From an optimization exercise on the open Yosys and OpenROAD flow, aimed at small area and a short achievable clock period; shortcuts taken in it are not production practice. At most, simulation tests tie the RTL to the original design; equivalence was not proved. The series may have gaps, and a smaller design here may also do less where the tests do not look. The RTL of runs 2 to 12 was laid out without a check of its function. Power and IR drop assume default switching activity.

Run 1, metal 1:
Bar = 50 um. Supply wires on this layer in gray. Cells faint in the background.
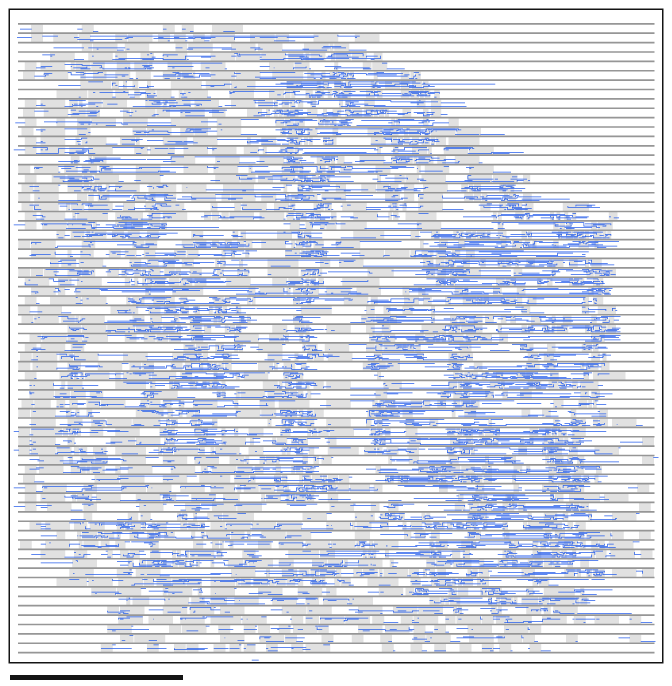
Run 1, metal 2:
Bar = 50 um.
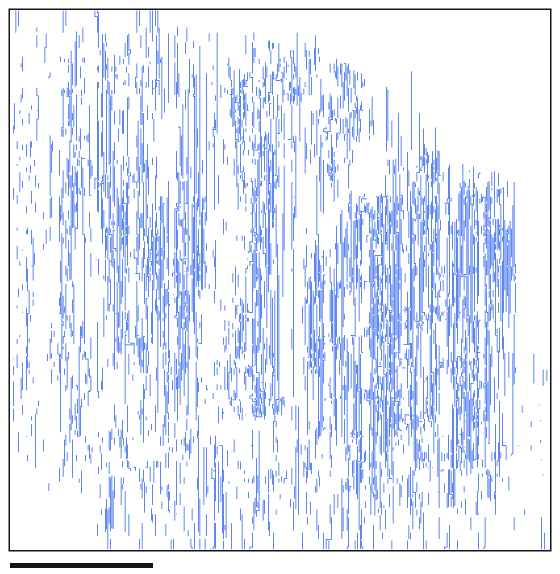
Run 1, signal wires on met3:
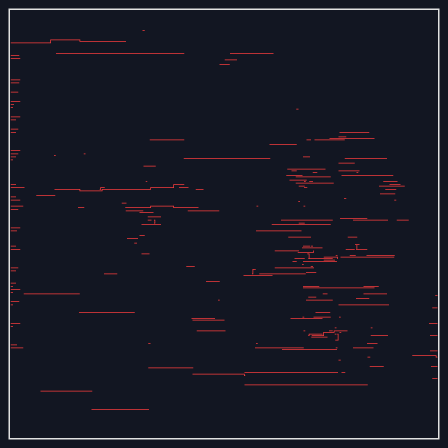
Run 1, met4 routing:
Bar = 50 um. Supply wires on this layer in gray.
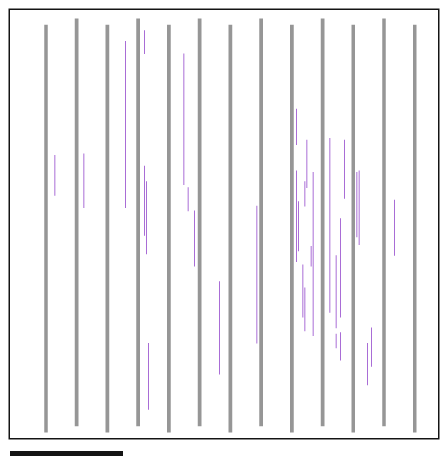
$ cat design/flow/config.mk
export PLATFORM = sky130hd
export DESIGN_NAME = top_level
export DESIGN_NICKNAME = top_level
export VERILOG_FILES = /design/flow/design.v
export SDC_FILE = /design/flow/constraint.sdc
export NUM_CORES = 4
export LEC_CHECK = 0
export CAP_MARGIN = 20
export CORE_MARGIN = 2
export CORE_UTILIZATION = 40
export SLEW_MARGIN = 20
$ cat design/flow/constraint.sdc
create_clock -name core_clock -period 6.0 [get_ports {clk_i}]
set_input_delay 1.2000 -clock core_clock [delete_from_list [all_inputs] [get_ports {clk_i}]]
set_output_delay 1.2000 -clock core_clock [all_outputs]
set_load 0.01 [all_outputs]
$ cat design/flow/design.v
module barrel_shifter #(
  parameter int InputDataWidth  = 10,
  parameter int OutputDataWidth = 10,
  parameter int MaxShift        = 10
) (
  input  [InputDataWidth-1:0]     data_i,
  input  [$clog2(MaxShift+1)-1:0] shift_amount_i,
  output [OutputDataWidth-1:0]    data_o
);
  localparam int NumStages = $clog2(MaxShift+1);
  logic [OutputDataWidth-1:0] stage_out[0:NumStages-1];
  logic [OutputDataWidth-1:0] stage_in[0:NumStages-1];
  always_comb begin
    for (int i = 0; i < NumStages; i = i + 1) begin
      if (shift_amount_i[i]) begin
        stage_out[i] = stage_in[i] << 2**i;
      end else begin
        stage_out[i] = stage_in[i];
      end
    end
  end
  always_comb begin
    for (int j = 0; j < NumStages; j = j + 1) begin
      if (j == 0) begin
        stage_in[j] = data_i;
      end else begin
        stage_in[j] = stage_out[j-1];
      end
    end
  end
  assign data_o = stage_out[NumStages-1];
endmodule : barrel_shifter
module normalizer #(
  parameter  EXPONENT_WIDTH = 5,
  parameter  MANTISSA_WIDTH = 11
) (
  input                       clk_i,
  input                       sign_i,
  input  [EXPONENT_WIDTH-1:0] exp_i,
  input                       mant_carry_bit_i,
  input  [MANTISSA_WIDTH-1:0] mant_i,
  input                       mant_guard_bit_i,
                              mant_round_bit_i,
                              mant_sticky_bit_i,
  output [(1+EXPONENT_WIDTH-1+MANTISSA_WIDTH)-1:0] result_o   
);
  localparam DATA_WIDTH = 1 + EXPONENT_WIDTH - 1 + MANTISSA_WIDTH;   
  localparam LeadingBitMaxIndex = $bits({mant_carry_bit_i,
                                         mant_i,
                                         mant_guard_bit_i});
  logic [$clog2(LeadingBitMaxIndex+1)-1:0] leading_bit_pos;
  always_comb begin : leading_bit_index_encoder
    leading_bit_pos = 0;   
    for (int i = 0; i < LeadingBitMaxIndex; i = i + 1) begin
      if ({mant_carry_bit_i, mant_i, mant_guard_bit_i} >= 2**i) begin
        leading_bit_pos = (LeadingBitMaxIndex - 1) - i;
      end
    end
  end : leading_bit_index_encoder
  logic [(MANTISSA_WIDTH+1+1+1)-1:0] shifter_data_in;   
  logic [(MANTISSA_WIDTH+1+1+1)-1:0] shifter_data_out;
  assign shifter_data_in = {mant_i,
                            mant_guard_bit_i,
                            mant_round_bit_i,
                            mant_sticky_bit_i};
  barrel_shifter #(
    .InputDataWidth (MANTISSA_WIDTH+1+1+1),
    .OutputDataWidth(MANTISSA_WIDTH+1+1+1),
    .MaxShift       (LeadingBitMaxIndex-1)
  ) barrel_shifter_inst (
    .data_i        (shifter_data_in),
    .shift_amount_i(leading_bit_pos),
    .data_o        (shifter_data_out)
  );
  logic [MANTISSA_WIDTH-1:0] mant_unrounded;
  logic                      mant_unrounded_ulp;
  logic                      mant_unrounded_round_bit;
  logic                      mant_unrounded_sticky_bit;
  assign mant_unrounded = {1'b1, shifter_data_out[(MANTISSA_WIDTH+1+1+1)-1:4]};
  assign mant_unrounded_ulp  = shifter_data_out[4];
  assign mant_unrounded_round_bit = shifter_data_out[3];
  assign mant_unrounded_sticky_bit = |shifter_data_out[2:0];
  logic [MANTISSA_WIDTH-1:0] mant_rounded;
  logic                      mant_rounded_carry_bit;
  assign {mant_rounded_carry_bit, mant_rounded} = mant_unrounded +
                                                  (mant_unrounded_round_bit &&
                                                    (mant_unrounded_sticky_bit ||
                                                      mant_unrounded_ulp));
  logic                          result_sign_field;
  logic [EXPONENT_WIDTH-1:0]     result_exp_field;
  logic                          result_hidden_bit_field;   
  logic [(MANTISSA_WIDTH-1)-1:0] result_mant_field;         
  assign result_sign_field = sign_i;
  assign result_exp_field = (((exp_i + 1'b1) - leading_bit_pos) + mant_rounded_carry_bit);
  always_comb begin
    if (mant_rounded_carry_bit) begin
      result_mant_field = 0;
    end else begin
      result_mant_field = mant_rounded[(MANTISSA_WIDTH-1)-1:0];   
    end
  end
  logic [DATA_WIDTH-1:0] result_d,
                         result_q;
  assign result_d = {result_sign_field,
                     result_exp_field,
                     result_mant_field};
  always @(posedge clk_i) begin
    result_q <= result_d;
  end
  assign result_o = result_q;
endmodule : normalizer
module fp_addsub #(
  parameter  EXPONENT_WIDTH = 5,
  parameter  MANTISSA_WIDTH = 11
) (
  input  clk_i,
  input  addsub_i,
  input  [(1+EXPONENT_WIDTH-1+MANTISSA_WIDTH)-1:0] data_a_i,
                                                   data_b_i,
  output [(1+EXPONENT_WIDTH-1+MANTISSA_WIDTH)-1:0] result_o
);
  localparam DATA_WIDTH = 1 + EXPONENT_WIDTH - 1 + MANTISSA_WIDTH;   
  logic addsub_q;
  logic [DATA_WIDTH-1:0] data_a_q,
                         data_b_q;
  always @(posedge clk_i) begin
    addsub_q <= addsub_i;
  end
  always @(posedge clk_i) begin
    data_a_q <= data_a_i;
    data_b_q <= data_b_i;
  end
  logic                      exp_a_minus_b_sign;
  logic [EXPONENT_WIDTH-1:0] exp_a_minus_b;
  logic [EXPONENT_WIDTH-1:0] exp_a_minus_b_mag_d;
  assign {exp_a_minus_b_sign,
          exp_a_minus_b} = $signed({1'b0, exponent(data_a_q)}) -
                           $signed({1'b0, exponent(data_b_q)});
  always_comb begin
    if (exp_a_minus_b_sign) begin
      exp_a_minus_b_mag_d = -exp_a_minus_b;
    end else begin
      exp_a_minus_b_mag_d = exp_a_minus_b;
    end
  end
  logic exp_a_less_than_b;
  logic mant_a_less_than_b;
  logic a_less_than_b;
  assign exp_a_less_than_b = exp_a_minus_b_sign;
  assign mant_a_less_than_b = mantissa(data_a_q) < mantissa(data_b_q);
  assign a_less_than_b = (exp_a_minus_b != 0) ?
                         exp_a_less_than_b :
                         mant_a_less_than_b;
  logic                      high_sign_d;
  logic [EXPONENT_WIDTH-1:0] high_exp_d;
  logic [MANTISSA_WIDTH-1:0] high_mant_d;
  logic                      low_sign_d;
  logic [MANTISSA_WIDTH-1:0] low_mant_d;
  always_comb begin
    if (a_less_than_b) begin
      high_sign_d = sign(data_b_q) ^ addsub_q;   
      high_exp_d = exponent(data_b_q);
      high_mant_d = mantissa(data_b_q);
    end else begin
      high_sign_d = sign(data_a_q);
      high_exp_d = exponent(data_a_q);
      high_mant_d = mantissa(data_a_q);
    end
  end
  always_comb begin
    if (a_less_than_b) begin
      low_sign_d = sign(data_a_q);
      low_mant_d = mantissa(data_a_q);
    end else begin
      low_sign_d = sign(data_b_q) ^ addsub_q;   
      low_mant_d = mantissa(data_b_q);
    end
  end
  logic [EXPONENT_WIDTH-1:0] exp_a_minus_b_mag_q;
  logic                      high_sign_q;
  logic [EXPONENT_WIDTH-1:0] high_exp_q;
  logic [MANTISSA_WIDTH-1:0] high_mant_q;
  logic                      low_sign_q;
  logic [MANTISSA_WIDTH-1:0] low_mant_q;
  always @(posedge clk_i) begin
    exp_a_minus_b_mag_q <= exp_a_minus_b_mag_d;
  end
  always @(posedge clk_i) begin
    high_sign_q <= high_sign_d;
    high_exp_q <= high_exp_d;
    high_mant_q <= high_mant_d;
  end
  always @(posedge clk_i) begin
    low_sign_q <= low_sign_d;
    low_mant_q <= low_mant_d;
  end
  localparam MaxShift = MANTISSA_WIDTH + 1;   
  logic [MANTISSA_WIDTH-1:0]     aligner_data_in;
  logic [$clog2(MaxShift+1)-1:0] aligner_shift_amount;
  logic [2*MANTISSA_WIDTH-1:0]   aligner_data_out;
  always_comb begin
    for (int i = 0; i < MANTISSA_WIDTH; i = i + 1) begin
      aligner_data_in[i] = low_mant_q[MANTISSA_WIDTH-1-i];
    end
  end
  assign aligner_shift_amount = (exp_a_minus_b_mag_q < MaxShift) ?
                                exp_a_minus_b_mag_q[$clog2(MaxShift+1)-1:0] :
                                MaxShift;
  barrel_shifter #(
    .InputDataWidth (MANTISSA_WIDTH),
    .OutputDataWidth(2 * MANTISSA_WIDTH),
    .MaxShift       (MaxShift)
  ) aligner (
    .data_i        (aligner_data_in),
    .shift_amount_i(aligner_shift_amount),
    .data_o        (aligner_data_out)
  );
  logic [MANTISSA_WIDTH-1:0] low_mant_aligned_part,
                             low_mant_dropped_part;
  logic [MANTISSA_WIDTH-1:0] low_mant_d2;
  logic                      low_mant_guard_bit_d2,
                             low_mant_round_bit_d2,
                             low_mant_sticky_bit_d2;
  always_comb begin
    for (int j = 0; j < MANTISSA_WIDTH; j = j + 1) begin
      low_mant_aligned_part[j] = aligner_data_out[MANTISSA_WIDTH-1-j];
      low_mant_dropped_part[j] = aligner_data_out[2*MANTISSA_WIDTH-1-j];
    end
  end
  assign low_mant_d2 = low_mant_aligned_part;  
  assign low_mant_guard_bit_d2 = low_mant_dropped_part[MANTISSA_WIDTH-1];
  assign low_mant_round_bit_d2 = low_mant_dropped_part[MANTISSA_WIDTH-2];
  assign low_mant_sticky_bit_d2 = |low_mant_dropped_part[MANTISSA_WIDTH-3:0];     
  logic                      high_sign_q2;
  logic [EXPONENT_WIDTH-1:0] high_exp_q2;
  logic [MANTISSA_WIDTH-1:0] high_mant_q2;
  logic                      low_sign_q2;
  logic [MANTISSA_WIDTH-1:0] low_mant_q2;
  logic                      low_mant_guard_bit_q2,
                             low_mant_round_bit_q2,
                             low_mant_sticky_bit_q2;
  always @(posedge clk_i) begin
    high_sign_q2 <= high_sign_q;
    high_exp_q2 <= high_exp_q;
    high_mant_q2 <= high_mant_q;
  end
  always @(posedge clk_i) begin
    low_sign_q2 <= low_sign_q;
    low_mant_q2 <= low_mant_d2;
    low_mant_guard_bit_q2 <= low_mant_guard_bit_d2;
    low_mant_round_bit_q2 <= low_mant_round_bit_d2;
    low_mant_sticky_bit_q2 <= low_mant_sticky_bit_d2;
  end
  logic                              mant_adder_addsub;
  logic [(MANTISSA_WIDTH+1+1+1)-1:0] mant_adder_op_a,
                                     mant_adder_op_b;
  logic [(MANTISSA_WIDTH+1+1+1)-1:0] mant_adder_sum;
  logic                              mant_adder_carry;
  assign mant_adder_addsub = (high_sign_q2 != low_sign_q2);
  assign mant_adder_op_a = {high_mant_q2,
                            1'b0,
                            1'b0,
                            1'b0};
  assign mant_adder_op_b = {low_mant_q2,
                            low_mant_guard_bit_q2,
                            low_mant_round_bit_q2,
                            low_mant_sticky_bit_q2};
  assign {mant_adder_carry, mant_adder_sum} = mant_adder_addsub ?
                                              {1'b0, mant_adder_op_a} - {1'b0, mant_adder_op_b} :
                                              {1'b0, mant_adder_op_a} + {1'b0, mant_adder_op_b};
  logic                      result_sign_d3;
  logic [EXPONENT_WIDTH-1:0] result_exp_d3;
  logic                      result_mant_carry_bit_d3;
  logic [MANTISSA_WIDTH-1:0] result_mant_d3;
  logic                      result_mant_guard_bit_d3,
                             result_mant_round_bit_d3,
                             result_mant_stikcy_bit_d3;
  assign result_sign_d3 = high_sign_q2;
  assign result_exp_d3 = high_exp_q2;
  assign result_mant_carry_bit_d3 = mant_adder_carry;
  assign result_mant_d3 = mant_adder_sum[(MANTISSA_WIDTH+1+1+1)-1:3];
  assign result_mant_guard_bit_d3 = mant_adder_sum[2];
  assign result_mant_round_bit_d3 = mant_adder_sum[1];
  assign result_mant_stikcy_bit_d3 = mant_adder_sum[0];
  logic                      result_sign_q3;
  logic [EXPONENT_WIDTH-1:0] result_exp_q3;
  logic                      result_mant_carry_bit_q3;
  logic [MANTISSA_WIDTH-1:0] result_mant_q3;
  logic                      result_mant_guard_bit_q3,
                             result_mant_round_bit_q3,
                             result_mant_sticky_bit_q3;
  always @(posedge clk_i) begin
    result_sign_q3 <= result_sign_d3;
    result_exp_q3 <= result_exp_d3;
    result_mant_carry_bit_q3 <= result_mant_carry_bit_d3;
    result_mant_q3 <= result_mant_d3;
    result_mant_guard_bit_q3 <= result_mant_guard_bit_d3;
    result_mant_round_bit_q3 <= result_mant_round_bit_d3;
    result_mant_sticky_bit_q3 <= result_mant_stikcy_bit_d3;
  end
  normalizer #(
    .EXPONENT_WIDTH(EXPONENT_WIDTH),
    .MANTISSA_WIDTH(MANTISSA_WIDTH)
  ) normalizer_inst (
    .clk_i            (clk_i),
    .sign_i           (result_sign_q3),
    .exp_i            (result_exp_q3),
    .mant_carry_bit_i (result_mant_carry_bit_q3),
    .mant_i           (result_mant_q3),
    .mant_guard_bit_i (result_mant_guard_bit_q3),
    .mant_round_bit_i (result_mant_round_bit_q3),
    .mant_sticky_bit_i(result_mant_sticky_bit_q3),
    .result_o         (result_o)
  );
  function automatic sign(input [DATA_WIDTH-1:0] fp_in);
    sign = fp_in[EXPONENT_WIDTH+MANTISSA_WIDTH-1];
  endfunction
  function automatic [EXPONENT_WIDTH-1:0] exponent(input [DATA_WIDTH-1:0] fp_in);
    exponent = fp_in[EXPONENT_WIDTH+MANTISSA_WIDTH-1-1:MANTISSA_WIDTH-1];
  endfunction
  function automatic [MANTISSA_WIDTH-1:0] mantissa(input [DATA_WIDTH-1:0] fp_in);
    mantissa = {1'b1, fp_in[MANTISSA_WIDTH-1-1:0]};
  endfunction
endmodule : fp_addsub
module top_level (
  input         clk_i,
  input         addsub_i,
  input  [31:0] data_a_i,
                data_b_i,
  output [31:0] result_o
);
  fp_addsub #(
    .EXPONENT_WIDTH(8),
    .MANTISSA_WIDTH(24)
  ) fp_addsub_inst (
    .clk_i   (clk_i),
    .addsub_i(addsub_i),
    .data_a_i(data_a_i),
    .data_b_i(data_b_i),
    .result_o(result_o)
  );
endmodule
$ cat design/flow/run.sh
#!/bin/bash
# synth_recipe.tcl (not shown) runs the flow's synth.tcl, then flattens the netlist and writes it again
# the make line also repeats each setting of config.mk as NAME=value (left out here)
make -C /OpenROAD-flow-scripts/flow DESIGN_CONFIG=/design/flow/config.mk WORK_HOME=/design/flow/orfs CLKGATE_MAP_FILE= SYNTH_SCRIPT=/design/flow/synth_recipe.tcl finish
==> notes.md, run 1 <==
PwrDens 454 nW/um^2; Slew @ Worst Pin 0.981 ns; multi-input logic area 7890 um^2; internal power 4560 uW; Placer Congestion 0.908; Clock buf/inv share 5.91%; Final Hold Slack 0.319 ns; adder-cell share of the synthesized area 8.72%; CP peak stage delay 0.50 ns; post_cts resized 0; switching power as a share of total power 39.0%; ys async rst share 0%; ant diodes 0; Starting DRT DRC Count 627; initial antenna violation count 0; Tap Count 448; min Tclk post-route 5.64 ns; setup TNS 0 ns; status finished clean; GR peak layer met2; synth cell count leaders dfxtp_1, nor2_1, inv_1, ha_1, a21oi_1; Synth Area in Compound Gates 17.8%; first-pass GRT wire length 58,100 um; Top Registers fp_addsub_inst.data_a_q (32), fp_addsub_inst.data_b_q (32), fp_addsub_inst.normalizer_inst.result_q (32); metal3 WL 1560 um; layout cells sized above 1 14.5%; maximum net fanout on the critical path 12; Yosys warnings 8; start of the worst register-to-register path fp_addsub_inst.result_mant_q3[20]; CP max stage cell nor4_1; placed cell count 2,036; largest net degree at the start of global routing 45; final antenna-violating net count 0; number of buffer cells added on primary ports 97; H-tree levels 1; FF+latch count 258; vias per std cell 5.41; total gr overflow 0; Buffers excl. clock 157; Worst Reg-to-Reg Cells 27; Synth Area in XOR/XNOR 3.78%; met2 wire len 18,000 um; CP Class flop to flop; latest clock arrival within the worst-skew pair 0.54 ns; Final Cell Area 16,500 um^2; CTS Hold Bufs 0; Logic inverters 113; Hold Crit Depth 0; TritonRoute pass-1 iters 5; switching power 2910 uW; Max Freq 177 MHz; register area 5170 um^2; Comb. pwr 3340 uW; syn avg cell area 9.15 um^2; Max-slew headroom 34.6%; Final Max Tran Viols 0; I/O pin cnt 98; largest family of logic cells by synthesized area compound AO/OA/AOI/OAI gates; most frequent cells in the layout dfxtp_1, nor2_1, inv_1, clkdlybuf4s50_1, ha_1; Main synth FF type dfxtp_1; post-synthesis cell type count 99; Mapped Cells 1,496; die width 189 um; Design Power 7470 uW; most common cell after layout, fill and taps aside dfxtp_1; Final setup viols 0; post-synthesis simple-gate area fraction 15.6%; DRC 0; Synth top area share 37.7%; Peak supply drop 0.000248 V; Logic pwr share 44.7%
Notes on 'metal 1' above:
1,664 nets have wire on it. The wires run mostly horizontal. The layer holds 44% of the routed length. The longest straight run is 66.1 um. The layer carries 16,200 um of wire.
DR vias: 11.3k
DRT Wirelength: 36,700 um
met1 Track Usage GR: 25.6%

Notes on 'metal 2' above:
The longest straight run is 79.2 um. The layer carries 18,000 um of wire. 1,473 nets have wire on it. The wires run mostly vertical.

Notes on 'signal wires on met3' above:
The wires run mostly horizontal. 135 nets have wire on it. The longest straight run is 56.4 um. The layer carries 1,560 um of wire.
GR Util met3: 2.13%

Notes on 'met4 routing' above:
The layer carries 961 um of wire. The wires run mostly vertical. The longest straight run is 76.8 um.

==> inputs of run 2 (changes only) <==
==> design/flow/design.v (replaced) <==
module top_level (
  input         clk_i,
  input         addsub_i,
  input  [31:0] data_a_i,
                data_b_i,
  output [31:0] result_o
);
  logic [31:0] a_q, b_q;
  always_ff @(posedge clk_i) begin
    a_q <= data_a_i;
    b_q <= {data_b_i[31] ^ addsub_i, data_b_i[30:0]};
  end
  logic [7:0]  ea, eb;
  logic [22:0] fa, fb;
  logic [8:0]  d_ab;
  logic [7:0]  d_ba, d_mag;
  logic        e_lt, e_eq, f_lt, swap;
  logic [4:0]  sh_d;
  assign ea = a_q[30:23];
  assign eb = b_q[30:23];
  assign fa = a_q[22:0];
  assign fb = b_q[22:0];
  assign d_ab  = {1'b0, ea} - {1'b0, eb};
  assign d_ba  = eb - ea;
  assign e_lt  = d_ab[8];
  assign e_eq  = (ea == eb);
  assign f_lt  = (fa < fb);
  assign swap  = e_lt | (e_eq & f_lt);
  assign d_mag = e_lt ? d_ba : d_ab[7:0];
  assign sh_d  = (d_mag < 8'd25) ? d_mag[4:0] : 5'd25;
  logic        hs_q2, es_q2;
  logic [7:0]  he_q2;
  logic [22:0] hf_q2, lf_q2;
  logic [4:0]  sh_q2;
  always_ff @(posedge clk_i) begin
    hs_q2 <= swap ? b_q[31] : a_q[31];
    es_q2 <= a_q[31] ^ b_q[31];
    he_q2 <= e_lt ? eb : ea;
    hf_q2 <= swap ? fb : fa;
    lf_q2 <= swap ? fa : fb;
    sh_q2 <= sh_d;
  end
  logic [23:0] lm;
  logic [26:0] al;
  logic [22:0] smask;
  logic        sticky;
  assign lm = {1'b1, lf_q2};
  assign al = {lm, 3'b000} >> sh_q2;
  always_comb begin
    for (int j = 0; j < 23; j++)
      smask[j] = ({27'd0, sh_q2} >= j + 3) && !(j == 0 && sh_q2 == 5'd25);
  end
  assign sticky = |(lm[22:0] & smask);
  logic        hs_q3, es_q3;
  logic [7:0]  he_q3;
  logic [22:0] hf_q3;
  logic [26:0] lo_q3;
  always_ff @(posedge clk_i) begin
    hs_q3 <= hs_q2;
    es_q3 <= es_q2;
    he_q3 <= he_q2;
    hf_q3 <= hf_q2;
    lo_q3 <= {al[26:1], sticky};
  end
  logic [27:0] sum;
  assign sum = es_q3 ? {2'b01, hf_q3, 3'b000} - {1'b0, lo_q3}
                     : {2'b01, hf_q3, 3'b000} + {1'b0, lo_q3};
  logic        hs_q4;
  logic [7:0]  he_q4;
  logic [27:0] sum_q4;
  always_ff @(posedge clk_i) begin
    hs_q4  <= hs_q3;
    he_q4  <= he_q3;
    sum_q4 <= sum;
  end
  logic [25:0] v;
  logic [4:0]  pos;
  logic [26:0] nrm;
  logic        ulp, rnd, stk, inc;
  assign v = sum_q4[27:2];
  always_comb begin
    pos = 5'd0;
    for (int i = 0; i < 26; i++)
      if (v[i]) pos = 5'(25 - i);
  end
  assign nrm = sum_q4[26:0] << pos;
  assign ulp = nrm[4];
  assign rnd = nrm[3];
  assign stk = |nrm[2:0];
  assign inc = rnd & (stk | ulp);
  logic [30:0] mag;
  assign mag = {he_q4 + 8'd1 - {3'd0, pos}, nrm[26:4]} + {30'd0, inc};
  logic [31:0] res_q;
  always_ff @(posedge clk_i) res_q <= {hs_q4, mag};
  assign result_o = res_q;
endmodule
--- a/design/flow/config.mk
+++ b/design/flow/config.mk
@@ -10,2 +10,3 @@
 export CORE_UTILIZATION = 40
+export SETUP_SLACK_MARGIN = 3.5
 export SLEW_MARGIN = 20
Run 2, clock tree branches:
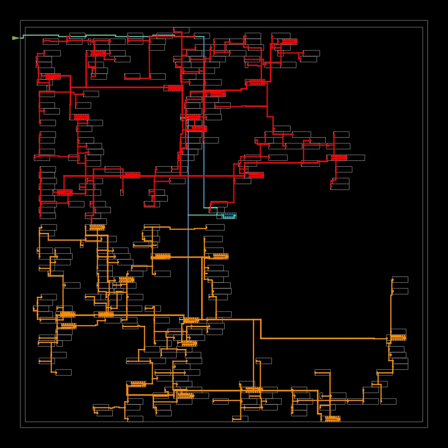
CTS Buf Count: 28
H-tree levels: 1
Clock Root Buffer: clkbuf_16

Run 2, metal 2:
Bar = 50 um.
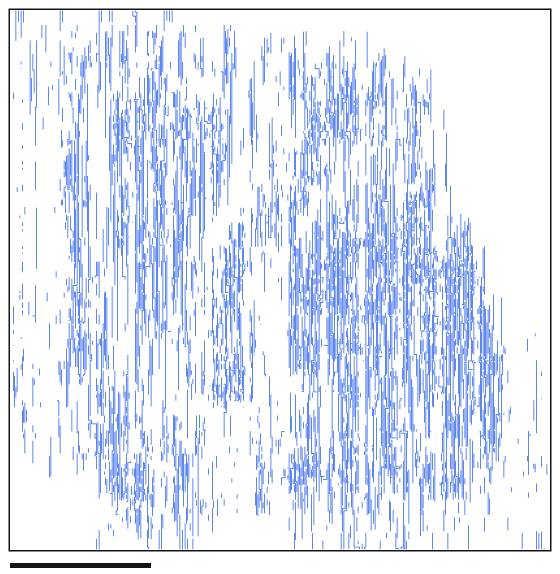
The layer holds 49% of the routed length. The longest straight run is 59.2 um. 1,634 nets have wire on it. The wires run mostly vertical.
met2 Use GR: 37.6%
DRT Wirelength: 41,100 um
DR vias: 12.5k

==> run 2 against run 1 <==
Net effect:
- fmax rose by 44%
- critical endpoint is now res_q[19]
- worst hold slack better by 0.0025 ns
- die area increased by 2.0%
- via count grew 11%
- sequential power fell by 3%
- critical path type unchanged
- global-route usage grew 1.8 points
- highest routed layer unchanged
==> notes.md, run 2 <==
Clock buf/inv share 4.86% (-1.0 points); post-layout net count 1,946; PwrDens 369 nW/um^2 (-19%); multi-input combinational area share 49.6%; number of buffer cells added on primary ports 97 (unchanged); P_seq 2300 uW; Tap Count 455 (+1.6%); Fillers 2,991; Crit path max-delay family simple AND/OR/NAND/NOR gates; multiplexer share of the synthesized area 9.62%; final antenna-violating net count 0 (unchanged); largest power group combinational logic; placed cell count 2,058 (+1.1%); wire per inst 18.2 um; Synth Area in Compound Gates 20.3% (+2.5 points); Peak supply drop 0.000210 V (-15%); latest clock arrival within the worst-skew pair 0.56 ns (+0.02 ns); I/O pin cnt 98 (unchanged); total gr overflow 0 (unchanged); post-synthesis cell type count 95 (-4.0%); metal3 WL 2290 um (+47%); largest family of logic cells by synthesized area compound AO/OA/AOI/OAI gates; comb_multi_in 1,124; most common cell after layout, fill and taps aside dfxtp_1; Buffers excl. clock 254 (+62%); Critical Path Source Type flop; met2 wire len 19,900 um (+11%); NonClk Buf Share 13.2%; synth cell count leaders dfxtp_1, nand2_1, inv_1, o21ai_0, nor2_1; Post-Syn Area 14,000 um^2; largest net degree at the start of global routing 51 (+13%); Comb. pwr 3030 uW (-9.3%); CTS Hold Bufs 0 (unchanged); CP peak stage delay 0.56 ns (+0.06 ns); post-route clock period utilization 65.3%; Synth top area share 36.4% (-1.3 points); pre-CTS setup slack 1.41 ns; met1 Track Usage GR 27.2% (+1.5 points); die width 191 um (+1.0%); ant diodes 0 (unchanged); Rows 68; Initial Utilization 40.5%; Logic inverters 118 (+4.4%); RSZ-0062 raised after global routing true; Yosys warnings 1 (-7); Reg clk slew, reported paths 0.06 ns; initial antenna violation count 0 (unchanged); CP Class flop to flop; Area Growth Syn to Fin 37.3%; post-CTS setup buffer count 91; Max Freq 255 MHz (+44%); DP HPWL 27,700 um; Critical Path Stages 13; die span in y 191 um; Clock Skews 0.0181 ns; Top Registers a_q (32), b_q (32), res_q (32); Buf/Inv on CP 3; most frequent cells in the layout dfxtp_1, buf_4, nand2_1, inv_1, nor2_1; layout cells sized above 1 28.2% (+14 points); start of the worst register-to-register path sum_q4[11]; Tightest Hold Check Type flop to flop; setup TNS 0 ns (unchanged); CP max stage cell or4_4; CTS tree done; Fin. Hold Viols 0; min Tclk post-route 3.92 ns (-1.73 ns); die area 36,400 um^2; post_cts resized 244 (+244); CTS sink cnt 254; Clock buffer cells 36; EDFF count, synth 0; vias in the first global route 12.1k; adder-cell share of the synthesized area 9.17% (+0.45 points); Reg2Reg Capture Point res_q[19]; max-cap check violation count 0; TritonRoute pass-1 iters 7 (+2); Main synth FF type dfxtp_1; Setup crit start sum_q4[11]; Placed Area 15,700 um^2; CP Capture Point res_q[19]; Max-slew headroom 36.7% (+2.0 points); Logic pwr share 42.9% (-1.8 points); R2R Setup Slk 2.08 ns; critical-path cell list or4_4 -> o2111a_2 -> nor2_4 -> buf_4 -> inv_4 -> buf_4 -> nor2_2 -> a22oi_2 -> a2111oi_4 -> o2111ai_2 -> or4_4 -> or4_4 -> xor2_1; syn avg cell area 8.94 um^2 (-2.2%); DRC 0 (unchanged); ys async rst share 0% (unchanged); switching power as a share of total power 36.3% (-2.7 points); core area 34,500 um^2; Starting DRT DRC Count 1,017 (+62%); Syn Nets 1,728; multi-input logic area 9510 um^2 (+20%); vias per std cell 5.55 (+2.7%); Final Util 55.6%; Final Hold Slack 0.322 ns (+0.00248 ns); Seq/Total Area, Yosys 36.4%; most common cell in the synthesized netlist dfxtp_1; Seq area share 26.9%; met1 wire length 17,300 um; Final Cell Area 19,200 um^2 (+17%); top cell category multi-input gates; top routing layer in use met4; synthesized flop and latch total 254; internal power 4500 uW (-1.3%); Mapped Cells 1,562 (+4.4%); status finished clean; Worst Reg-to-Reg Cells 13 (-52%); post-synthesis simple-gate area fraction 14.9% (-0.70 points); Total GRT Usage 21.8%; Critical Path Most Common Cell or4_4; Placer Congestion 0.895 (-1.4%); nature of the critical path endpoint flop; Hold Startpoint hf_q2[15]; maximum net fanout on the critical path 6 (-6); switching power 2570 uW (-12%); Clock power frac 24.6%; FF+latch count 254 (-1.6%); Final setup viols 0 (unchanged); Final Instance Count excl. Fillers 2,252; GR peak layer met2; Synth area leader dfxtp_1; sequential share of power 32.5%; Final Max Tran Viols 0 (unchanged); Hold Path End hf_q3[15]; register area 5170 um^2 (about the same); Static Leak 0.00822 uW; Hold Crit Depth 0 (unchanged); Synth area leaders dfxtp_1, ha_1, mux2_2, mux2i_1, o21ai_0; Clock net power 1740 uW; setup ws final 2.08 ns; Slew @ Worst Pin 0.949 ns (-0.0317 ns); Design Power 7070 uW (-5.4%); first-pass GRT wire length 63,900 um (+10%); deepest clock path buffer count 3; Worst Path Required 6.43 ns; Synth Area in XOR/XNOR 3.89% (+0.11 points); GR Util met3 3.24% (+1.1 points); critical path data arrival time 4.35 ns
==> inputs of run 3 (changes only) <==
--- a/design/flow/config.mk
+++ b/design/flow/config.mk
@@ -10,3 +10,2 @@
 export CORE_UTILIZATION = 40
-export SETUP_SLACK_MARGIN = 3.5
 export SLEW_MARGIN = 20
Run 3, signal wires on met3:
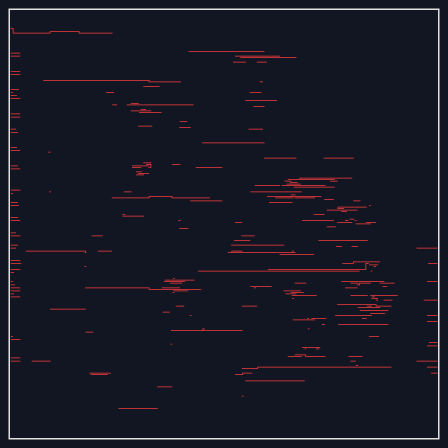
The layer carries 1,800 um of wire. The layer holds 5.1% of the routed length. The wires run mostly horizontal.
GR Util met3: 2.39%
DRT Wirelength: 35,500 um
DR vias: 11.5k

Run 3, clock tree branches:
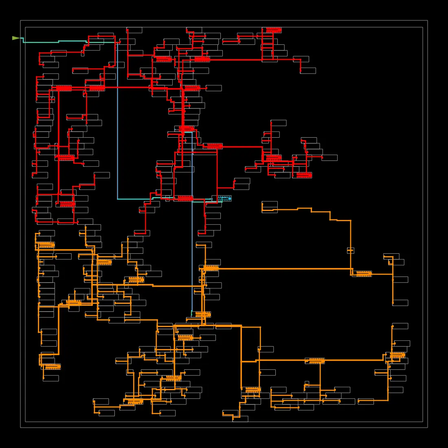
CTS sink cnt: 254
FF+latch count: 254

==> run 3 against run 2 <==
Net effect:
- still clean
- clock-buffer cell count is 1 higher
- critical path depth is 1 lower
- sequential power hardly changed
- non-clock buffer count is 140 lower
- critical path type unchanged
- largest cell class unchanged
- highest routed layer unchanged
==> notes.md, run 3 <==
deepest clock path buffer count 3 (unchanged); RSZ-0062 raised after global routing false; Post-Syn Area 14,000 um^2 (unchanged); start of the worst register-to-register path sum_q4[11]; total gr overflow 0 (unchanged); nature of the critical path endpoint flop; Final Instance Count excl. Fillers 2,110 (-6.3%); Clock power frac 27.1% (+2.5 points); ys async rst share 0% (unchanged); pre-CTS setup slack 1.22 ns (-0.192 ns); Design Power 6200 uW (-12%); status finished clean; Final Hold Slack 0.325 ns (+0.00349 ns); Tightest Hold Check Type flop to flop; Starting DRT DRC Count 750 (-26%); Tap Count 455 (unchanged); die width 191 um (unchanged); Final Util 47.0% (-8.6 points); layout cells sized above 1 9.73% (-18 points); setup ws final 1.10 ns (-0.984 ns); sequential share of power 36.7% (+4.2 points); Hold Startpoint he_q3[7]; Initial Utilization 40.5% (unchanged); die area 36,400 um^2 (unchanged); CP Class flop to flop; core area 34,500 um^2 (unchanged); initial antenna violation count 1 (+1); Static Leak 0.00687 uW (-16%); Buf/Inv on CP 1 (-2); CP Capture Point res_q[19]; multi-input logic area 8100 um^2 (-15%); R2R Setup Slk 1.10 ns (-0.98 ns); synth cell count leaders dfxtp_1, nand2_1, inv_1, o21ai_0, nor2_1; CTS tree done; most common cell after layout, fill and taps aside dfxtp_1; post-layout net count 1,800 (-7.5%); critical-path cell list or4_4 -> o2111a_2 -> nor2_4 -> inv_4 -> mux2i_1 -> o21ai_1 -> nand3_2 -> a2111oi_4 -> o2111ai_2 -> or4_1 -> or4_1 -> xor2_1; vias per std cell 5.46 (-1.8%); DP HPWL 27,000 um (-2.5%); Rows 68 (unchanged); placed cell count 2,059 (+0.049%); switching power 2230 uW (-13%); post-synthesis simple-gate area fraction 14.9% (unchanged); CTS Hold Bufs 0 (unchanged); Placer Congestion 0.938 (+4.8%); CP peak stage delay 0.60 ns (+0.04 ns); first-pass GRT wire length 56,100 um (-12%); DRC 0 (unchanged); Top Registers a_q (32), b_q (32), res_q (32); met1 Track Usage GR 25.3% (-1.8 points); min Tclk post-route 4.90 ns (+0.984 ns); ant diodes 0 (unchanged); P_seq 2270 uW (about the same); metal3 WL 1800 um (-22%); NonClk Buf Share 6.78% (-6.4 points); register area 5080 um^2 (-1.6%); internal power 3970 uW (-12%); Worst Path Required 6.44 ns (about the same); Synth Area in XOR/XNOR 3.89% (unchanged); Seq area share 31.4% (+4.4 points); TritonRoute pass-1 iters 5 (-2); I/O pin cnt 98 (unchanged); most frequent cells in the layout dfxtp_1, nand2_1, inv_1, o21ai_0, nor2_1; largest power group sequential cells; Total GRT Usage 19.0% (-2.8 points); Logic inverters 116 (-1.7%); Critical Path Stages 12 (-1); H-tree levels 1 (unchanged); Clock Skews 0.0435 ns (+0.0255 ns); most common cell in the synthesized netlist dfxtp_1; Main synth FF type dfxtp_1
==> inputs of run 4 (changes only) <==
==> design/flow/design.v (replaced) <==
module top_level (
  input         clk_i,
  input         addsub_i,
  input  [31:0] data_a_i,
                data_b_i,
  output [31:0] result_o
);
  logic [31:0] a_q, b_q;
  always_ff @(posedge clk_i) begin
    a_q <= data_a_i;
    b_q <= {data_b_i[31] ^ addsub_i, data_b_i[30:0]};
  end
  logic [7:0]  ea, eb;
  logic [22:0] fa, fb;
  logic [7:0]  d_ab, d_ba, d_mag;
  logic        e_lt, e_eq, f_lt, swm;
  logic [4:0]  sh_d;
  assign ea = a_q[30:23];
  assign eb = b_q[30:23];
  assign fa = a_q[22:0];
  assign fb = b_q[22:0];
  assign e_lt  = ea < eb;
  assign e_eq  = ea == eb;
  assign f_lt  = fa < fb;
  assign swm   = e_eq & f_lt;
  assign d_ab  = ea - eb;
  assign d_ba  = eb - ea;
  assign d_mag = e_lt ? d_ba : d_ab;
  assign sh_d  = (d_mag > 8'd24) ? 5'd25 : d_mag[4:0];
  logic        hs_q2, es_q2, swm_q2;
  logic [7:0]  he_q2;
  logic [22:0] xf_q2, yf_q2;
  logic [4:0]  sh_q2;
  always_ff @(posedge clk_i) begin
    hs_q2  <= (e_lt | swm) ? b_q[31] : a_q[31];
    es_q2  <= a_q[31] ^ b_q[31];
    swm_q2 <= swm;
    he_q2  <= e_lt ? eb : ea;
    xf_q2  <= e_lt ? fb : fa;
    yf_q2  <= e_lt ? fa : fb;
    sh_q2  <= sh_d;
  end
  logic [23:0] ly;
  logic [26:0] lv0, al;
  logic [22:0] smask;
  logic        sticky;
  logic [22:0] hf_d3;
  assign ly = {1'b1, yf_q2};
  assign lv0 = sh_q2[0] ? {1'b0, ly, 2'b00}
                        : (swm_q2 ? {1'b1, xf_q2, 3'b000} : {ly, 3'b000});
  assign al  = lv0 >> {sh_q2[4:1], 1'b0};
  always_comb begin
    for (int j = 0; j < 23; j++)
      smask[j] = ({27'd0, sh_q2} >= j + 3) && !(j == 0 && sh_q2 == 5'd25);
  end
  assign sticky = |(ly[22:0] & smask);
  assign hf_d3 = swm_q2 ? yf_q2 : xf_q2;
  logic        hs_q3, es_q3;
  logic [7:0]  he_q3;
  logic [22:0] hf_q3;
  logic [26:0] lo_q3;
  always_ff @(posedge clk_i) begin
    hs_q3 <= hs_q2;
    es_q3 <= es_q2;
    he_q3 <= he_q2;
    hf_q3 <= hf_d3;
    lo_q3 <= {al[26:1], sticky};
  end
  logic [26:0] opa;
  logic [27:0] sum;
  logic [26:0] t, z, f;
  logic [4:0]  lz;
  logic        fz;
  logic [2:0]  inc;
  assign opa = {1'b1, hf_q3, 3'b000};
  assign sum = es_q3 ? {1'b0, opa} - {1'b0, lo_q3} : {1'b0, opa} + {1'b0, lo_q3};
  assign t = opa ^ lo_q3;
  assign z = ~opa & lo_q3;
  assign f = t & ~{z[25:0], 1'b0};
  always_comb begin
    lz = 5'd0;
    for (int i = 2; i < 26; i++)
      if (f[i]) lz = 5'(25 - i);
  end
  assign fz = ~|f[25:2];
  assign inc[0] = sum[3] & (|sum[2:0] | sum[4]);
  assign inc[1] = sum[2] & (|sum[1:0] | sum[3]);
  assign inc[2] = sum[1] & (sum[0] | sum[2]);
  logic        hs_q4, c_q4, fz_q4;
  logic [7:0]  he_q4;
  logic [26:2] s_q4;
  logic [4:0]  lz_q4;
  logic [2:0]  inc_q4;
  always_ff @(posedge clk_i) begin
    hs_q4  <= hs_q3;
    he_q4  <= he_q3;
    c_q4   <= sum[27];
    s_q4   <= sum[26:2];
    lz_q4  <= lz;
    fz_q4  <= fz;
    inc_q4 <= inc;
  end
  logic [22:0] ff;
  logic [7:0]  fe;
  logic        finc, far;
  logic [30:0] fres;
  always_comb begin
    if (c_q4) begin
      ff = s_q4[26:4]; fe = he_q4 + 8'd1; finc = inc_q4[0];
    end else if (s_q4[26]) begin
      ff = s_q4[25:3]; fe = he_q4;        finc = inc_q4[1];
    end else begin
      ff = s_q4[24:2]; fe = he_q4 - 8'd1; finc = inc_q4[2];
    end
  end
  assign far  = c_q4 | s_q4[26] | s_q4[25];
  assign fres = {fe, ff} + {30'd0, finc};
  logic [27:0] nt, ny;
  logic [22:0] nf;
  logic [7:0]  ne;
  assign nt = {1'b0, s_q4[24:2], 4'b0000};
  assign ny = nt << lz_q4;
  assign nf = ny[27] ? ny[26:4] : ny[25:3];
  assign ne = ny[27] ? he_q4 - 8'd1 - {3'd0, lz_q4}
                     : he_q4 - 8'd2 - {3'd0, lz_q4};
  logic [30:0] res;
  always_comb begin
    if (far)        res = fres;
    else if (fz_q4) res = {he_q4 + 8'd1, 23'd0};
    else            res = {ne, nf};
  end
  logic [31:0] res_q;
  always_ff @(posedge clk_i) res_q <= {hs_q4, res};
  assign result_o = res_q;
endmodule
--- a/design/flow/config.mk
+++ b/design/flow/config.mk
@@ -7,2 +7,3 @@
 export LEC_CHECK = 0
+export ABC_AREA = 1
 export CAP_MARGIN = 20
Run 4, metal 2:
Bar = 50 um.
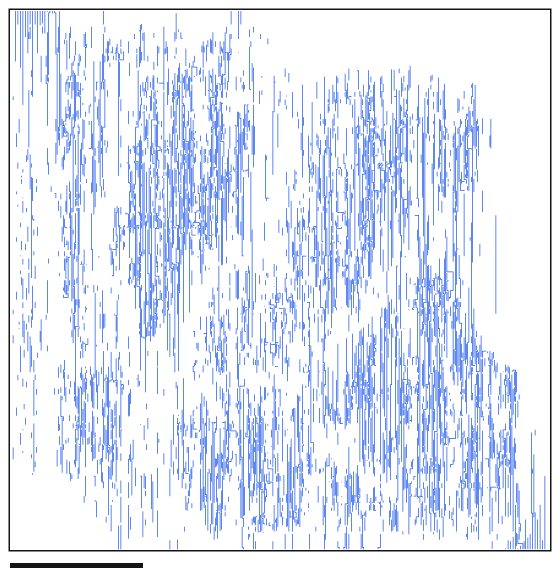
The layer carries 20.4 mm of wire. The wires run mostly vertical. The layer holds 45% of the routed length. 1,897 nets have wire on it. The longest straight run is 75.1 um.

Run 4, signal wires on met3:
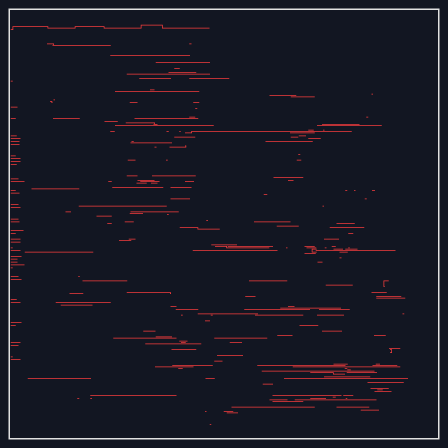
The layer holds 5.4% of the routed length. The longest straight run is 75.7 um. The layer carries 2,450 um of wire. 159 nets have wire on it. The wires run mostly horizontal.

==> run 4 against run 3 <==
Net effect:
- highest routed layer unchanged
- global-route usage up 2.4 points
- worst setup slack better by 1.3 ns
- non-clock buffer count fell by 7
- sequential power rose by 4%
- clock skew decreased by 0.025 ns
- critical path type unchanged
- total power is 14% higher
- clock-buffer cell count is 1 higher
- final cell count is 33% higher
- register-to-register slack improved by 1.3 ns
- sequential share of layout area decreased by 2.2 points
- final area rose by 11%
- largest power group is now combinational logic
- utilization decreased by 0.66 points
==> notes.md, run 4 <==
status finished clean; ant diodes 0 (unchanged); synth cell count leaders nand2_1, inv_1, dfxtp_1, o21ai_0, nor2_1; Post-Syn Area 15,800 um^2 (+13%); adder-cell share of the synthesized area 10.6%; Clock power frac 25.1% (-2.0 points); Final Instance Count excl. Fillers 2,798 (+33%); P_seq 2350 uW (+4%); switching power 2860 uW (+28%); Critical Path Source Type flop; final antenna-violating net count 0; post-synthesis simple-gate area fraction 20.8% (+5.9 points); placed cell count 2,745 (+33%); DRC 0 (unchanged); die span in y 203 um; register area 5250 um^2 (+3.1%); Tap Count 518 (+14%); initial antenna violation count 0 (-1); pre-CTS setup slack 2.50 ns (+1.28 ns); Synth Area in Compound Gates 20.6%; most frequent cells in the layout nand2_1, inv_1, dfxtp_1, o21ai_0, nor2_1; DR vias 14.4k (+25%); deepest clock path buffer count 3 (unchanged); I/O pin cnt 98 (unchanged); Starting DRT DRC Count 885 (+18%); R2R Setup Slk 2.42 ns (+1.32 ns); Area Growth Syn to Fin 14.0%; critical-path cell list inv_2 -> nand2_4 -> inv_1 -> nand2_1 -> o221ai_1 -> ha_1 -> ha_1 -> nand4_2 -> inv_2 -> nand3b_4 -> nor2_4 -> nand2_1 -> xnor2_1 -> nand2_1 -> o211ai_1; Max-slew headroom 30.2%; Placer Congestion 0.950 (+1.3%); met1 Track Usage GR 29.3% (+4.0 points); Hold Crit Depth 0; GR Util met3 2.78% (+0.38 points); Reg2Reg Capture Point res_q[24]; internal power 4190 uW (+5.6%); Reg clk slew, reported paths 0.06 ns; die area 41,100 um^2 (+13%); CP max stage cell dfxtp_1; CP Class flop to flop; Critical Path Most Common Cell nand2_1; multi-input logic area 8980 um^2 (+11%); Tightest Hold Check Type flop to flop; Logic inverters 297 (+160%); total gr overflow 0 (unchanged); start of the worst register-to-register path c_q4; post-layout net count 2,455 (+36%); H-tree levels 1 (unchanged); FF+latch count 262 (+3.1%); setup TNS 0 ns; most common cell after layout, fill and taps aside nand2_1; RSZ-0062 raised after global routing false; most common cell in the synthesized netlist nand2_1; ys async rst share 0% (unchanged); DP HPWL 36,200 um (+34%); nature of the critical path endpoint flop; Clock buf/inv share 5.40%; TritonRoute pass-1 iters 5 (unchanged); top routing layer in use met4; post-CTS setup buffer count 0; Final Hold Slack 0.321 ns (-0.00421 ns); Buffers excl. clock 107; vias per std cell 5.14 (-5.8%); Buf/Inv on CP 3 (+2); CTS sink cnt 262 (+3.1%); Initial Utilization 40.7% (+0.13 points); setup ws final 2.42 ns (+1.32 ns); CP Capture Point res_q[24]; Placed Area 17,000 um^2; switching power as a share of total power 40.6%; core area 38,800 um^2 (+13%); syn avg cell area 7.10 um^2; Clock Skews 0.0188 ns (-0.0247 ns); Fillers 3,950; CP peak stage delay 1.01 ns (+0.41 ns); DRT Wirelength 45,100 um (+27%); largest power group combinational logic; Crit path max-delay family flip-flops; metal3 WL 2450 um (+36%); Final setup viols 0; Critical Path Stages 15 (+3); CTS tree done; comb_multi_in 1,561; Top Registers a_q (32), b_q (32), res_q (32); Hold Path End res_q[31]; post-route clock period utilization 59.7%; Final Cell Area 18,000 um^2; Logic pwr share 41.7%; largest family of logic cells by synthesized area simple AND/OR/NAND/NOR gates; Seq area share 29.1% (-2.2 points); Design Power 7050 uW (+14%); Rows 72 (+5.9%); Final Util 46.4% (-0.66 points); Static Leak 0.00842 uW (+22%); Hold Startpoint hs_q4; EDFF count, synth 0; Synth Area in XOR/XNOR 3.99% (+0.098 points); Main synth FF type dfxtp_1; min Tclk post-route 3.58 ns (-1.32 ns); NonClk Buf Share 5.81% (-0.97 points); Total GRT Usage 21.4% (+2.4 points); post-synthesis cell type count 67; Worst Path Required 6.49 ns (+0.05 ns); largest net degree at the start of global routing 119; die width 203 um (+6.2%); GR peak layer met2; layout cells sized above 1 4.65% (-5.1 points); CTS Hold Bufs 0 (unchanged); first-pass GRT wire length 70,800 um (+26%); sequential share of power 33.3% (-3.4 points)
--- run 5 (changed files replaced; the others as in run 4) ---
==> design/flow/design.v <==
module pfx_add #(
  parameter int W = 8
) (
  input  [W-1:0] a,
  input  [W-1:0] b,
  input          ci,
  output [W-1:0] sum,
  output         co
);
  logic [W-1:0] p, g, gg, pp;
  logic [W-1:0] c;    
  assign p = a ^ b;
  assign g = a & b;
  always_comb begin
    gg = g;
    pp = p;
    for (int l = 0; (1 << l) < W; l++) begin
      for (int i = W - 1; i >= 0; i--) begin
        if ((i >> l) & 1) begin
          gg[i] = gg[i] | (pp[i] & gg[((i >> l) << l) - 1]);
          pp[i] = pp[i] & pp[((i >> l) << l) - 1];
        end
      end
    end
  end
  assign c   = {gg[W-2:0] | (pp[W-2:0] & {(W-1){ci}}), ci};
  assign sum = p ^ c;
  assign co  = gg[W-1] | (pp[W-1] & ci);
endmodule
module pfx_cout #(
  parameter int W = 8
) (
  input  [W-1:0] a,
  input  [W-1:0] b,
  input          ci,
  output         co
);
  logic [W:0] g, p;
  always_comb begin
    g = {a & b, ci};
    p = {a ^ b, 1'b0};
    for (int s = 1; s <= W; s = s * 2) begin
      for (int i = 0; i + s <= W; i += 2 * s) begin
        if (i + s <= W) begin
          g[i] = g[i + s] | (p[i + s] & g[i]);
          p[i] = p[i + s] & p[i];
        end
      end
    end
  end
  assign co = g[0];
endmodule
module top_level (
  input         clk_i,
  input         addsub_i,
  input  [31:0] data_a_i,
                data_b_i,
  output [31:0] result_o
);
  logic [7:0]  ea, eb;
  logic [22:0] fa, fb;
  logic [7:0]  d_ab, d_ba, d_mag;
  logic        co_ab, co_ba, co_f;
  logic        e_lt, e_eq, f_lt, swm;
  logic [4:0]  sh_d;
  assign ea = data_a_i[30:23];
  assign eb = data_b_i[30:23];
  assign fa = data_a_i[22:0];
  assign fb = data_b_i[22:0];
  pfx_add  #(.W(8))  u_dab (.a(ea), .b(~eb), .ci(1'b1), .sum(d_ab), .co(co_ab));
  pfx_add  #(.W(8))  u_dba (.a(eb), .b(~ea), .ci(1'b1), .sum(d_ba), .co(co_ba));
  pfx_cout #(.W(23)) u_flt (.a(fa), .b(~fb), .ci(1'b1), .co(co_f));
  assign e_lt  = ~co_ab;           
  assign e_eq  = ea == eb;
  assign f_lt  = ~co_f;            
  assign swm   = e_eq & f_lt;      
  assign d_mag = e_lt ? d_ba : d_ab;
  assign sh_d  = (d_mag > 8'd24) ? 5'd25 : d_mag[4:0];
  logic        sa_q1, sb_q1, elt_q1, swm_q1;
  logic [7:0]  he_q1;
  logic [22:0] xf_q1, yf_q1;
  logic [4:0]  sh_q1;
  always_ff @(posedge clk_i) begin
    sa_q1  <= data_a_i[31];
    sb_q1  <= data_b_i[31] ^ addsub_i;
    elt_q1 <= e_lt;
    swm_q1 <= swm;
    he_q1  <= e_lt ? eb : ea;
    xf_q1  <= e_lt ? fb : fa;      
    yf_q1  <= e_lt ? fa : fb;      
    sh_q1  <= sh_d;
  end
  logic [23:0] ly;
  logic [26:0] lv0, al;
  logic [22:0] smask;
  logic [31:0] thermo;
  logic        sticky, es;
  assign ly = {1'b1, yf_q1};
  assign es = sa_q1 ^ sb_q1;
  assign lv0 = sh_q1[0] ? {1'b0, ly, 2'b00}
                        : (swm_q1 ? {1'b1, xf_q1, 3'b000} : {ly, 3'b000});
  assign al  = lv0 >> {sh_q1[4:1], 1'b0};
  assign thermo = 32'hFFFF_FFFF << sh_q1;    
  assign smask  = {~thermo[24:3], ~thermo[2] & (sh_q1 != 5'd25)};
  assign sticky = |(ly[22:0] & smask);
  logic        hs_q2, es_q2;
  logic [7:0]  he_q2;
  logic [22:0] hf_q2;
  logic [26:0] lo_q2;
  always_ff @(posedge clk_i) begin
    hs_q2 <= (elt_q1 | swm_q1) ? sb_q1 : sa_q1;
    es_q2 <= es;
    he_q2 <= he_q1;
    hf_q2 <= swm_q1 ? yf_q1 : xf_q1;
    lo_q2 <= {al[26:1], sticky} ^ {27{es}};    
  end
  logic [26:0] opa;
  logic [27:0] sum;
  logic        add_co;
  logic [26:0] t, z, f;
  logic [4:0]  lz;
  logic        fz;
  logic [2:0]  inc;
  assign opa = {1'b1, hf_q2, 3'b000};
  pfx_add #(.W(27)) u_add (.a(opa), .b(lo_q2), .ci(es_q2),
                           .sum(sum[26:0]), .co(add_co));
  assign sum[27] = add_co ^ es_q2;
  assign t = ~(opa ^ lo_q2);
  assign z = ~(opa | lo_q2);
  assign f = t & ~{z[25:0], 1'b0};
  always_comb begin
    lz = 5'd0;
    for (int i = 2; i < 26; i++)
      if (f[i]) lz = 5'(25 - i);
  end
  assign fz = ~|f[25:2];
  assign inc[0] = sum[3] & (|sum[2:0] | sum[4]);
  assign inc[1] = sum[2] & (|sum[1:0] | sum[3]);
  assign inc[2] = sum[1] & (sum[0] | sum[2]);
  logic        hs_q3, c_q3, fz_q3;
  logic [7:0]  he_q3;
  logic [26:2] s_q3;
  logic [4:0]  lz_q3;
  logic [2:0]  inc_q3;
  always_ff @(posedge clk_i) begin
    hs_q3  <= hs_q2;
    he_q3  <= he_q2;
    c_q3   <= sum[27];
    s_q3   <= sum[26:2];
    lz_q3  <= lz;
    fz_q3  <= fz;
    inc_q3 <= inc;
  end
  logic        far, finc;
  logic [22:0] ff;
  logic [7:0]  fe, he_p1;
  logic [27:0] nt, ny;
  logic [7:0]  ne;
  assign he_p1 = he_q3 + 8'd1;
  assign far   = c_q3 | s_q3[26] | s_q3[25];
  always_comb begin
    if (c_q3) begin
      ff = s_q3[26:4]; fe = he_p1;         finc = inc_q3[0];
    end else if (s_q3[26]) begin
      ff = s_q3[25:3]; fe = he_q3;         finc = inc_q3[1];
    end else begin
      ff = s_q3[24:2]; fe = he_q3 - 8'd1;  finc = inc_q3[2];
    end
  end
  assign nt = {1'b0, s_q3[24:2], 4'b0000};
  assign ny = nt << lz_q3;
  assign ne = he_q3 + {3'b111, ~lz_q3};    
  logic        hs_q4, i_q4;
  logic [7:0]  e_q4;
  logic [24:0] m_q4;
  always_ff @(posedge clk_i) begin
    hs_q4 <= hs_q3;
    i_q4  <= far & finc;
    if (far) begin
      e_q4 <= fe;    m_q4 <= {1'b1, ff, 1'b0};
    end else if (fz_q3) begin
      e_q4 <= he_p1; m_q4 <= {1'b1, 24'd0};
    end else begin
      e_q4 <= ne;    m_q4 <= ny[27:3];
    end
  end
  logic [22:0] fr, fpre;
  logic        fall1;
  logic [7:0]  e_p1, e_m1;
  logic [30:0] res;
  always_comb begin
    fpre = m_q4[23:1];
    for (int l = 0; (1 << l) < 23; l++)
      for (int i = 22; i >= 0; i--)
        if ((i >> l) & 1)
          fpre[i] = fpre[i] & fpre[((i >> l) << l) - 1];
  end
  assign fr    = m_q4[23:1] ^ ({fpre[21:0], 1'b1} & {23{i_q4}});
  assign fall1 = fpre[22] & i_q4;
  assign e_p1  = e_q4 + 8'd1;
  assign e_m1  = e_q4 - 8'd1;
  assign res = m_q4[24] ? {fall1 ? e_p1 : e_q4, fr}
                        : {e_m1, m_q4[22:0]};
  logic [31:0] res_q;
  always_ff @(posedge clk_i) res_q <= {hs_q4, res};
  assign result_o = res_q;
endmodule
Run 5, metal 2:
Bar = 50 um.
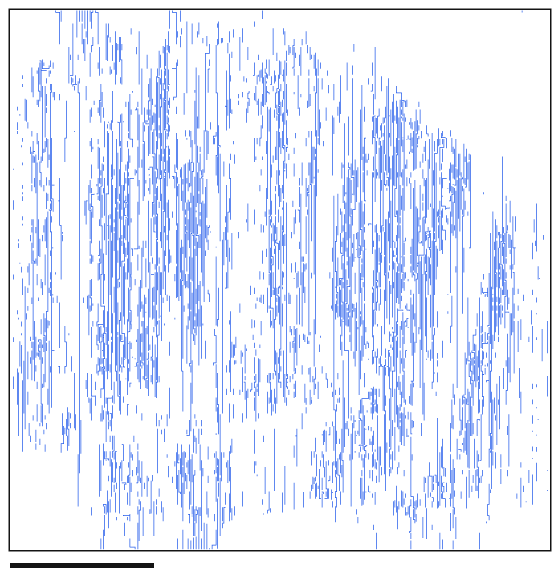
1,567 nets have wire on it. The layer carries 16,900 um of wire. The layer holds 49% of the routed length.

Run 5, signal wires on met3:
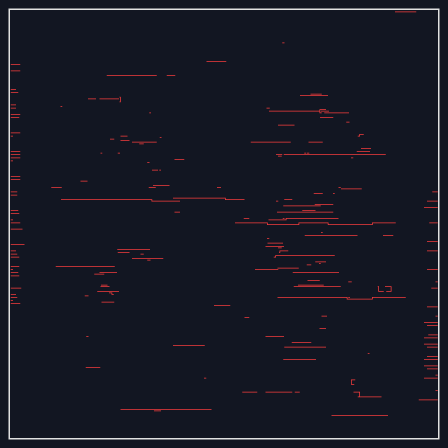
The layer carries 1,250 um of wire. 134 nets have wire on it. The layer holds 3.6% of the routed length. The longest straight run is 44.4 um.

==> run 5 against run 4 <==
Net effect:
- largest cell class unchanged
- final area down 13%
- highest routed layer unchanged
- fmax decreased by 5.4%
- first-iteration DRC count is 24% lower
- die area decreased by 14%
==> notes.md, run 5 <==
Placed Area 14,800 um^2 (-13%); post-synthesis cell type count 49 (-27%); initial antenna violation count 0 (unchanged); Yosys warnings 4; CP max stage cell clkdlybuf4s50_1; DR vias 11.9k (-17%); metal3 WL 1250 um (-49%); ant diodes 0 (unchanged); Synth area leaders dfxtp_1, nand2_1, o21ai_0, ha_1, inv_1; vias per std cell 4.89 (-5.0%); Hold Path End he_q3[1]; Top Registers res_q (32), lo_q2 (27), s_q3 (25); die area 35,100 um^2 (-14%); switching power as a share of total power 41.2% (+0.58 points); post-route clock period utilization 63.2% (+3.4 points); top routing layer in use met4; Synth Area in Compound Gates 20.4% (-0.16 points); comb_multi_in 1,330 (-15%); CTS Buf Count 26; Mapped Cells 1,913; Comb. pwr 3150 uW; pre-CTS setup slack 1.69 ns (-0.809 ns); Clock Root Buffer clkbuf_16; final antenna-violating net count 0 (unchanged); met1 Track Usage GR 23.1% (-6.2 points); Final Max Tran Viols 0; syn avg cell area 7.04 um^2 (-0.84%); Worst Reg-to-Reg Cells 12; Area Growth Syn to Fin 16.3%; Clock Skews 0.00908 ns (-0.00974 ns); critical path data arrival time 4.25 ns; core area 33,400 um^2 (-14%); vias in the first global route 11.4k; most common cell in the synthesized netlist nand2_1; Buf/Inv on CP 5 (+2); Clock buf/inv share 5.40% (about the same); Final setup viols 0 (unchanged); Critical Path Source Type input port; status finished clean; GR Util met3 2.40% (-0.38 points); Max Freq 264 MHz; Starting DRT DRC Count 673 (-24%); synth cell count leaders nand2_1, o21ai_0, inv_1, dfxtp_1, nor2_1; Main synth FF type dfxtp_1; Seq/Total Area, Yosys 34.6%; post-layout net count 2,136 (-13%); maximum net fanout on the critical path 25; Peak supply drop 0.000227 V; multiplexer share of the synthesized area 0.976%; wire per inst 14.2 um; CTS Hold Bufs 0 (unchanged); multi-input logic area 7490 um^2 (-17%); DP HPWL 27,500 um (-24%); Tap Count 448 (-14%); EDFF count, synth 0 (unchanged); Syn Nets 2,074; setup TNS 0 ns (unchanged); Synth area leader dfxtp_1; number of buffer cells added on primary ports 97; CTS tree done; Fin. Hold Viols 0; die width 187 um (-7.5%); Setup crit start data_b_i[23]; post_cts resized 0; Slew @ Worst Pin 0.946 ns; NonClk Buf Share 6.87% (+1.1 points); Tightest Hold Check Type flop to flop; die span in y 187 um (-7.5%); Final Cell Area 15,700 um^2 (-13%); deepest clock path buffer count 3 (unchanged); largest net degree at the start of global routing 49 (-59%); top cell category multi-input gates; setup ws final 2.21 ns (-0.206 ns); sequential share of power 33.8% (+0.5 points); Logic inverters 273 (-8.1%); first-pass GRT wire length 56,600 um (-20%); P_seq 2390 uW (+2%); min Tclk post-route 3.79 ns (+0.206 ns); DRC 0 (unchanged); start of the worst register-to-register path s_q3[26]; CP peak stage delay 0.45 ns (-0.56 ns); total gr overflow 0 (unchanged); CTS sink cnt 233 (-11%); Max-slew headroom 36.9% (+6.7 points); CP Class input port to flop; max reg flops 32; Crit path max-delay family simple AND/OR/NAND/NOR gates; TritonRoute pass-1 iters 6 (+1); Reg clk slew, reported paths 0.06 ns (about the same); Buffers excl. clock 111 (+3.7%); Clock buffer cells 35; Biggest register res_q; nature of the critical path endpoint flop; synthesized flop and latch total 233; post-synthesis simple-gate area fraction 20.0% (-0.85 points); Seq area share 29.8% (+0.67 points); most frequent cells in the layout nand2_1, o21ai_0, inv_1, dfxtp_1, nor2_1; latest clock arrival within the worst-skew pair 0.53 ns; RSZ-0062 raised after global routing false; Final Instance Count excl. Fillers 2,441 (-13%); GR peak layer met2; Hold Crit Depth 0 (unchanged); met1 wire length 15,000 um; Synth Area in XOR/XNOR 5.27% (+1.3 points); Static Leak 0.00732 uW (-13%); Total GRT Usage 19.5% (-1.9 points); Rows 67 (-6.9%); adder-cell share of the synthesized area 9.00% (-1.6 points); internal power 4160 uW (-0.57%); Clock net power 1540 uW; ys async rst share 0% (unchanged); largest power group combinational logic; switching power 2920 uW (+1.9%); layout cells sized above 1 4.06% (-0.58 points); R2R Setup Slk 2.75 ns (+0.33 ns); Fillers 3,419 (-13%); Final Util 46.9% (+0.54 points); FF+latch count 233 (-11%); Design Power 7080 uW (+0.42%); Clock power frac 21.8% (-3.3 points); met2 Use GR 35.5%; met2 wire len 16,900 um; critical-path cell list clkdlybuf4s50_1 -> inv_1 -> ha_1 -> inv_1 -> fa_1 -> o21ai_0 -> or2_1 -> nand2_1 -> nand2_2 -> inv_2 -> nor2_1 -> a21oi_2 -> nand2_1 -> nand4_1 -> a21oi_1 -> nand2_1 -> nor2_1 -> inv_1 -> nor2_1; multi-input combinational area share 47.8%; Hold Startpoint he_q2[1]; Reg2Reg Capture Point m_q4[12]; Worst Path Required 6.46 ns (-0.03 ns); I/O pin cnt 98 (unchanged); placed cell count 2,395 (-13%); largest family of logic cells by synthesized area compound AO/OA/AOI/OAI gates; Synth top area share 34.6%; Logic pwr share 44.4% (+2.7 points); Placer Congestion 0.951 (about the same); DRT Wirelength 34,600 um (-23%); Post-Syn Area 13,500 um^2 (-15%); post-CTS setup buffer count 0 (unchanged); Critical Path Stages 19 (+4); PwrDens 452 nW/um^2; CP Capture Point sh_q1[1]; Final Hold Slack 0.323 ns (+0.00245 ns); max-cap check violation count 0; H-tree levels 1 (unchanged); Initial Utilization 40.4% (-0.32 points); register area 4660 um^2 (-11%); most common cell after layout, fill and taps aside nand2_1
==> inputs of run 6 (changes only) <==
--- a/design/flow/design.v
+++ b/design/flow/design.v
@@ -133,3 +133,3 @@
     for (int i = 2; i < 26; i++)
-      if (f[i]) lz = 5'(25 - i);
+      if (f[i]) lz = 5'(27 - i);
   end
@@ -154,20 +154,23 @@
   logic        far, finc;
-  logic [22:0] ff;
-  logic [7:0]  fe, he_p1;
-  logic [27:0] nt, ny;
-  logic [7:0]  ne;
-  assign he_p1 = he_q3 + 8'd1;
-  assign far   = c_q3 | s_q3[26] | s_q3[25];
-  always_comb begin
-    if (c_q3) begin
-      ff = s_q3[26:4]; fe = he_p1;         finc = inc_q3[0];
-    end else if (s_q3[26]) begin
-      ff = s_q3[25:3]; fe = he_q3;         finc = inc_q3[1];
-    end else begin
-      ff = s_q3[24:2]; fe = he_q3 - 8'd1;  finc = inc_q3[2];
-    end
-  end
-  assign nt = {1'b0, s_q3[24:2], 4'b0000};
-  assign ny = nt << lz_q3;
-  assign ne = he_q3 + {3'b111, ~lz_q3};    
+  logic [1:0]  kf;
+  logic [4:0]  k;
+  logic [25:0] v;
+  logic [50:0] vs;
+  logic [24:0] m;
+  logic [7:0]  e;
+  assign far = c_q3 | s_q3[26] | s_q3[25];
+  assign kf  = c_q3 ? 2'd0 : (s_q3[26] ? 2'd1 : 2'd2);
+  assign k   = far ? {3'd0, kf} : lz_q3;
+  assign v   = {c_q3, s_q3[26:2]};
+  assign vs  = {25'd0, v} << k;
+  assign m   = (~far & fz_q3) ? {1'b1, 24'd0} : vs[25:1];
+  logic [7:0] ef, en;
+  assign ef  = c_q3 ? he_q3 + 8'd1 : (s_q3[26] ? he_q3 : he_q3 - 8'd1);
+  assign en  = he_q3 + 8'd1 - {3'd0, lz_q3};
+  assign e   = far ? ef : en;    
+  always_comb begin
+    if (c_q3)          finc = inc_q3[0];
+    else if (s_q3[26]) finc = inc_q3[1];
+    else               finc = inc_q3[2];
+  end
   logic        hs_q4, i_q4;
@@ -178,9 +181,4 @@
     i_q4  <= far & finc;
-    if (far) begin
-      e_q4 <= fe;    m_q4 <= {1'b1, ff, 1'b0};
-    end else if (fz_q3) begin
-      e_q4 <= he_p1; m_q4 <= {1'b1, 24'd0};
-    end else begin
-      e_q4 <= ne;    m_q4 <= ny[27:3];
-    end
+    e_q4  <= e;
+    m_q4  <= m;
   end
==> design/flow/flow/run.sh (new file) <==
#!/bin/bash



export BUFFER_PORTS_ARGS="-buffer_cell sky130_fd_sc_hd__buf_2"
bash standard.sh > standard.log 2>&1
==> design/flow/standard.sh (new file) <==
#!/bin/bash
# synth_recipe.tcl (not shown) runs the flow's synth.tcl, then flattens the netlist and writes it again
# the make line also repeats each setting of config.mk as NAME=value (left out here)
make -C /OpenROAD-flow-scripts/flow DESIGN_CONFIG=/design/flow/config.mk WORK_HOME=/design/flow/orfs CLKGATE_MAP_FILE= SYNTH_SCRIPT=/design/flow/synth_recipe.tcl "${@:-finish}"
--- a/design/flow/config.mk
+++ b/design/flow/config.mk
@@ -10,3 +10,4 @@
 export CORE_MARGIN = 2
-export CORE_UTILIZATION = 40
+export CORE_UTILIZATION = 60
+export SETUP_SLACK_MARGIN = 3.2
 export SLEW_MARGIN = 20
removed: design/flow/run.sh
Run 6, signal wires on met3:
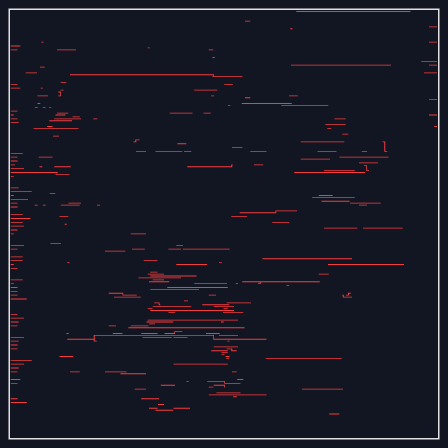
The longest straight run is 50.8 um. 185 nets have wire on it. The layer carries 1,520 um of wire. The layer holds 4.6% of the routed length.
DR vias: 12.0k
GR Util met3: 2.94%
DRT Wirelength: 33,300 um

Run 6, metal 1:
Bar = 50 um. Supply wires on this layer in gray. Cells faint in the background.
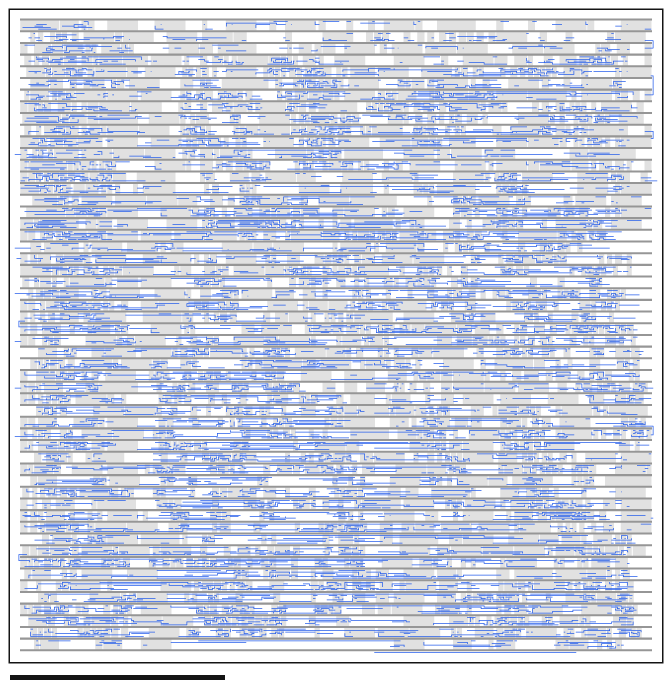
The wires run mostly horizontal. 1,936 nets have wire on it.

==> run 6 against run 5 <==
Net effect:
- largest cell class unchanged
- critical endpoint unchanged
- clock skew increased by 0.016 ns
- clock-buffer cell count decreased by 4
- flip-flop and latch count increased by 1
- first-iteration DRC count rose by 33%
- critical path type unchanged
- worst setup slack better by 0.84 ns
- critical path depth decreased by 1
- still clean
==> notes.md, run 6 <==
DRC 0 (unchanged); Synth area leader dfxtp_1; R2R Setup Slk 3.18 ns (+0.43 ns); Placer Congestion 0.917 (-3.6%); layout cells sized above 1 12.3% (+8.2 points); Comb. pwr 2970 uW (-6%); CP Capture Point sh_q1[1]; Seq/Total Area, Yosys 35.7% (+1.1 points); Hold Startpoint hs_q4; Final Hold Slack 0.326 ns (+0.00255 ns); Yosys warnings 4 (unchanged); Final Util 69.8% (+23 points); met1 Track Usage GR 37.3% (+14 points); max reg flops 32 (unchanged); met2 Use GR 48.6% (+13 points); nature of the critical path endpoint flop; Final setup viols 0 (unchanged); initial antenna violation count 1 (+1); Static Leak 0.00746 uW (+1.9%); adder-cell share of the synthesized area 9.24% (+0.24 points); Critical Path Source Type input port; Critical Path Stages 18 (-1); critical-path cell list buf_12 -> inv_12 -> ha_4 -> inv_2 -> fa_2 -> o21ai_2 -> or2_4 -> buf_6 -> inv_1 -> o21ai_1 -> nor2_1 -> a21oi_2 -> xor2_1 -> a21oi_1 -> o21ai_1 -> a21oi_2 -> nand2_1 -> nor2_1; CP Class input port to flop; largest net degree at the start of global routing 51 (+4.1%); Post-Syn Area 13,100 um^2 (-2.6%); most common cell in the synthesized netlist nand2_1; post_cts resized 35 (+35); Top Registers res_q (32), lo_q2 (27); Synth Area in XOR/XNOR 5.08% (-0.19 points); Reg clk slew, reported paths 0.06 ns (about the same); max-cap check violation count 0 (unchanged); PwrDens 459 nW/um^2 (+1.5%); H-tree levels 1 (unchanged); Seq area share 31.1% (+1.3 points); Final Instance Count excl. Fillers 2,226 (-8.8%); most common cell after layout, fill and taps aside nand2_1; critical path data arrival time 3.41 ns (-0.84 ns); Area Growth Syn to Fin 15.1%; Tightest Hold Check Type flop to flop; total gr overflow 0 (unchanged); register area 4690 um^2 (+0.48%); I/O pin cnt 98 (unchanged); Hold Path End res_q[31]; die area 23,100 um^2 (-34%); synth cell count leaders nand2_1, inv_1, o21ai_0, dfxtp_1, nor2_1; die width 152 um (-19%); synthesized flop and latch total 234 (+0.43%); Max-slew headroom 46.4% (+9.5 points); Initial Utilization 60.6% (+20 points); Buffers excl. clock 125 (+13%); GR peak layer met2; latest clock arrival within the worst-skew pair 0.53 ns (about the same); largest power group combinational logic; pre-CTS setup slack 1.77 ns (+0.0843 ns); EDFF count, synth 0 (unchanged); setup TNS 0 ns (unchanged); P_seq 2410 uW (about the same); top routing layer in use met4; Fillers 1,811 (-47%); most frequent cells in the layout nand2_1, inv_1, o21ai_0, dfxtp_1, nor2_1; Buf/Inv on CP 5 (unchanged); top cell category multi-input gates; Clock Skews 0.0249 ns (+0.0158 ns); internal power 4090 uW (-1.8%); Mapped Cells 1,832 (-4.2%); Logic inverters 275 (+0.73%); Crit path max-delay family compound AO/OA/AOI/OAI gates; metal3 WL 1520 um (+22%); Slew @ Worst Pin 0.798 ns (-0.147 ns); ant diodes 0 (unchanged); Synth top area share 35.7% (+1.1 points); CTS Hold Bufs 0 (unchanged); post-synthesis simple-gate area fraction 20.3% (+0.33 points); Clock Root Buffer clkbuf_16; Hold Crit Depth 0 (unchanged); NonClk Buf Share 4.85% (-2.0 points); multi-input logic area 7390 um^2 (-1.3%); Clock net power 1540 uW (about the same); Tap Count 280 (-38%); Rows 54 (-19%); multi-input combinational area share 49.0% (+1.2 points); FF+latch count 234 (+0.43%); Synth area leaders dfxtp_1, nand2_1, o21ai_0, ha_1, inv_1; RSZ-0062 raised after global routing true; post-synthesis cell type count 55 (+12%); Final Cell Area 15,100 um^2 (-3.6%); DP HPWL 24,600 um (-11%); placed cell count 2,152 (-10%); CTS sink cnt 234 (+0.43%); switching power 2840 uW (-2.7%); syn avg cell area 7.16 um^2 (+1.7%); status finished clean; Main synth FF type dfxtp_1; Final Max Tran Viols 0 (unchanged); comb_multi_in 1,268 (-4.7%); CP max stage cell fa_2; Design Power 6930 uW (-2.2%); Peak supply drop 0.000179 V (-21%); Clock buffer cells 31 (-11%); Clock power frac 22.3% (+0.5 points); sequential share of power 34.8% (+1.0 points); first-pass GRT wire length 54,600 um (-3.5%); CP peak stage delay 0.36 ns (-0.09 ns); Total GRT Usage 28.1% (+8.7 points); min Tclk post-route 2.95 ns (-0.844 ns); post-layout net count 2,089 (-2.2%); Biggest register res_q; CTS tree done; final antenna-violating net count 0 (unchanged); ys async rst share 0% (unchanged); maximum net fanout on the critical path 4 (-84%); TritonRoute pass-1 iters 5 (-1); vias in the first global route 11.3k (-0.79%); largest family of logic cells by synthesized area simple AND/OR/NAND/NOR gates; Syn Nets 1,993 (-3.9%); Starting DRT DRC Count 895 (+33%); wire per inst 14.9 um (+5.5%); start of the worst register-to-register path sh_q1[1]; core area 21,600 um^2 (-35%); post-CTS setup buffer count 11 (+11); Clock buf/inv share 5.48% (+0.079 points); multiplexer share of the synthesized area 1.61% (+0.64 points); deepest clock path buffer count 3 (unchanged); Placed Area 13,800 um^2 (-6.8%); Fin. Hold Viols 0 (unchanged); Synth Area in Compound Gates 18.5% (-1.9 points); CTS Buf Count 24 (-7.7%); die span in y 152 um (-19%); setup ws final 3.05 ns (+0.844 ns); met1 wire length 15,200 um (+1.4%); number of buffer cells added on primary ports 97 (unchanged); post-route clock period utilization 49.1% (-14 points); switching power as a share of total power 41.0% (-0.21 points); Max Freq 339 MHz (+29%); Worst Reg-to-Reg Cells 7 (-5); Setup crit start data_b_i[23]; met2 wire len 15,600 um (-7.3%); Reg2Reg Capture Point lo_q2[1]; vias per std cell 5.41 (+11%); Logic pwr share 42.9% (-1.5 points); Worst Path Required 6.46 ns (about the same)
==> inputs of run 7 (changes only) <==
--- a/design/flow/config.mk
+++ b/design/flow/config.mk
@@ -10,4 +10,3 @@
 export CORE_MARGIN = 2
-export CORE_UTILIZATION = 60
-export SETUP_SLACK_MARGIN = 3.2
+export CORE_UTILIZATION = 40
 export SLEW_MARGIN = 20
Run 7, clock tree branches:
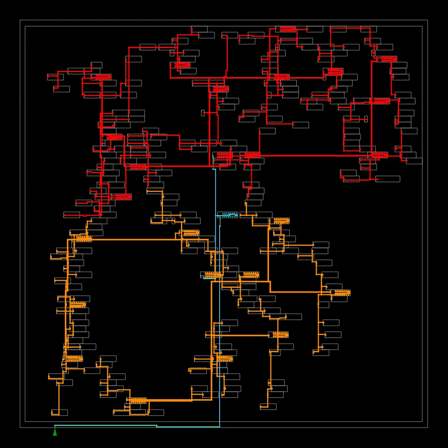
CTS sink cnt: 234
CTS Buf Count: 26
FF+latch count: 234

Run 7, metal 2:
Bar = 50 um.
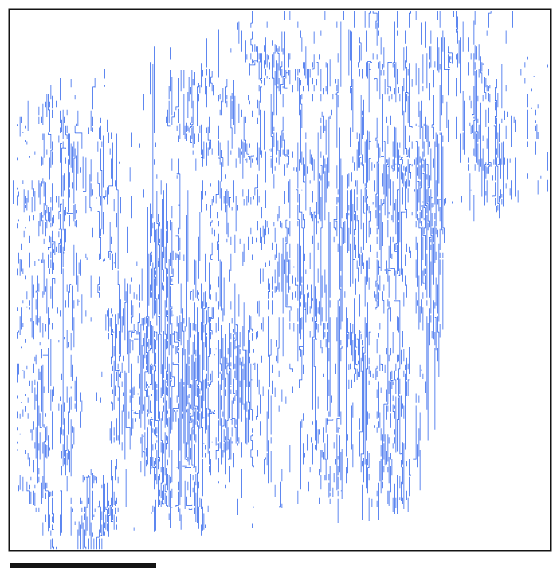
The layer carries 14,500 um of wire. The longest straight run is 55.2 um.

==> run 7 against run 6 <==
Net effect:
- synthesized cell count unchanged
- first-iteration DRC count decreased by 35%
- wire length decreased by 6.2%
- critical endpoint is now sh_q1[2]
==> notes.md, run 7 <==
H-tree levels 1 (unchanged); post-synthesis simple-gate area fraction 20.3% (unchanged); maximum net fanout on the critical path 70 (+66); Clock net power 1550 uW (about the same); top routing layer in use met4; post_cts resized 0 (-100%); Final Util 45.8% (-24 points); CTS tree done; met2 Use GR 32.5% (-16 points); EDFF count, synth 0 (unchanged); post-CTS setup buffer count 0 (-11); most common cell in the synthesized netlist nand2_1; post-synthesis cell type count 55 (unchanged); NonClk Buf Share 3.68% (-1.2 points); comb_multi_in 1,266 (-0.16%); met2 wire len 14,500 um (-7.1%); switching power 2710 uW (-4.5%); Final Cell Area 14,800 um^2 (-1.8%); die width 185 um (+22%); Final Hold Slack 0.319 ns (-0.00647 ns); final antenna-violating net count 0 (unchanged); most common cell after layout, fill and taps aside nand2_1; metal3 WL 1380 um (-8.9%); P_seq 2390 uW (about the same); Buf/Inv on CP 5 (unchanged); Final setup viols 0 (unchanged); Placer Congestion 0.919 (+0.23%); CTS Hold Bufs 0 (unchanged); Hold Crit Depth 0 (unchanged); max reg flops 32 (unchanged); Logic pwr share 41.5% (-1.4 points); Top Registers res_q (32), lo_q2 (27); Max-slew headroom 43.5% (-2.9 points); Total GRT Usage 18.5% (-9.6 points); Syn Nets 1,993 (unchanged); Tap Count 442 (+58%); register area 4680 um^2 (about the same); Biggest register res_q; Synth area leader dfxtp_1; sequential share of power 35.5% (+0.7 points); Synth Area in Compound Gates 18.5% (unchanged); switching power as a share of total power 40.2% (-0.79 points); start of the worst register-to-register path c_q3; PwrDens 455 nW/um^2 (-0.85%); status finished clean; Buffers excl. clock 105 (-16%); synth cell count leaders nand2_1, inv_1, o21ai_0, dfxtp_1, nor2_1; internal power 4030 uW (-1.3%); wire per inst 13.2 um (-12%); vias in the first global route 11.0k (-2.9%); layout cells sized above 1 9.48% (-2.8 points); Seq area share 31.6% (+0.55 points); placed cell count 2,315 (+7.6%); Yosys warnings 4 (unchanged); Design Power 6740 uW (-2.6%); DRC 0 (unchanged); Clock Skews 0.0128 ns (-0.0121 ns); Synth top area share 35.7% (unchanged); Area Growth Syn to Fin 13.0%; setup ws final 2.04 ns (-1.02 ns); post-layout net count 2,062 (-1.3%); Main synth FF type dfxtp_1; R2R Setup Slk 2.52 ns (-0.66 ns); post-route clock period utilization 66.0% (+17 points); Comb. pwr 2800 uW (-6%); Hold Path End he_q3[0]; die area 34,200 um^2 (+49%); met1 Track Usage GR 23.9% (-13 points)
==> inputs of run 8 (changes only) <==
--- a/design/flow/design.v
+++ b/design/flow/design.v
@@ -52,2 +52,32 @@
 endmodule
+module pfx_add2 #(
+  parameter int W = 8
+) (
+  input  [W-1:0] a,
+  input  [W-1:0] b,
+  output [W-1:0] s0,
+  output [W-1:0] s1,
+  output         co0,
+  output         co1
+);
+  logic [W-1:0] p, g, gg, pp;
+  assign p = a ^ b;
+  assign g = a & b;
+  always_comb begin
+    gg = g;
+    pp = p;
+    for (int l = 0; (1 << l) < W; l++) begin
+      for (int i = W - 1; i >= 0; i--) begin
+        if ((i >> l) & 1) begin
+          gg[i] = gg[i] | (pp[i] & gg[((i >> l) << l) - 1]);
+          pp[i] = pp[i] & pp[((i >> l) << l) - 1];
+        end
+      end
+    end
+  end
+  assign s0  = p ^ {gg[W-2:0], 1'b0};
+  assign s1  = p ^ {gg[W-2:0] | pp[W-2:0], 1'b1};
+  assign co0 = gg[W-1];
+  assign co1 = gg[W-1] | pp[W-1];
+endmodule
 module top_level (
@@ -61,3 +91,2 @@
   logic [22:0] fa, fb;
-  logic [7:0]  d_ab, d_ba, d_mag;
   logic        co_ab, co_ba, co_f;
@@ -69,24 +98,24 @@
   assign fb = data_b_i[22:0];
-  pfx_add  #(.W(8))  u_dab (.a(ea), .b(~eb), .ci(1'b1), .sum(d_ab), .co(co_ab));
-  pfx_add  #(.W(8))  u_dba (.a(eb), .b(~ea), .ci(1'b1), .sum(d_ba), .co(co_ba));
-  pfx_cout #(.W(23)) u_flt (.a(fa), .b(~fb), .ci(1'b1), .co(co_f));
-  assign e_lt  = ~co_ab;           
-  assign e_eq  = ea == eb;
-  assign f_lt  = ~co_f;            
-  assign swm   = e_eq & f_lt;      
-  assign d_mag = e_lt ? d_ba : d_ab;
-  assign sh_d  = (d_mag > 8'd24) ? 5'd25 : d_mag[4:0];
-  logic        sa_q1, sb_q1, elt_q1, swm_q1;
+  logic [7:0] dx, dy;    
+  logic       big;
+  pfx_add2 #(.W(8))  u_dexp (.a(ea), .b(~eb), .s0(dx), .s1(dy), .co0(co_ab), .co1(co_ba));
+  pfx_cout #(.W(23)) u_flt  (.a(fa), .b(~fb), .ci(1'b1), .co(co_f));
+  assign e_lt   = ~co_ba;          
+  assign e_eq   = ea == eb;
+  assign f_lt   = ~co_f;           
+  assign swm    = e_eq & f_lt;     
+  assign big    = co_ab ? |dy[7:5] : ~&dx[7:5];
+  assign sh_d   = big ? 5'd31 : (co_ab ? dy[4:0] : ~dx[4:0]);
+  logic        sa_q1, sb_q1, sw_q1;
   logic [7:0]  he_q1;
-  logic [22:0] xf_q1, yf_q1;
+  logic [22:0] fa_q1, fb_q1;
   logic [4:0]  sh_q1;
   always_ff @(posedge clk_i) begin
-    sa_q1  <= data_a_i[31];
-    sb_q1  <= data_b_i[31] ^ addsub_i;
-    elt_q1 <= e_lt;
-    swm_q1 <= swm;
-    he_q1  <= e_lt ? eb : ea;
-    xf_q1  <= e_lt ? fb : fa;      
-    yf_q1  <= e_lt ? fa : fb;      
-    sh_q1  <= sh_d;
+    sa_q1 <= data_a_i[31];
+    sb_q1 <= data_b_i[31] ^ addsub_i;
+    sw_q1 <= e_lt | swm;           
+    he_q1 <= e_lt ? eb : ea;
+    fa_q1 <= fa;
+    fb_q1 <= fb;
+    sh_q1 <= sh_d;
   end
@@ -97,9 +126,10 @@
   logic        sticky, es;
-  assign ly = {1'b1, yf_q1};
+  assign ly = sw_q1 ? {1'b1, fa_q1} : {1'b1, fb_q1};
   assign es = sa_q1 ^ sb_q1;
-  assign lv0 = sh_q1[0] ? {1'b0, ly, 2'b00}
-                        : (swm_q1 ? {1'b1, xf_q1, 3'b000} : {ly, 3'b000});
+  assign lv0 = sh_q1[0] ? {1'b0, ly, 2'b00} : {ly, 3'b000};
   assign al  = lv0 >> {sh_q1[4:1], 1'b0};
+  logic sat;
+  assign sat    = sh_q1 >= 5'd25;
   assign thermo = 32'hFFFF_FFFF << sh_q1;    
-  assign smask  = {~thermo[24:3], ~thermo[2] & (sh_q1 != 5'd25)};
+  assign smask  = {~thermo[24:3], ~thermo[2] & ~sat};
   assign sticky = |(ly[22:0] & smask);
@@ -110,7 +140,7 @@
   always_ff @(posedge clk_i) begin
-    hs_q2 <= (elt_q1 | swm_q1) ? sb_q1 : sa_q1;
+    hs_q2 <= sw_q1 ? sb_q1 : sa_q1;
     es_q2 <= es;
     he_q2 <= he_q1;
-    hf_q2 <= swm_q1 ? yf_q1 : xf_q1;
-    lo_q2 <= {al[26:1], sticky} ^ {27{es}};    
+    hf_q2 <= sw_q1 ? fb_q1 : fa_q1;
+    lo_q2 <= {al[26:2], al[1] | sat, sticky} ^ {27{es}};    
   end
--- a/design/flow/config.mk
+++ b/design/flow/config.mk
@@ -10,3 +10,4 @@
 export CORE_MARGIN = 2
-export CORE_UTILIZATION = 40
+export CORE_UTILIZATION = 60
+export SETUP_SLACK_MARGIN = 3.2
 export SLEW_MARGIN = 20
Run 8, metal 2:
Bar = 50 um.
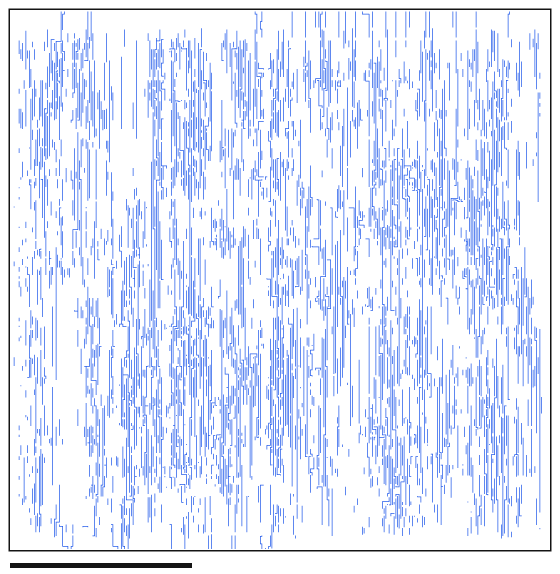
The wires run mostly vertical. 1,611 nets have wire on it.

Run 8, clock tree branches:
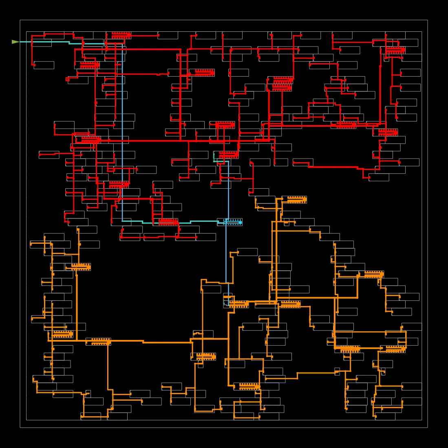
CTS sink cnt: 233
CTS Buf Count: 25

==> run 8 against run 7 <==
Net effect:
- combinational power about the same
- first-iteration DRC count up 53%
- total power down 2.5%
- sequential share of layout area up 1.1 points
- clock-buffer cell count down 4
- register-to-register slack better by 0.85 ns
- final area down 3.6%
- via count down 1.8%
- critical endpoint is now sh_q1[1]
- largest cell class unchanged
==> notes.md, run 8 <==
EDFF count, synth 0 (unchanged); H-tree levels 1 (unchanged); comb_multi_in 1,196 (-5.5%); Synth top area share 37.3% (+1.6 points); Setup crit start data_a_i[23]; Critical Path Source Type input port; nature of the critical path endpoint flop; Hold Path End hs_q3; Synth area leader dfxtp_1; core area 20,400 um^2; Fin. Hold Viols 0; Synth area leaders dfxtp_1, nand2_1, ha_1, inv_1, o21ai_0; metal3 WL 1910 um (+38%); met1 Track Usage GR 38.2% (+14 points); wire per inst 14.7 um (+11%); Clock buffer cells 34; DRC 0 (unchanged); top routing layer in use met4; Comb. pwr 2770 uW (about the same); Placer Congestion 0.977 (+6.3%); Biggest register res_q; initial antenna violation count 2; die area 22,000 um^2 (-36%); Buffers excl. clock 121 (+15%); NonClk Buf Share 4.90% (+1.2 points); GR Util met3 3.28%; Final Util 70.2% (+24 points); die width 148 um (-20%); CP Capture Point sh_q1[1]; TritonRoute pass-1 iters 5; latest clock arrival within the worst-skew pair 0.53 ns; largest net degree at the start of global routing 58; P_seq 2320 uW (-3%); Synth Area in Compound Gates 15.4% (-3.1 points); layout cells sized above 1 12.2% (+2.7 points); Max Freq 347 MHz; Top Registers res_q (32), lo_q2 (27); most frequent cells in the layout nand2_1, inv_1, dfxtp_1, o21ai_0, nor2_1; GR peak layer met2; max-cap check violation count 0; start of the worst register-to-register path sh_q1[1]; Synth Area in XOR/XNOR 5.52%; Max-slew headroom 45.9% (+2.5 points); pre-CTS setup slack 2.39 ns; switching power as a share of total power 40.6% (+0.44 points); Final setup viols 0 (unchanged); register area 4670 um^2 (-0.35%); synth cell count leaders nand2_1, inv_1, dfxtp_1, o21ai_0, nor2_1; Reg2Reg Capture Point lo_q2[2]; Design Power 6570 uW (-2.5%); FF+latch count 233 (-0.43%); most common cell after layout, fill and taps aside nand2_1; placed cell count 2,053 (-11%); post-CTS setup buffer count 7 (+7); PwrDens 460 nW/um^2 (+1.1%); post-route clock period utilization 48.1% (-18 points); Clock net power 1480 uW (-5%); post-synthesis simple-gate area fraction 21.8% (+1.5 points); maximum net fanout on the critical path 5 (-93%); met2 Use GR 48.3% (+16 points); internal power 3900 uW (-3.3%); R2R Setup Slk 3.37 ns (+0.85 ns); Final Hold Slack 0.326 ns (+0.00661 ns); CTS Hold Bufs 0 (unchanged); Rows 52; Final Instance Count excl. Fillers 2,120; setup ws final 3.11 ns (+1.08 ns); post_cts resized 15 (+15); Syn Nets 1,895 (-4.9%); Buf/Inv on CP 3 (-2); final antenna-violating net count 0 (unchanged); DR vias 11.3k; Clock buf/inv share 5.59%; Main synth FF type dfxtp_1; Clock Skews 0.0115 ns (-0.00132 ns); Area Growth Syn to Fin 14.2%; CP Class input port to flop; critical path data arrival time 3.28 ns; Final Cell Area 14,300 um^2 (-3.6%); multi-input logic area 6770 um^2; post-layout net count 1,990 (-3.5%); vias in the first global route 10.6k (-3.5%); Hold Crit Depth 0 (unchanged); met2 wire len 14,400 um (-1.0%); Worst Path Required 6.39 ns; sequential share of power 35.3% (-0.2 points); max reg flops 32 (unchanged); multi-input combinational area share 47.4%; Hold Startpoint hs_q2; CTS tree done; Yosys warnings 4 (unchanged); post-synthesis cell type count 53 (-3.6%); Clock Root Buffer clkbuf_16; most common cell in the synthesized netlist nand2_1; status finished clean; number of buffer cells added on primary ports 97; Seq area share 32.7% (+1.1 points); critical-path cell list buf_2 -> ha_4 -> inv_2 -> fa_2 -> inv_2 -> a21oi_2 -> o21bai_2 -> fa_1 -> xnor2_1 -> a31oi_1 -> o31ai_4 -> o211ai_1; Logic pwr share 42.2% (+0.7 points); Post-Syn Area 12,500 um^2; Tap Count 270 (-39%); Total GRT Usage 28.2% (+9.7 points); CP peak stage delay 0.41 ns; die span in y 148 um; switching power 2670 uW (-1.5%)
==> inputs of run 9 (changes only) <==
--- a/design/flow/config.mk
+++ b/design/flow/config.mk
@@ -11,3 +11,3 @@
 export CORE_UTILIZATION = 60
-export SETUP_SLACK_MARGIN = 3.2
+export SETUP_SLACK_MARGIN = 3.6
 export SLEW_MARGIN = 20
Run 9, clock tree branches:
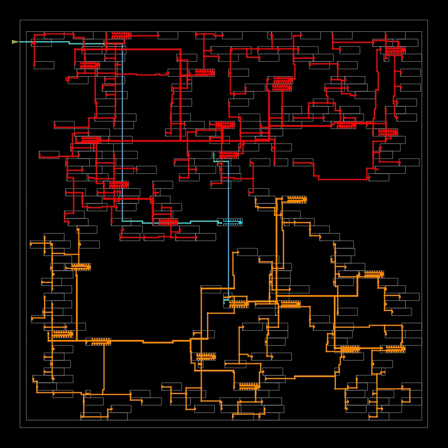
FF+latch count: 233

Run 9, signal wires on met3:
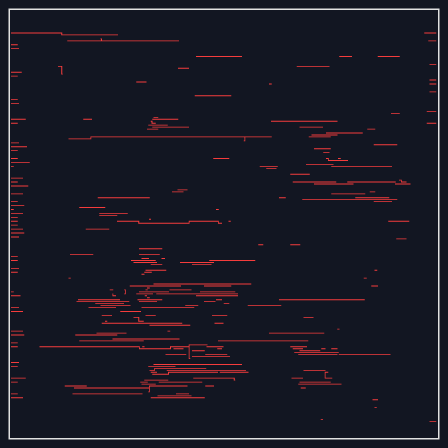
The layer holds 5.6% of the routed length. The wires run mostly horizontal. The layer carries 1,840 um of wire. The longest straight run is 62.6 um. 182 nets have wire on it.
GR Util met3: 3.13%
DRT Wirelength: 33,100 um
DR vias: 11.6k

==> run 9 against run 8 <==
Net effect:
- via count is 2.6% higher
- clock-buffer cell count stayed put
- sequential power barely moved
- highest routed layer unchanged
- combinational power rose by 9.7%
- clock skew increased by 0.0041 ns
- sequential share of layout area is 1.2 points lower
- critical path type unchanged
- worst hold slack lost 0.0022 ns
- still clean on timing, DRC and antenna
- final cell count up 1.3%
- largest cell class unchanged
- critical path depth shrank 1
==> notes.md, run 9 <==
status finished clean; Synth Area in Compound Gates 15.4% (unchanged); die area 22,000 um^2 (unchanged); most common cell after layout, fill and taps aside nand2_1; EDFF count, synth 0 (unchanged); CTS tree done; Max Freq 351 MHz (+1.2%); Main synth FF type dfxtp_1; met2 wire len 15,700 um (+9.0%); switching power 2820 uW (+5.5%); Final setup viols 0 (unchanged); max reg flops 32 (unchanged); Rows 52 (unchanged); switching power as a share of total power 41.0% (+0.38 points); most common cell in the synthesized netlist nand2_1; pre-CTS setup slack 2.39 ns (unchanged); Synth area leader dfxtp_1; synth cell count leaders nand2_1, inv_1, dfxtp_1, o21ai_0, nor2_1; max-cap check violation count 0 (unchanged); Area Growth Syn to Fin 19.4%; start of the worst register-to-register path sh_q1[4]; Buffers excl. clock 147 (+21%); Clock buffer cells 34 (unchanged); Logic pwr share 44.3% (+2.1 points); RSZ-0062 raised after global routing true; Clock Root Buffer clkbuf_16; Synth top area share 37.3% (unchanged); Syn Nets 1,895 (unchanged); Fin. Hold Viols 0 (unchanged); CP Class input port to flop; Seq area share 31.5% (-1.2 points); post-route clock period utilization 47.5% (-0.56 points); latest clock arrival within the worst-skew pair 0.53 ns (about the same); sequential share of power 34.0% (-1.3 points); CTS Buf Count 25 (unchanged); die width 148 um (unchanged); Clock Skews 0.0156 ns (+0.00407 ns); CP Capture Point sh_q1[2]; initial antenna violation count 2 (unchanged); P_seq 2340 uW (about the same); post-synthesis simple-gate area fraction 21.8% (unchanged); post_cts resized 53 (+38); post-layout net count 2,017 (+1.4%); CTS sink cnt 233 (unchanged); Worst Path Required 6.39 ns (about the same); PwrDens 460 nW/um^2 (about the same); Biggest register res_q; Buf/Inv on CP 4 (+1); Synth area leaders dfxtp_1, nand2_1, ha_1, inv_1, o21ai_0; top routing layer in use met4; final antenna-violating net count 0 (unchanged); Final Hold Slack 0.324 ns (-0.00217 ns); R2R Setup Slk 3.35 ns (-0.02 ns); largest net degree at the start of global routing 58 (unchanged); Comb. pwr 3040 uW (+9.7%); Design Power 6870 uW (+4.5%); internal power 4050 uW (+3.8%); post-synthesis cell type count 53 (unchanged); Static Leak 0.00739 uW; Setup crit start data_b_i[25]; critical path data arrival time 3.24 ns (-0.04 ns); Placer Congestion 0.977 (unchanged); Yosys warnings 4 (unchanged); Tap Count 270 (unchanged); CP peak stage delay 0.35 ns (-0.06 ns); Critical Path Source Type input port; DRC 0 (unchanged); wire per inst 15.4 um (+5.1%); maximum net fanout on the critical path 5 (unchanged); Final Util 73.3% (+3.2 points); setup ws final 3.15 ns (+0.0336 ns); Clock buf/inv share 5.35% (-0.24 points); layout cells sized above 1 16.8% (+4.6 points); nature of the critical path endpoint flop; Total GRT Usage 28.8% (+0.56 points); vias in the first global route 10.8k (+1.6%); CTS Hold Bufs 0 (unchanged); core area 20,400 um^2 (unchanged); Hold Path End he_q3[1]; most frequent cells in the layout nand2_1, inv_1, dfxtp_1, o21ai_0, nor2_1; multi-input combinational area share 47.6% (+0.17 points); register area 4700 um^2 (+0.64%); metal3 WL 1840 um (-3.9%); multi-input logic area 7100 um^2 (+4.9%); met1 Track Usage GR 39.1% (+0.83 points); Max-slew headroom 45.5% (-0.39 points); critical-path cell list buf_2 -> inv_1 -> ha_1 -> inv_1 -> nor3_1 -> nand4_1 -> inv_1 -> nor2_2 -> xor2_2 -> o31ai_4 -> o211ai_1; met2 Use GR 49.5% (+1.2 points); Top Registers res_q (32), lo_q2 (27); Reg2Reg Capture Point lo_q2[0]; Synth Area in XOR/XNOR 5.52% (unchanged); comb_multi_in 1,196 (unchanged); Hold Crit Depth 0 (unchanged); Hold Startpoint he_q2[1]; Clock net power 1490 uW (about the same)
==> inputs of run 10 (changes only) <==
--- a/design/flow/design.v
+++ b/design/flow/design.v
@@ -93,3 +93,2 @@
   logic        e_lt, e_eq, f_lt, swm;
-  logic [4:0]  sh_d;
   assign ea = data_a_i[30:23];
@@ -106,8 +105,9 @@
   assign swm    = e_eq & f_lt;     
-  assign big    = co_ab ? |dy[7:5] : ~&dx[7:5];
-  assign sh_d   = big ? 5'd31 : (co_ab ? dy[4:0] : ~dx[4:0]);
-  logic        sa_q1, sb_q1, sw_q1;
+  logic [4:0] u;
+  assign u   = dx[4:0] ^ {5{~co_ab}};
+  assign big = co_ab ? |dx[7:5] : ~&dx[7:5];
+  logic        sa_q1, sb_q1, sw_q1, gt_q1, big_q1;
   logic [7:0]  he_q1;
   logic [22:0] fa_q1, fb_q1;
-  logic [4:0]  sh_q1;
+  logic [4:0]  u_q1;
   always_ff @(posedge clk_i) begin
@@ -119,3 +119,5 @@
     fb_q1 <= fb;
-    sh_q1 <= sh_d;
+    u_q1  <= u;
+    gt_q1 <= co_ab;
+    big_q1 <= big;
   end
@@ -128,8 +130,11 @@
   assign es = sa_q1 ^ sb_q1;
-  assign lv0 = sh_q1[0] ? {1'b0, ly, 2'b00} : {ly, 3'b000};
-  assign al  = lv0 >> {sh_q1[4:1], 1'b0};
+  logic [26:0] alu;
+  assign lv0 = u_q1[0] ? {1'b0, ly, 2'b00} : {ly, 3'b000};
+  assign alu = lv0 >> {u_q1[4:1], 1'b0};
+  assign al  = big_q1 ? 27'd0 : (gt_q1 ? {1'b0, alu[26:1]} : alu);
   logic sat;
-  assign sat    = sh_q1 >= 5'd25;
-  assign thermo = 32'hFFFF_FFFF << sh_q1;    
-  assign smask  = {~thermo[24:3], ~thermo[2] & ~sat};
+  assign sat    = big_q1 | (gt_q1 ? u_q1 >= 5'd24 : u_q1 >= 5'd25);
+  assign thermo = 32'hFFFF_FFFF << u_q1;     
+  assign smask  = (gt_q1 ? {~thermo[23:2], ~thermo[1] & ~sat}
+                         : {~thermo[24:3], ~thermo[2] & ~sat}) | {{22{big_q1}}, 1'b0};
   assign sticky = |(ly[22:0] & smask);
--- a/design/flow/config.mk
+++ b/design/flow/config.mk
@@ -11,3 +11,3 @@
 export CORE_UTILIZATION = 60
-export SETUP_SLACK_MARGIN = 3.6
+export SETUP_SLACK_MARGIN = 3.2
 export SLEW_MARGIN = 20
Run 10, signal wires on met3:
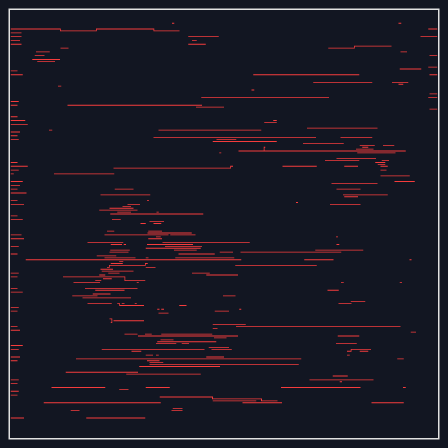
The longest straight run is 80.0 um. The wires run mostly horizontal. 187 nets have wire on it.
DRT Wirelength: 34,000 um
DR vias: 12.2k
GR Util met3: 4.55%

Run 10, met4 routing:
Bar = 50 um. Supply wires on this layer in gray.
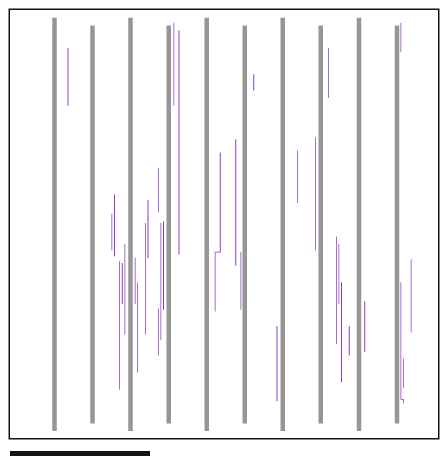
The wires run mostly vertical. The layer holds 2.7% of the routed length. 27 nets have wire on it. The longest straight run is 79.6 um. The layer carries 913 um of wire.

==> run 10 against run 9 <==
Net effect:
- sequential power rose by 5%
- utilization fell by 5.4 points
- fmax rose by 9.9%
- combinational power rose by 23%
- first-iteration DRC count rose by 3.3%
- total power rose by 14%
- final cell count rose by 4.8%
- synthesized cell count rose by 8.2%
- critical path type is now flop to flop
- highest routed layer unchanged
==> notes.md, run 10 <==
status finished clean; Final Cell Area 14,800 um^2; Clock Skews 0.00920 ns (-0.00638 ns); post-synthesis simple-gate area fraction 23.8% (+2.0 points); max reg flops 32 (unchanged); Placer Congestion 1.01 (+3.4%); FF+latch count 235 (+0.86%); Clock Root Buffer clkbuf_16; met2 wire len 15,400 um (-1.6%); Logic pwr share 47.9% (+3.6 points); Final setup viols 0 (unchanged); core area 21,800 um^2 (+6.8%); Biggest register res_q; Seq area share 31.8% (+0.39 points); final antenna-violating net count 0 (unchanged); Synth area leader dfxtp_1; die width 153 um (+2.9%); max-cap check violation count 0 (unchanged); post-route clock period utilization 43.2% (-4.3 points); Synth Area in XOR/XNOR 5.62% (+0.095 points); Max Freq 385 MHz (+9.9%); Buf/Inv on CP 2 (-2); CTS Hold Bufs 0 (unchanged); latest clock arrival within the worst-skew pair 0.54 ns (about the same); Fin. Hold Viols 0 (unchanged); placed cell count 2,199; multi-input logic area 7290 um^2 (+2.7%); setup ws final 3.41 ns (+0.257 ns); post-CTS setup buffer count 0; switching power 3460 uW (+23%); Clock buffer cells 34 (unchanged); register area 4710 um^2 (+0.24%); Comb. pwr 3740 uW (+23%); critical path data arrival time 3.00 ns (-0.24 ns); Critical Path Source Type flop; TritonRoute pass-1 iters 5; min Tclk post-route 2.59 ns; Max-slew headroom 45.4% (-0.11 points); post-synthesis cell type count 57 (+7.5%); post-layout net count 2,109 (+4.6%); maximum net fanout on the critical path 54 (+49); CTS sink cnt 235 (+0.86%); start of the worst register-to-register path sw_q1; Worst Path Required 6.40 ns (about the same); most common cell after layout, fill and taps aside nand2_1; Yosys warnings 4 (unchanged); wire per inst 15.1 um (-1.8%); Reg2Reg Capture Point lo_q2[1]; R2R Setup Slk 3.41 ns (+0.06 ns); RSZ-0062 raised after global routing true; Buffers excl. clock 108 (-27%); critical-path cell list clkbuf_8 -> inv_8 -> nand2_1 -> and2_1 -> nand2_1 -> o21ai_1 -> or2_1 -> o21ai_1 -> mux2i_1 -> nand2_1 -> o21ai_2 -> nor2_1 -> o21ai_1 -> nand3_1 -> xor2_1; CTS tree done; Synth area leaders dfxtp_1, nand2_1, ha_1, inv_1, o21ai_0; Critical Path Stages 15; layout cells sized above 1 10.6% (-6.3 points); total gr overflow 0; Setup crit start sw_q1; internal power 4350 uW (+7.4%); Synth top area share 35.5% (-1.8 points); Hold Startpoint he_q2[3]; synth cell count leaders nand2_1, inv_1, dfxtp_1, o21ai_0, nor2_1; vias in the first global route 11.5k (+7.0%); Clock net power 1610 uW (+8%); CP peak stage delay 0.33 ns (-0.02 ns); Top Registers res_q (32), lo_q2 (27); largest net degree at the start of global routing 55 (-5.2%); Rows 54 (+3.8%); Synth Area in Compound Gates 15.8% (+0.36 points); Mapped Cells 1,880; EDFF count, synth 0 (unchanged); Tap Count 280 (+3.7%); CP max stage cell clkbuf_8; CP Capture Point lo_q2[1]; met2 Use GR 48.9% (-0.66 points); Final Util 68.0% (-5.4 points); sequential share of power 31.5% (-2.5 points); comb_multi_in 1,322 (+11%); ant diodes 1; Final Hold Slack 0.325 ns (+0.00149 ns); nature of the critical path endpoint flop; ys async rst share 0%; most frequent cells in the layout nand2_1, inv_1, dfxtp_1, o21ai_0, nor2_1; Peak supply drop 0.000254 V; met1 Track Usage GR 38.6% (-0.45 points); metal3 WL 2390 um (+30%); deepest clock path buffer count 3; Static Leak 0.00744 uW (+0.61%); Area Growth Syn to Fin 11.6%; Main synth FF type dfxtp_1; initial antenna violation count 2 (unchanged); die area 23,300 um^2 (+5.8%); CTS Buf Count 25 (unchanged); P_seq 2460 uW (+5%); DRC 0 (unchanged); switching power as a share of total power 44.3% (+3.3 points); multi-input combinational area share 49.3% (+1.7 points); Syn Nets 2,036 (+7.4%); PwrDens 528 nW/um^2 (+15%); Hold Path End he_q3[3]; CP Class flop to flop; Clock buf/inv share 5.76% (+0.42 points); top routing layer in use met4; Hold Crit Depth 0 (unchanged); post_cts resized 2 (-96%); most common cell in the synthesized netlist nand2_1; Design Power 7810 uW (+14%); pre-CTS setup slack 2.90 ns (+0.509 ns); Total GRT Usage 29.0% (+0.23 points)
==> inputs of run 11 (changes only) <==
--- a/design/flow/design.v
+++ b/design/flow/design.v
@@ -92,3 +92,3 @@
   logic        co_ab, co_ba, co_f;
-  logic        e_lt, e_eq, f_lt, swm;
+  logic [4:0]  sh_d;
   assign ea = data_a_i[30:23];
@@ -100,14 +100,9 @@
   pfx_add2 #(.W(8))  u_dexp (.a(ea), .b(~eb), .s0(dx), .s1(dy), .co0(co_ab), .co1(co_ba));
-  pfx_cout #(.W(23)) u_flt  (.a(fa), .b(~fb), .ci(1'b1), .co(co_f));
-  assign e_lt   = ~co_ba;          
-  assign e_eq   = ea == eb;
-  assign f_lt   = ~co_f;           
-  assign swm    = e_eq & f_lt;     
-  logic [4:0] u;
-  assign u   = dx[4:0] ^ {5{~co_ab}};
-  assign big = co_ab ? |dx[7:5] : ~&dx[7:5];
-  logic        sa_q1, sb_q1, sw_q1, gt_q1, big_q1;
+  pfx_cout #(.W(31)) u_flt  (.a(data_a_i[30:0]), .b(~data_b_i[30:0]), .ci(1'b1), .co(co_f));
+  assign big    = co_f ? |dy[7:5] : ~&dx[7:5];
+  assign sh_d   = co_f ? dy[4:0] : ~dx[4:0];
+  logic        sa_q1, sb_q1, sw_q1, big_q1;
   logic [7:0]  he_q1;
   logic [22:0] fa_q1, fb_q1;
-  logic [4:0]  u_q1;
+  logic [4:0]  sh_q1;
   always_ff @(posedge clk_i) begin
@@ -115,8 +110,7 @@
     sb_q1 <= data_b_i[31] ^ addsub_i;
-    sw_q1 <= e_lt | swm;           
-    he_q1 <= e_lt ? eb : ea;
+    sw_q1 <= ~co_f;                
+    he_q1 <= co_f ? ea : eb;       
     fa_q1 <= fa;
     fb_q1 <= fb;
-    u_q1  <= u;
-    gt_q1 <= co_ab;
+    sh_q1 <= sh_d;
     big_q1 <= big;
@@ -130,11 +124,10 @@
   assign es = sa_q1 ^ sb_q1;
-  logic [26:0] alu;
-  assign lv0 = u_q1[0] ? {1'b0, ly, 2'b00} : {ly, 3'b000};
-  assign alu = lv0 >> {u_q1[4:1], 1'b0};
-  assign al  = big_q1 ? 27'd0 : (gt_q1 ? {1'b0, alu[26:1]} : alu);
+  logic [4:0] sh;
+  assign sh  = sh_q1 | {5{big_q1}};
+  assign lv0 = sh[0] ? {1'b0, ly, 2'b00} : {ly, 3'b000};
+  assign al  = lv0 >> {sh[4:1], 1'b0};
   logic sat;
-  assign sat    = big_q1 | (gt_q1 ? u_q1 >= 5'd24 : u_q1 >= 5'd25);
-  assign thermo = 32'hFFFF_FFFF << u_q1;     
-  assign smask  = (gt_q1 ? {~thermo[23:2], ~thermo[1] & ~sat}
-                         : {~thermo[24:3], ~thermo[2] & ~sat}) | {{22{big_q1}}, 1'b0};
+  assign sat    = sh >= 5'd25;
+  assign thermo = 32'hFFFF_FFFF << sh;       
+  assign smask  = {~thermo[24:3], ~thermo[2] & ~sat};
   assign sticky = |(ly[22:0] & smask);
@@ -156,3 +149,2 @@
   logic [4:0]  lz;
-  logic        fz;
   logic [2:0]  inc;
@@ -170,3 +162,2 @@
   end
-  assign fz = ~|f[25:2];
   assign inc[0] = sum[3] & (|sum[2:0] | sum[4]);
@@ -174,3 +165,3 @@
   assign inc[2] = sum[1] & (sum[0] | sum[2]);
-  logic        hs_q3, c_q3, fz_q3;
+  logic        hs_q3, c_q3;
   logic [7:0]  he_q3;
@@ -185,3 +176,2 @@
     lz_q3  <= lz;
-    fz_q3  <= fz;
     inc_q3 <= inc;
@@ -200,3 +190,3 @@
   assign vs  = {25'd0, v} << k;
-  assign m   = (~far & fz_q3) ? {1'b1, 24'd0} : vs[25:1];
+  assign m   = (~far & (lz_q3 == 5'd0)) ? {1'b1, 24'd0} : vs[25:1];
   logic [7:0] ef, en;
--- a/design/flow/config.mk
+++ b/design/flow/config.mk
@@ -11,2 +11,3 @@
 export CORE_UTILIZATION = 60
+export CTS_BUF_LIST = sky130_fd_sc_hd__clkbuf_8
 export SETUP_SLACK_MARGIN = 3.2
Run 11, metal 1:
Bar = 50 um. Supply wires on this layer in gray. Cells faint in the background.
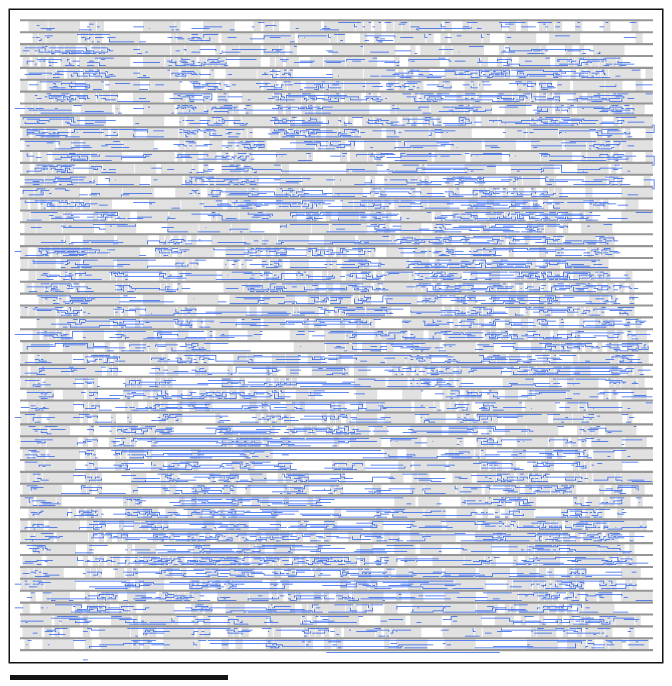
The layer holds 45% of the routed length. The wires run mostly horizontal. The layer carries 14,300 um of wire.

Run 11, metal 2:
Bar = 50 um.
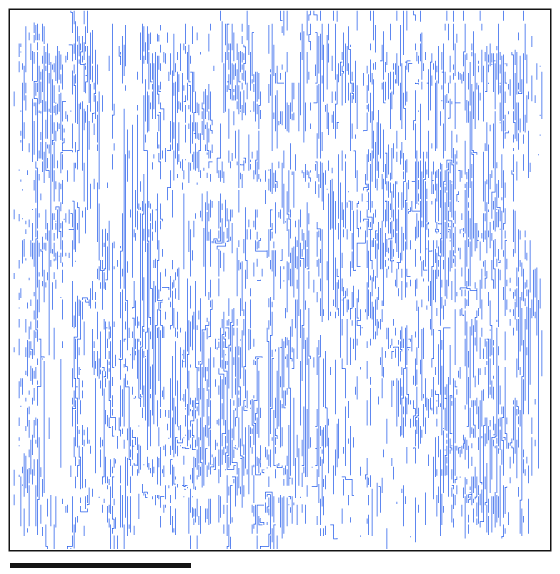
1,656 nets have wire on it. The longest straight run is 49.6 um.
DRT Wirelength: 31,600 um
met2 Use GR: 47.4%
DR vias: 11.6k

==> run 11 against run 10 <==
Net effect:
- still clean
- fmax decreased by 5.5%
- first-iteration DRC count decreased by 19%
- worst setup slack got worse by 0.15 ns
- final area decreased by 2.5%
- die area decreased by 4.4%
- global-route usage decreased by 0.79 points
- utilization increased by 1.1 points
- synthesized area decreased by 4.5%
- flip-flop and latch count decreased by 2
- final cell count decreased by 3.3%
- sequential power decreased by 3%
- critical path type is now input port to flop
- critical endpoint is now sh_q1[1]
- largest cell class unchanged
- highest routed layer unchanged
==> notes.md, run 11 <==
Peak supply drop 0.000186 V (-27%); Main synth FF type dfxtp_1; Synth area leaders dfxtp_1, nand2_1, ha_1, o21ai_0, inv_1; final antenna-violating net count 0 (unchanged); critical path data arrival time 3.17 ns (+0.17 ns); Biggest register res_q; status finished clean; Tap Count 275 (-1.8%); GR Util met3 5.23% (+0.68 points); P_seq 2380 uW (-3%); pre-CTS setup slack 2.54 ns (-0.357 ns); met2 wire len 14,700 um (-4.8%); register area 4670 um^2 (-0.88%); CP Capture Point sh_q1[1]; largest net degree at the start of global routing 52 (-5.5%); EDFF count, synth 0 (unchanged); critical-path cell list buf_2 -> inv_1 -> ha_1 -> nand4_1 -> nor4_4 -> inv_1 -> nor4_2 -> o21ai_2 -> nand2_2 -> buf_4 -> inv_1 -> nand2_1 -> o21ai_0; Placer Congestion 0.954 (-5.5%); Design Power 6920 uW (-11%); Clock buf/inv share 5.39% (-0.38 points); RSZ-0062 raised after global routing true; placed cell count 2,092 (-4.9%); die width 149 um (-2.2%); CP Class input port to flop; Top Registers res_q (32), lo_q2 (27); met1 Track Usage GR 37.7% (-0.90 points); Worst Path Required 6.42 ns (+0.02 ns); Mapped Cells 1,764 (-6.2%); maximum net fanout on the critical path 5 (-91%); Synth top area share 36.9% (+1.4 points); Area Growth Syn to Fin 14.0%; sequential share of power 34.4% (+2.9 points); Clock Skews 0.0292 ns (+0.0200 ns); latest clock arrival within the worst-skew pair 0.54 ns (about the same); multi-input logic area 6940 um^2 (-4.8%); wire per inst 14.5 um (-4.0%); R2R Setup Slk 3.31 ns (-0.10 ns); Hold Startpoint hs_q3; CTS Buf Count 38 (+52%); Static Leak 0.00734 uW (-1.4%); nature of the critical path endpoint flop; initial antenna violation count 1 (-1); Setup crit start data_b_i[25]; min Tclk post-route 2.74 ns (+0.150 ns); Buffers excl. clock 122 (+13%); layout cells sized above 1 12.8% (+2.3 points); Final Hold Slack 0.325 ns (-0.000614 ns); post-CTS setup buffer count 5 (+5); Synth Area in Compound Gates 14.6% (-1.2 points); Buf/Inv on CP 5 (+3); internal power 3960 uW (-9.0%); post-route clock period utilization 45.7% (+2.5 points); synth cell count leaders nand2_1, inv_1, dfxtp_1, o21ai_0, nor2_1; total gr overflow 0 (unchanged); PwrDens 480 nW/um^2 (-9.1%); FF+latch count 233 (-0.85%); post-synthesis cell type count 50 (-12%); Max-slew headroom 46.8% (+1.4 points); die area 22,300 um^2 (-4.4%); Clock Root Buffer clkbuf_8; Final setup viols 0 (unchanged); Critical Path Source Type input port; Logic pwr share 45.6% (-2.3 points); post_cts resized 10 (+8); CP peak stage delay 0.37 ns (+0.04 ns); ys async rst share 0% (unchanged); top routing layer in use met4; Synth area leader dfxtp_1; start of the worst register-to-register path big_q1; TritonRoute pass-1 iters 5 (unchanged); multi-input combinational area share 48.1% (-1.2 points); metal3 WL 2080 um (-13%); comb_multi_in 1,224 (-7.4%); Comb. pwr 3160 uW (-16%); Hold Path End hs_q4; max reg flops 32 (unchanged); switching power 2960 uW (-14%); most frequent cells in the layout nand2_1, inv_1, dfxtp_1, o21ai_0, nor2_1; Yosys warnings 4 (unchanged); Total GRT Usage 28.2% (-0.79 points); deepest clock path buffer count 3 (unchanged); Final Util 69.1% (+1.1 points); setup ws final 3.26 ns (-0.150 ns); post-layout net count 2,034 (-3.6%); most common cell in the synthesized netlist nand2_1; Syn Nets 1,921 (-5.6%); CP max stage cell ha_1; Max Freq 364 MHz (-5.5%); switching power as a share of total power 42.8% (-1.5 points); vias in the first global route 10.6k (-7.6%); Seq area share 32.4% (+0.52 points); Rows 53 (-1.9%); max-cap check violation count 0 (unchanged)
==> inputs of run 12 (changes only) <==
--- a/design/flow/config.mk
+++ b/design/flow/config.mk
@@ -11,3 +11,2 @@
 export CORE_UTILIZATION = 60
-export CTS_BUF_LIST = sky130_fd_sc_hd__clkbuf_8
 export SETUP_SLACK_MARGIN = 3.2
Run 12, signal wires on met3:
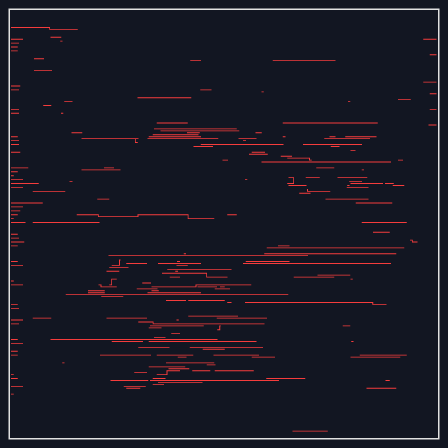
The layer holds 6.3% of the routed length. The layer carries 2,010 um of wire. The wires run mostly horizontal. The longest straight run is 77.3 um.

Run 12, clock tree branches:
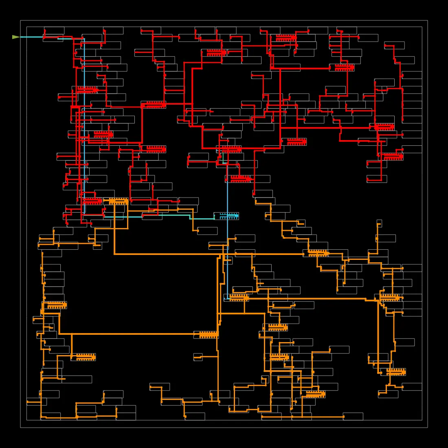

==> run 12 against run 11 <==
Net effect:
- sequential share of layout area decreased by 0.35 points
- final cell count decreased by 0.92%
- die area unchanged
- wire length increased by 0.40%
- synthesized area unchanged
- non-clock buffer count decreased by 1
==> notes.md, run 12 <==
status finished clean; CTS tree done; placed cell count 2,092 (unchanged); DRT Wirelength 31,700 um (+0.40%); Synth area leaders dfxtp_1, nand2_1, ha_1, o21ai_0, inv_1; Rows 53 (unchanged); CTS Buf Count 25 (-34%); ys async rst share 0% (unchanged); multiplexer share of the synthesized area 1.19%; top routing layer in use met4; Area Growth Syn to Fin 15.2%; Final Util 69.8% (+0.76 points); Mapped Cells 1,764 (unchanged); comb_multi_in 1,224 (unchanged); post-layout net count 2,020 (-0.69%); met2 Use GR 47.2% (-0.28 points); Buffers excl. clock 121 (-0.82%); Clock buffer cells 27; switching power as a share of total power 41.5% (-1.2 points); most common cell in the synthesized netlist nand2_1; Final Instance Count excl. Fillers 2,156; post-route clock period utilization 45.7% (-0.085 points); P_seq 2380 uW (about the same); Logic inverters 258; Max Freq 365 MHz (+0.19%); Final Cell Area 14,600 um^2; adder-cell share of the synthesized area 9.23%; Peak supply drop 0.000252 V (+36%); wire per inst 14.7 um (+1.3%); largest net degree at the start of global routing 52 (unchanged); largest power group combinational logic; Hold Startpoint he_q2[4]; most common cell after layout, fill and taps aside nand2_1; Critical Path Stages 17; Placed Area 13,400 um^2; critical path data arrival time 3.14 ns (-0.03 ns); deepest clock path buffer count 3 (unchanged); CP Class input port to flop; Crit path max-delay family simple AND/OR/NAND/NOR gates; Critical Path Source Type input port; Setup crit start data_b_i[23]; Clock Skews 0.0223 ns (-0.00694 ns); CP Capture Point big_q1; Clock power frac 23.5%; I/O pin cnt 98; register area 4670 um^2 (unchanged); PwrDens 498 nW/um^2 (+3.7%); Main synth FF type dfxtp_1; CTS Hold Bufs 0; Max-slew headroom 46.9% (about the same); GR peak layer met2; syn avg cell area 7.18 um^2; Reg2Reg Capture Point lo_q2[0]; Synth Area in XOR/XNOR 5.66%; CP max stage cell a221oi_4; Hold Crit Depth 0; Seq area share 32.0% (-0.35 points); Yosys warnings 4 (unchanged); die span in y 149 um; Static Leak 0.00736 uW (+0.31%); internal power 4240 uW (+7.1%); initial antenna violation count 1 (unchanged); total gr overflow 0 (unchanged); Placer Congestion 0.954 (unchanged); Synth top area share 36.9% (unchanged); core area 20,900 um^2; met1 wire length 14,500 um; setup TNS 0 ns; Top Registers res_q (32), lo_q2 (27); Biggest register res_q; GR Util met3 4.53% (-0.70 points); Clock buf/inv share 6.31% (+0.93 points); Clock net power 1710 uW; Worst Path Required 6.40 ns (-0.02 ns); die width 149 um (unchanged); metal3 WL 2010 um (-3.3%); Post-Syn Area 12,700 um^2; R2R Setup Slk 3.35 ns (+0.04 ns); switching power 3010 uW (+1.8%); Tightest Hold Check Type flop to flop; CTS sink cnt 233; EDFF count, synth 0 (unchanged); CP peak stage delay 0.36 ns (about the same); Fin. Hold Viols 0; number of buffer cells added on primary ports 97; Initial Utilization 60.6%; DR vias 11.5k (-1.0%); Final Hold Slack 0.322 ns (-0.00267 ns); Hold Path End he_q3[4]; Seq/Total Area, Yosys 36.9%; largest family of logic cells by synthesized area simple AND/OR/NAND/NOR gates; TritonRoute pass-1 iters 5 (unchanged); setup ws final 3.26 ns (+0.00510 ns); post-CTS setup buffer count 5 (unchanged); min Tclk post-route 2.74 ns (-0.00510 ns); DRC 0; Fillers 1,770; nature of the critical path endpoint flop; max reg flops 32 (unchanged); synthesized flop and latch total 233; Reg clk slew, reported paths 0.06 ns; post-synthesis cell type count 50 (unchanged); Syn Nets 1,921 (unchanged); multi-input combinational area share 47.6% (-0.51 points); H-tree levels 1; max-cap check violation count 0 (unchanged); synth cell count leaders nand2_1, inv_1, dfxtp_1, o21ai_0, nor2_1; RSZ-0062 raised after global routing true; Synth area leader dfxtp_1; die area 22,300 um^2 (unchanged); FF+latch count 233 (unchanged); layout cells sized above 1 12.2% (-0.61 points); first-pass GRT wire length 50,600 um; post-synthesis simple-gate area fraction 23.2%; Final Max Tran Viols 0; met1 Track Usage GR 38.1% (+0.35 points); vias in the first global route 10.5k (-1.2%); start of the worst register-to-register path big_q1; Synth Area in Compound Gates 14.6% (unchanged); Tap Count 275 (unchanged); Clock Root Buffer clkbuf_16; Critical Path Most Common Cell nand2_2; pre-CTS setup slack 2.54 ns (unchanged); critical-path cell list buf_4 -> inv_12 -> ha_4 -> inv_2 -> fa_2 -> inv_2 -> nand3_2 -> nand2_2 -> nand3_2 -> nand2_1 -> nand2_2 -> nand2_2 -> a221oi_4 -> nand2_2 -> buf_6 -> nand3_1 -> o21ai_0; Total GRT Usage 28.1% (-0.11 points); final antenna-violating net count 0 (unchanged); Comb. pwr 3170 uW (about the same); sequential share of power 32.8% (-1.6 points); post_cts resized 10 (unchanged); Final setup viols 0 (unchanged); latest clock arrival within the worst-skew pair 0.54 ns (about the same); NonClk Buf Share 4.77%; Slew @ Worst Pin 0.793 ns; DP HPWL 24,200 um; top cell category multi-input gates; Starting DRT DRC Count 653; most frequent cells in the layout nand2_1, inv_1, dfxtp_1, o21ai_0, nor2_1; vias per std cell 5.34; multi-input logic area 6940 um^2 (about the same); Logic pwr share 43.6% (-2.0 points); met2 wire len 14,600 um (-0.69%); Buf/Inv on CP 5 (unchanged); ant diodes 0; Worst Reg-to-Reg Cells 10; Design Power 7260 uW (+4.9%); maximum net fanout on the critical path 5 (unchanged)

==> gallery <==
Met4 routing.
Bar = 50 um. Supply wires on this layer in gray.
panel A
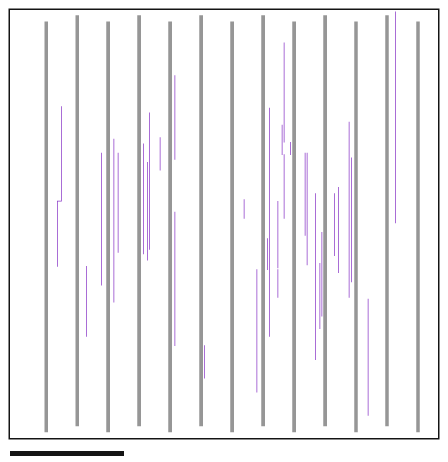
panel B
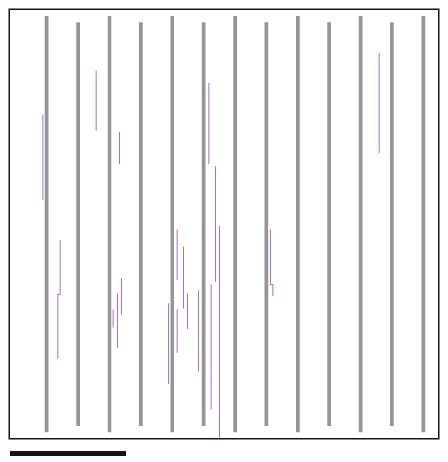
panel C
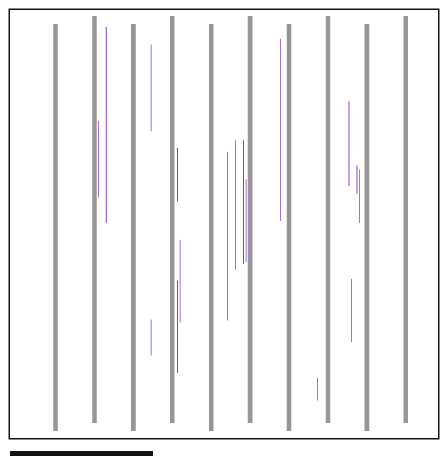
panel D
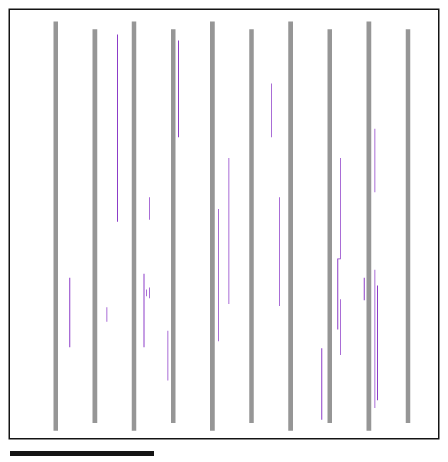
Panel B is run 7.
Panel A is run 5.
Panel C is run 11.
Panel D is run 9.

Key to panel A:
22 nets have wire on it. The layer holds 4.1% of the routed length.


==> screenshots <==
Metal 2.
Bar = 50 um.
image #1
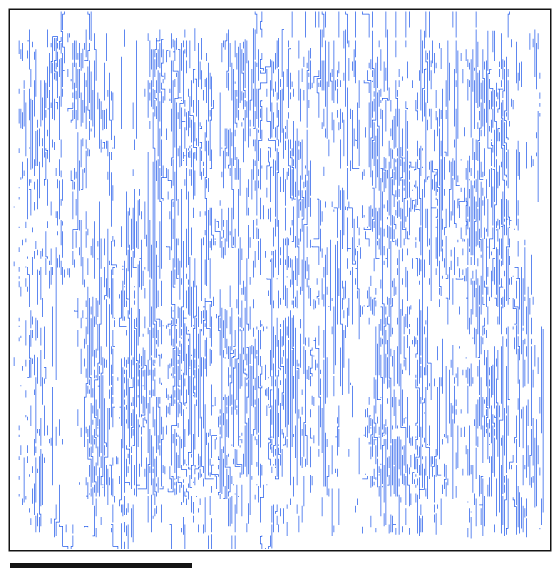
image #2
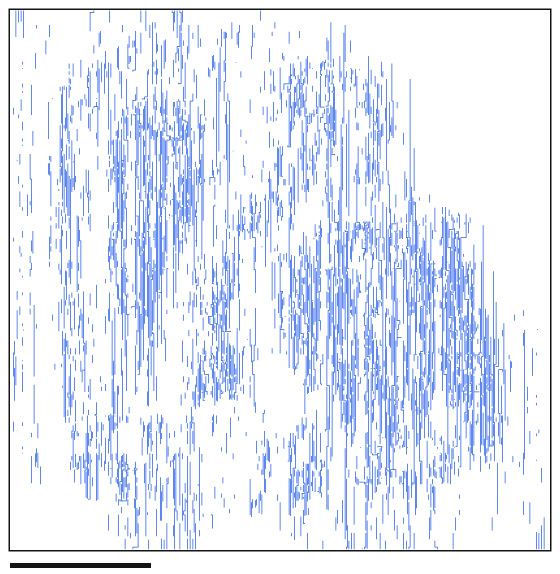
image #3
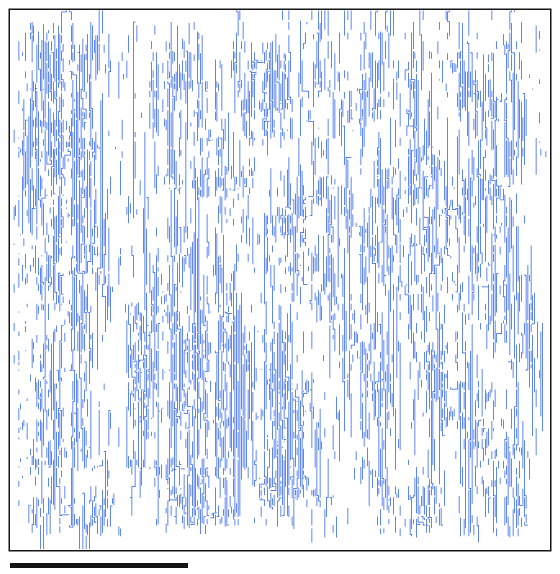
run 3: image #2
run 6: image #3
run 9: image #1

Key to image #2:
1,442 nets have wire on it. The layer holds 47% of the routed length. The longest straight run is 56.4 um. The wires run mostly vertical.

==> static timing again, ports no longer ideal <==
The flow's constraints put no driver on any port. The routed layouts listed below were extracted and timed again, unchanged, in two steps. Step 1: set_driving_cell puts a clkbuf_16 on clk_i and a buf_2 on each other input, an assumption about the parent block. Step 2 adds t to the input delays and takes it off the output delays; t is the mean of the earliest and latest rising clock arrival at the registers after step 1. Input paths then give back, and output paths get back, about the clock's delay inside the block. Three values: ideal, step 1, step 2; two values: the first two.
run	t (ns)	setup WS [ns]	pins driven straight from the clock port
run 1	0.581	0.355 / 0.355 / 0.355	1
run 2	0.601	2.083 / 2.083 / 2.083	1
run 3	0.597	1.099 / 1.099 / 1.099	1
run 4	0.619	2.416 / 2.416 / 2.416	1
run 5	0.577	2.210 / 2.242 / 1.665	1
run 6	0.566	3.054 / 3.052 / 2.486	1
run 7	0.575	2.037 / 2.065 / 1.490	1
run 8	0.568	3.115 / 3.124 / 2.557	1
run 9	0.567	3.148 / 3.177 / 2.611	1
run 10	0.589	3.406 / 3.406 / 2.912	1
run 11	0.564	3.255 / 3.277 / 2.713	1
run 12	0.572	3.260 / 3.284 / 2.713	1
After both steps every run listed still meets setup and hold. The setup slack of run 6, which loses most, moves by -0.002 ns with the drivers and by -0.568 ns with both steps.
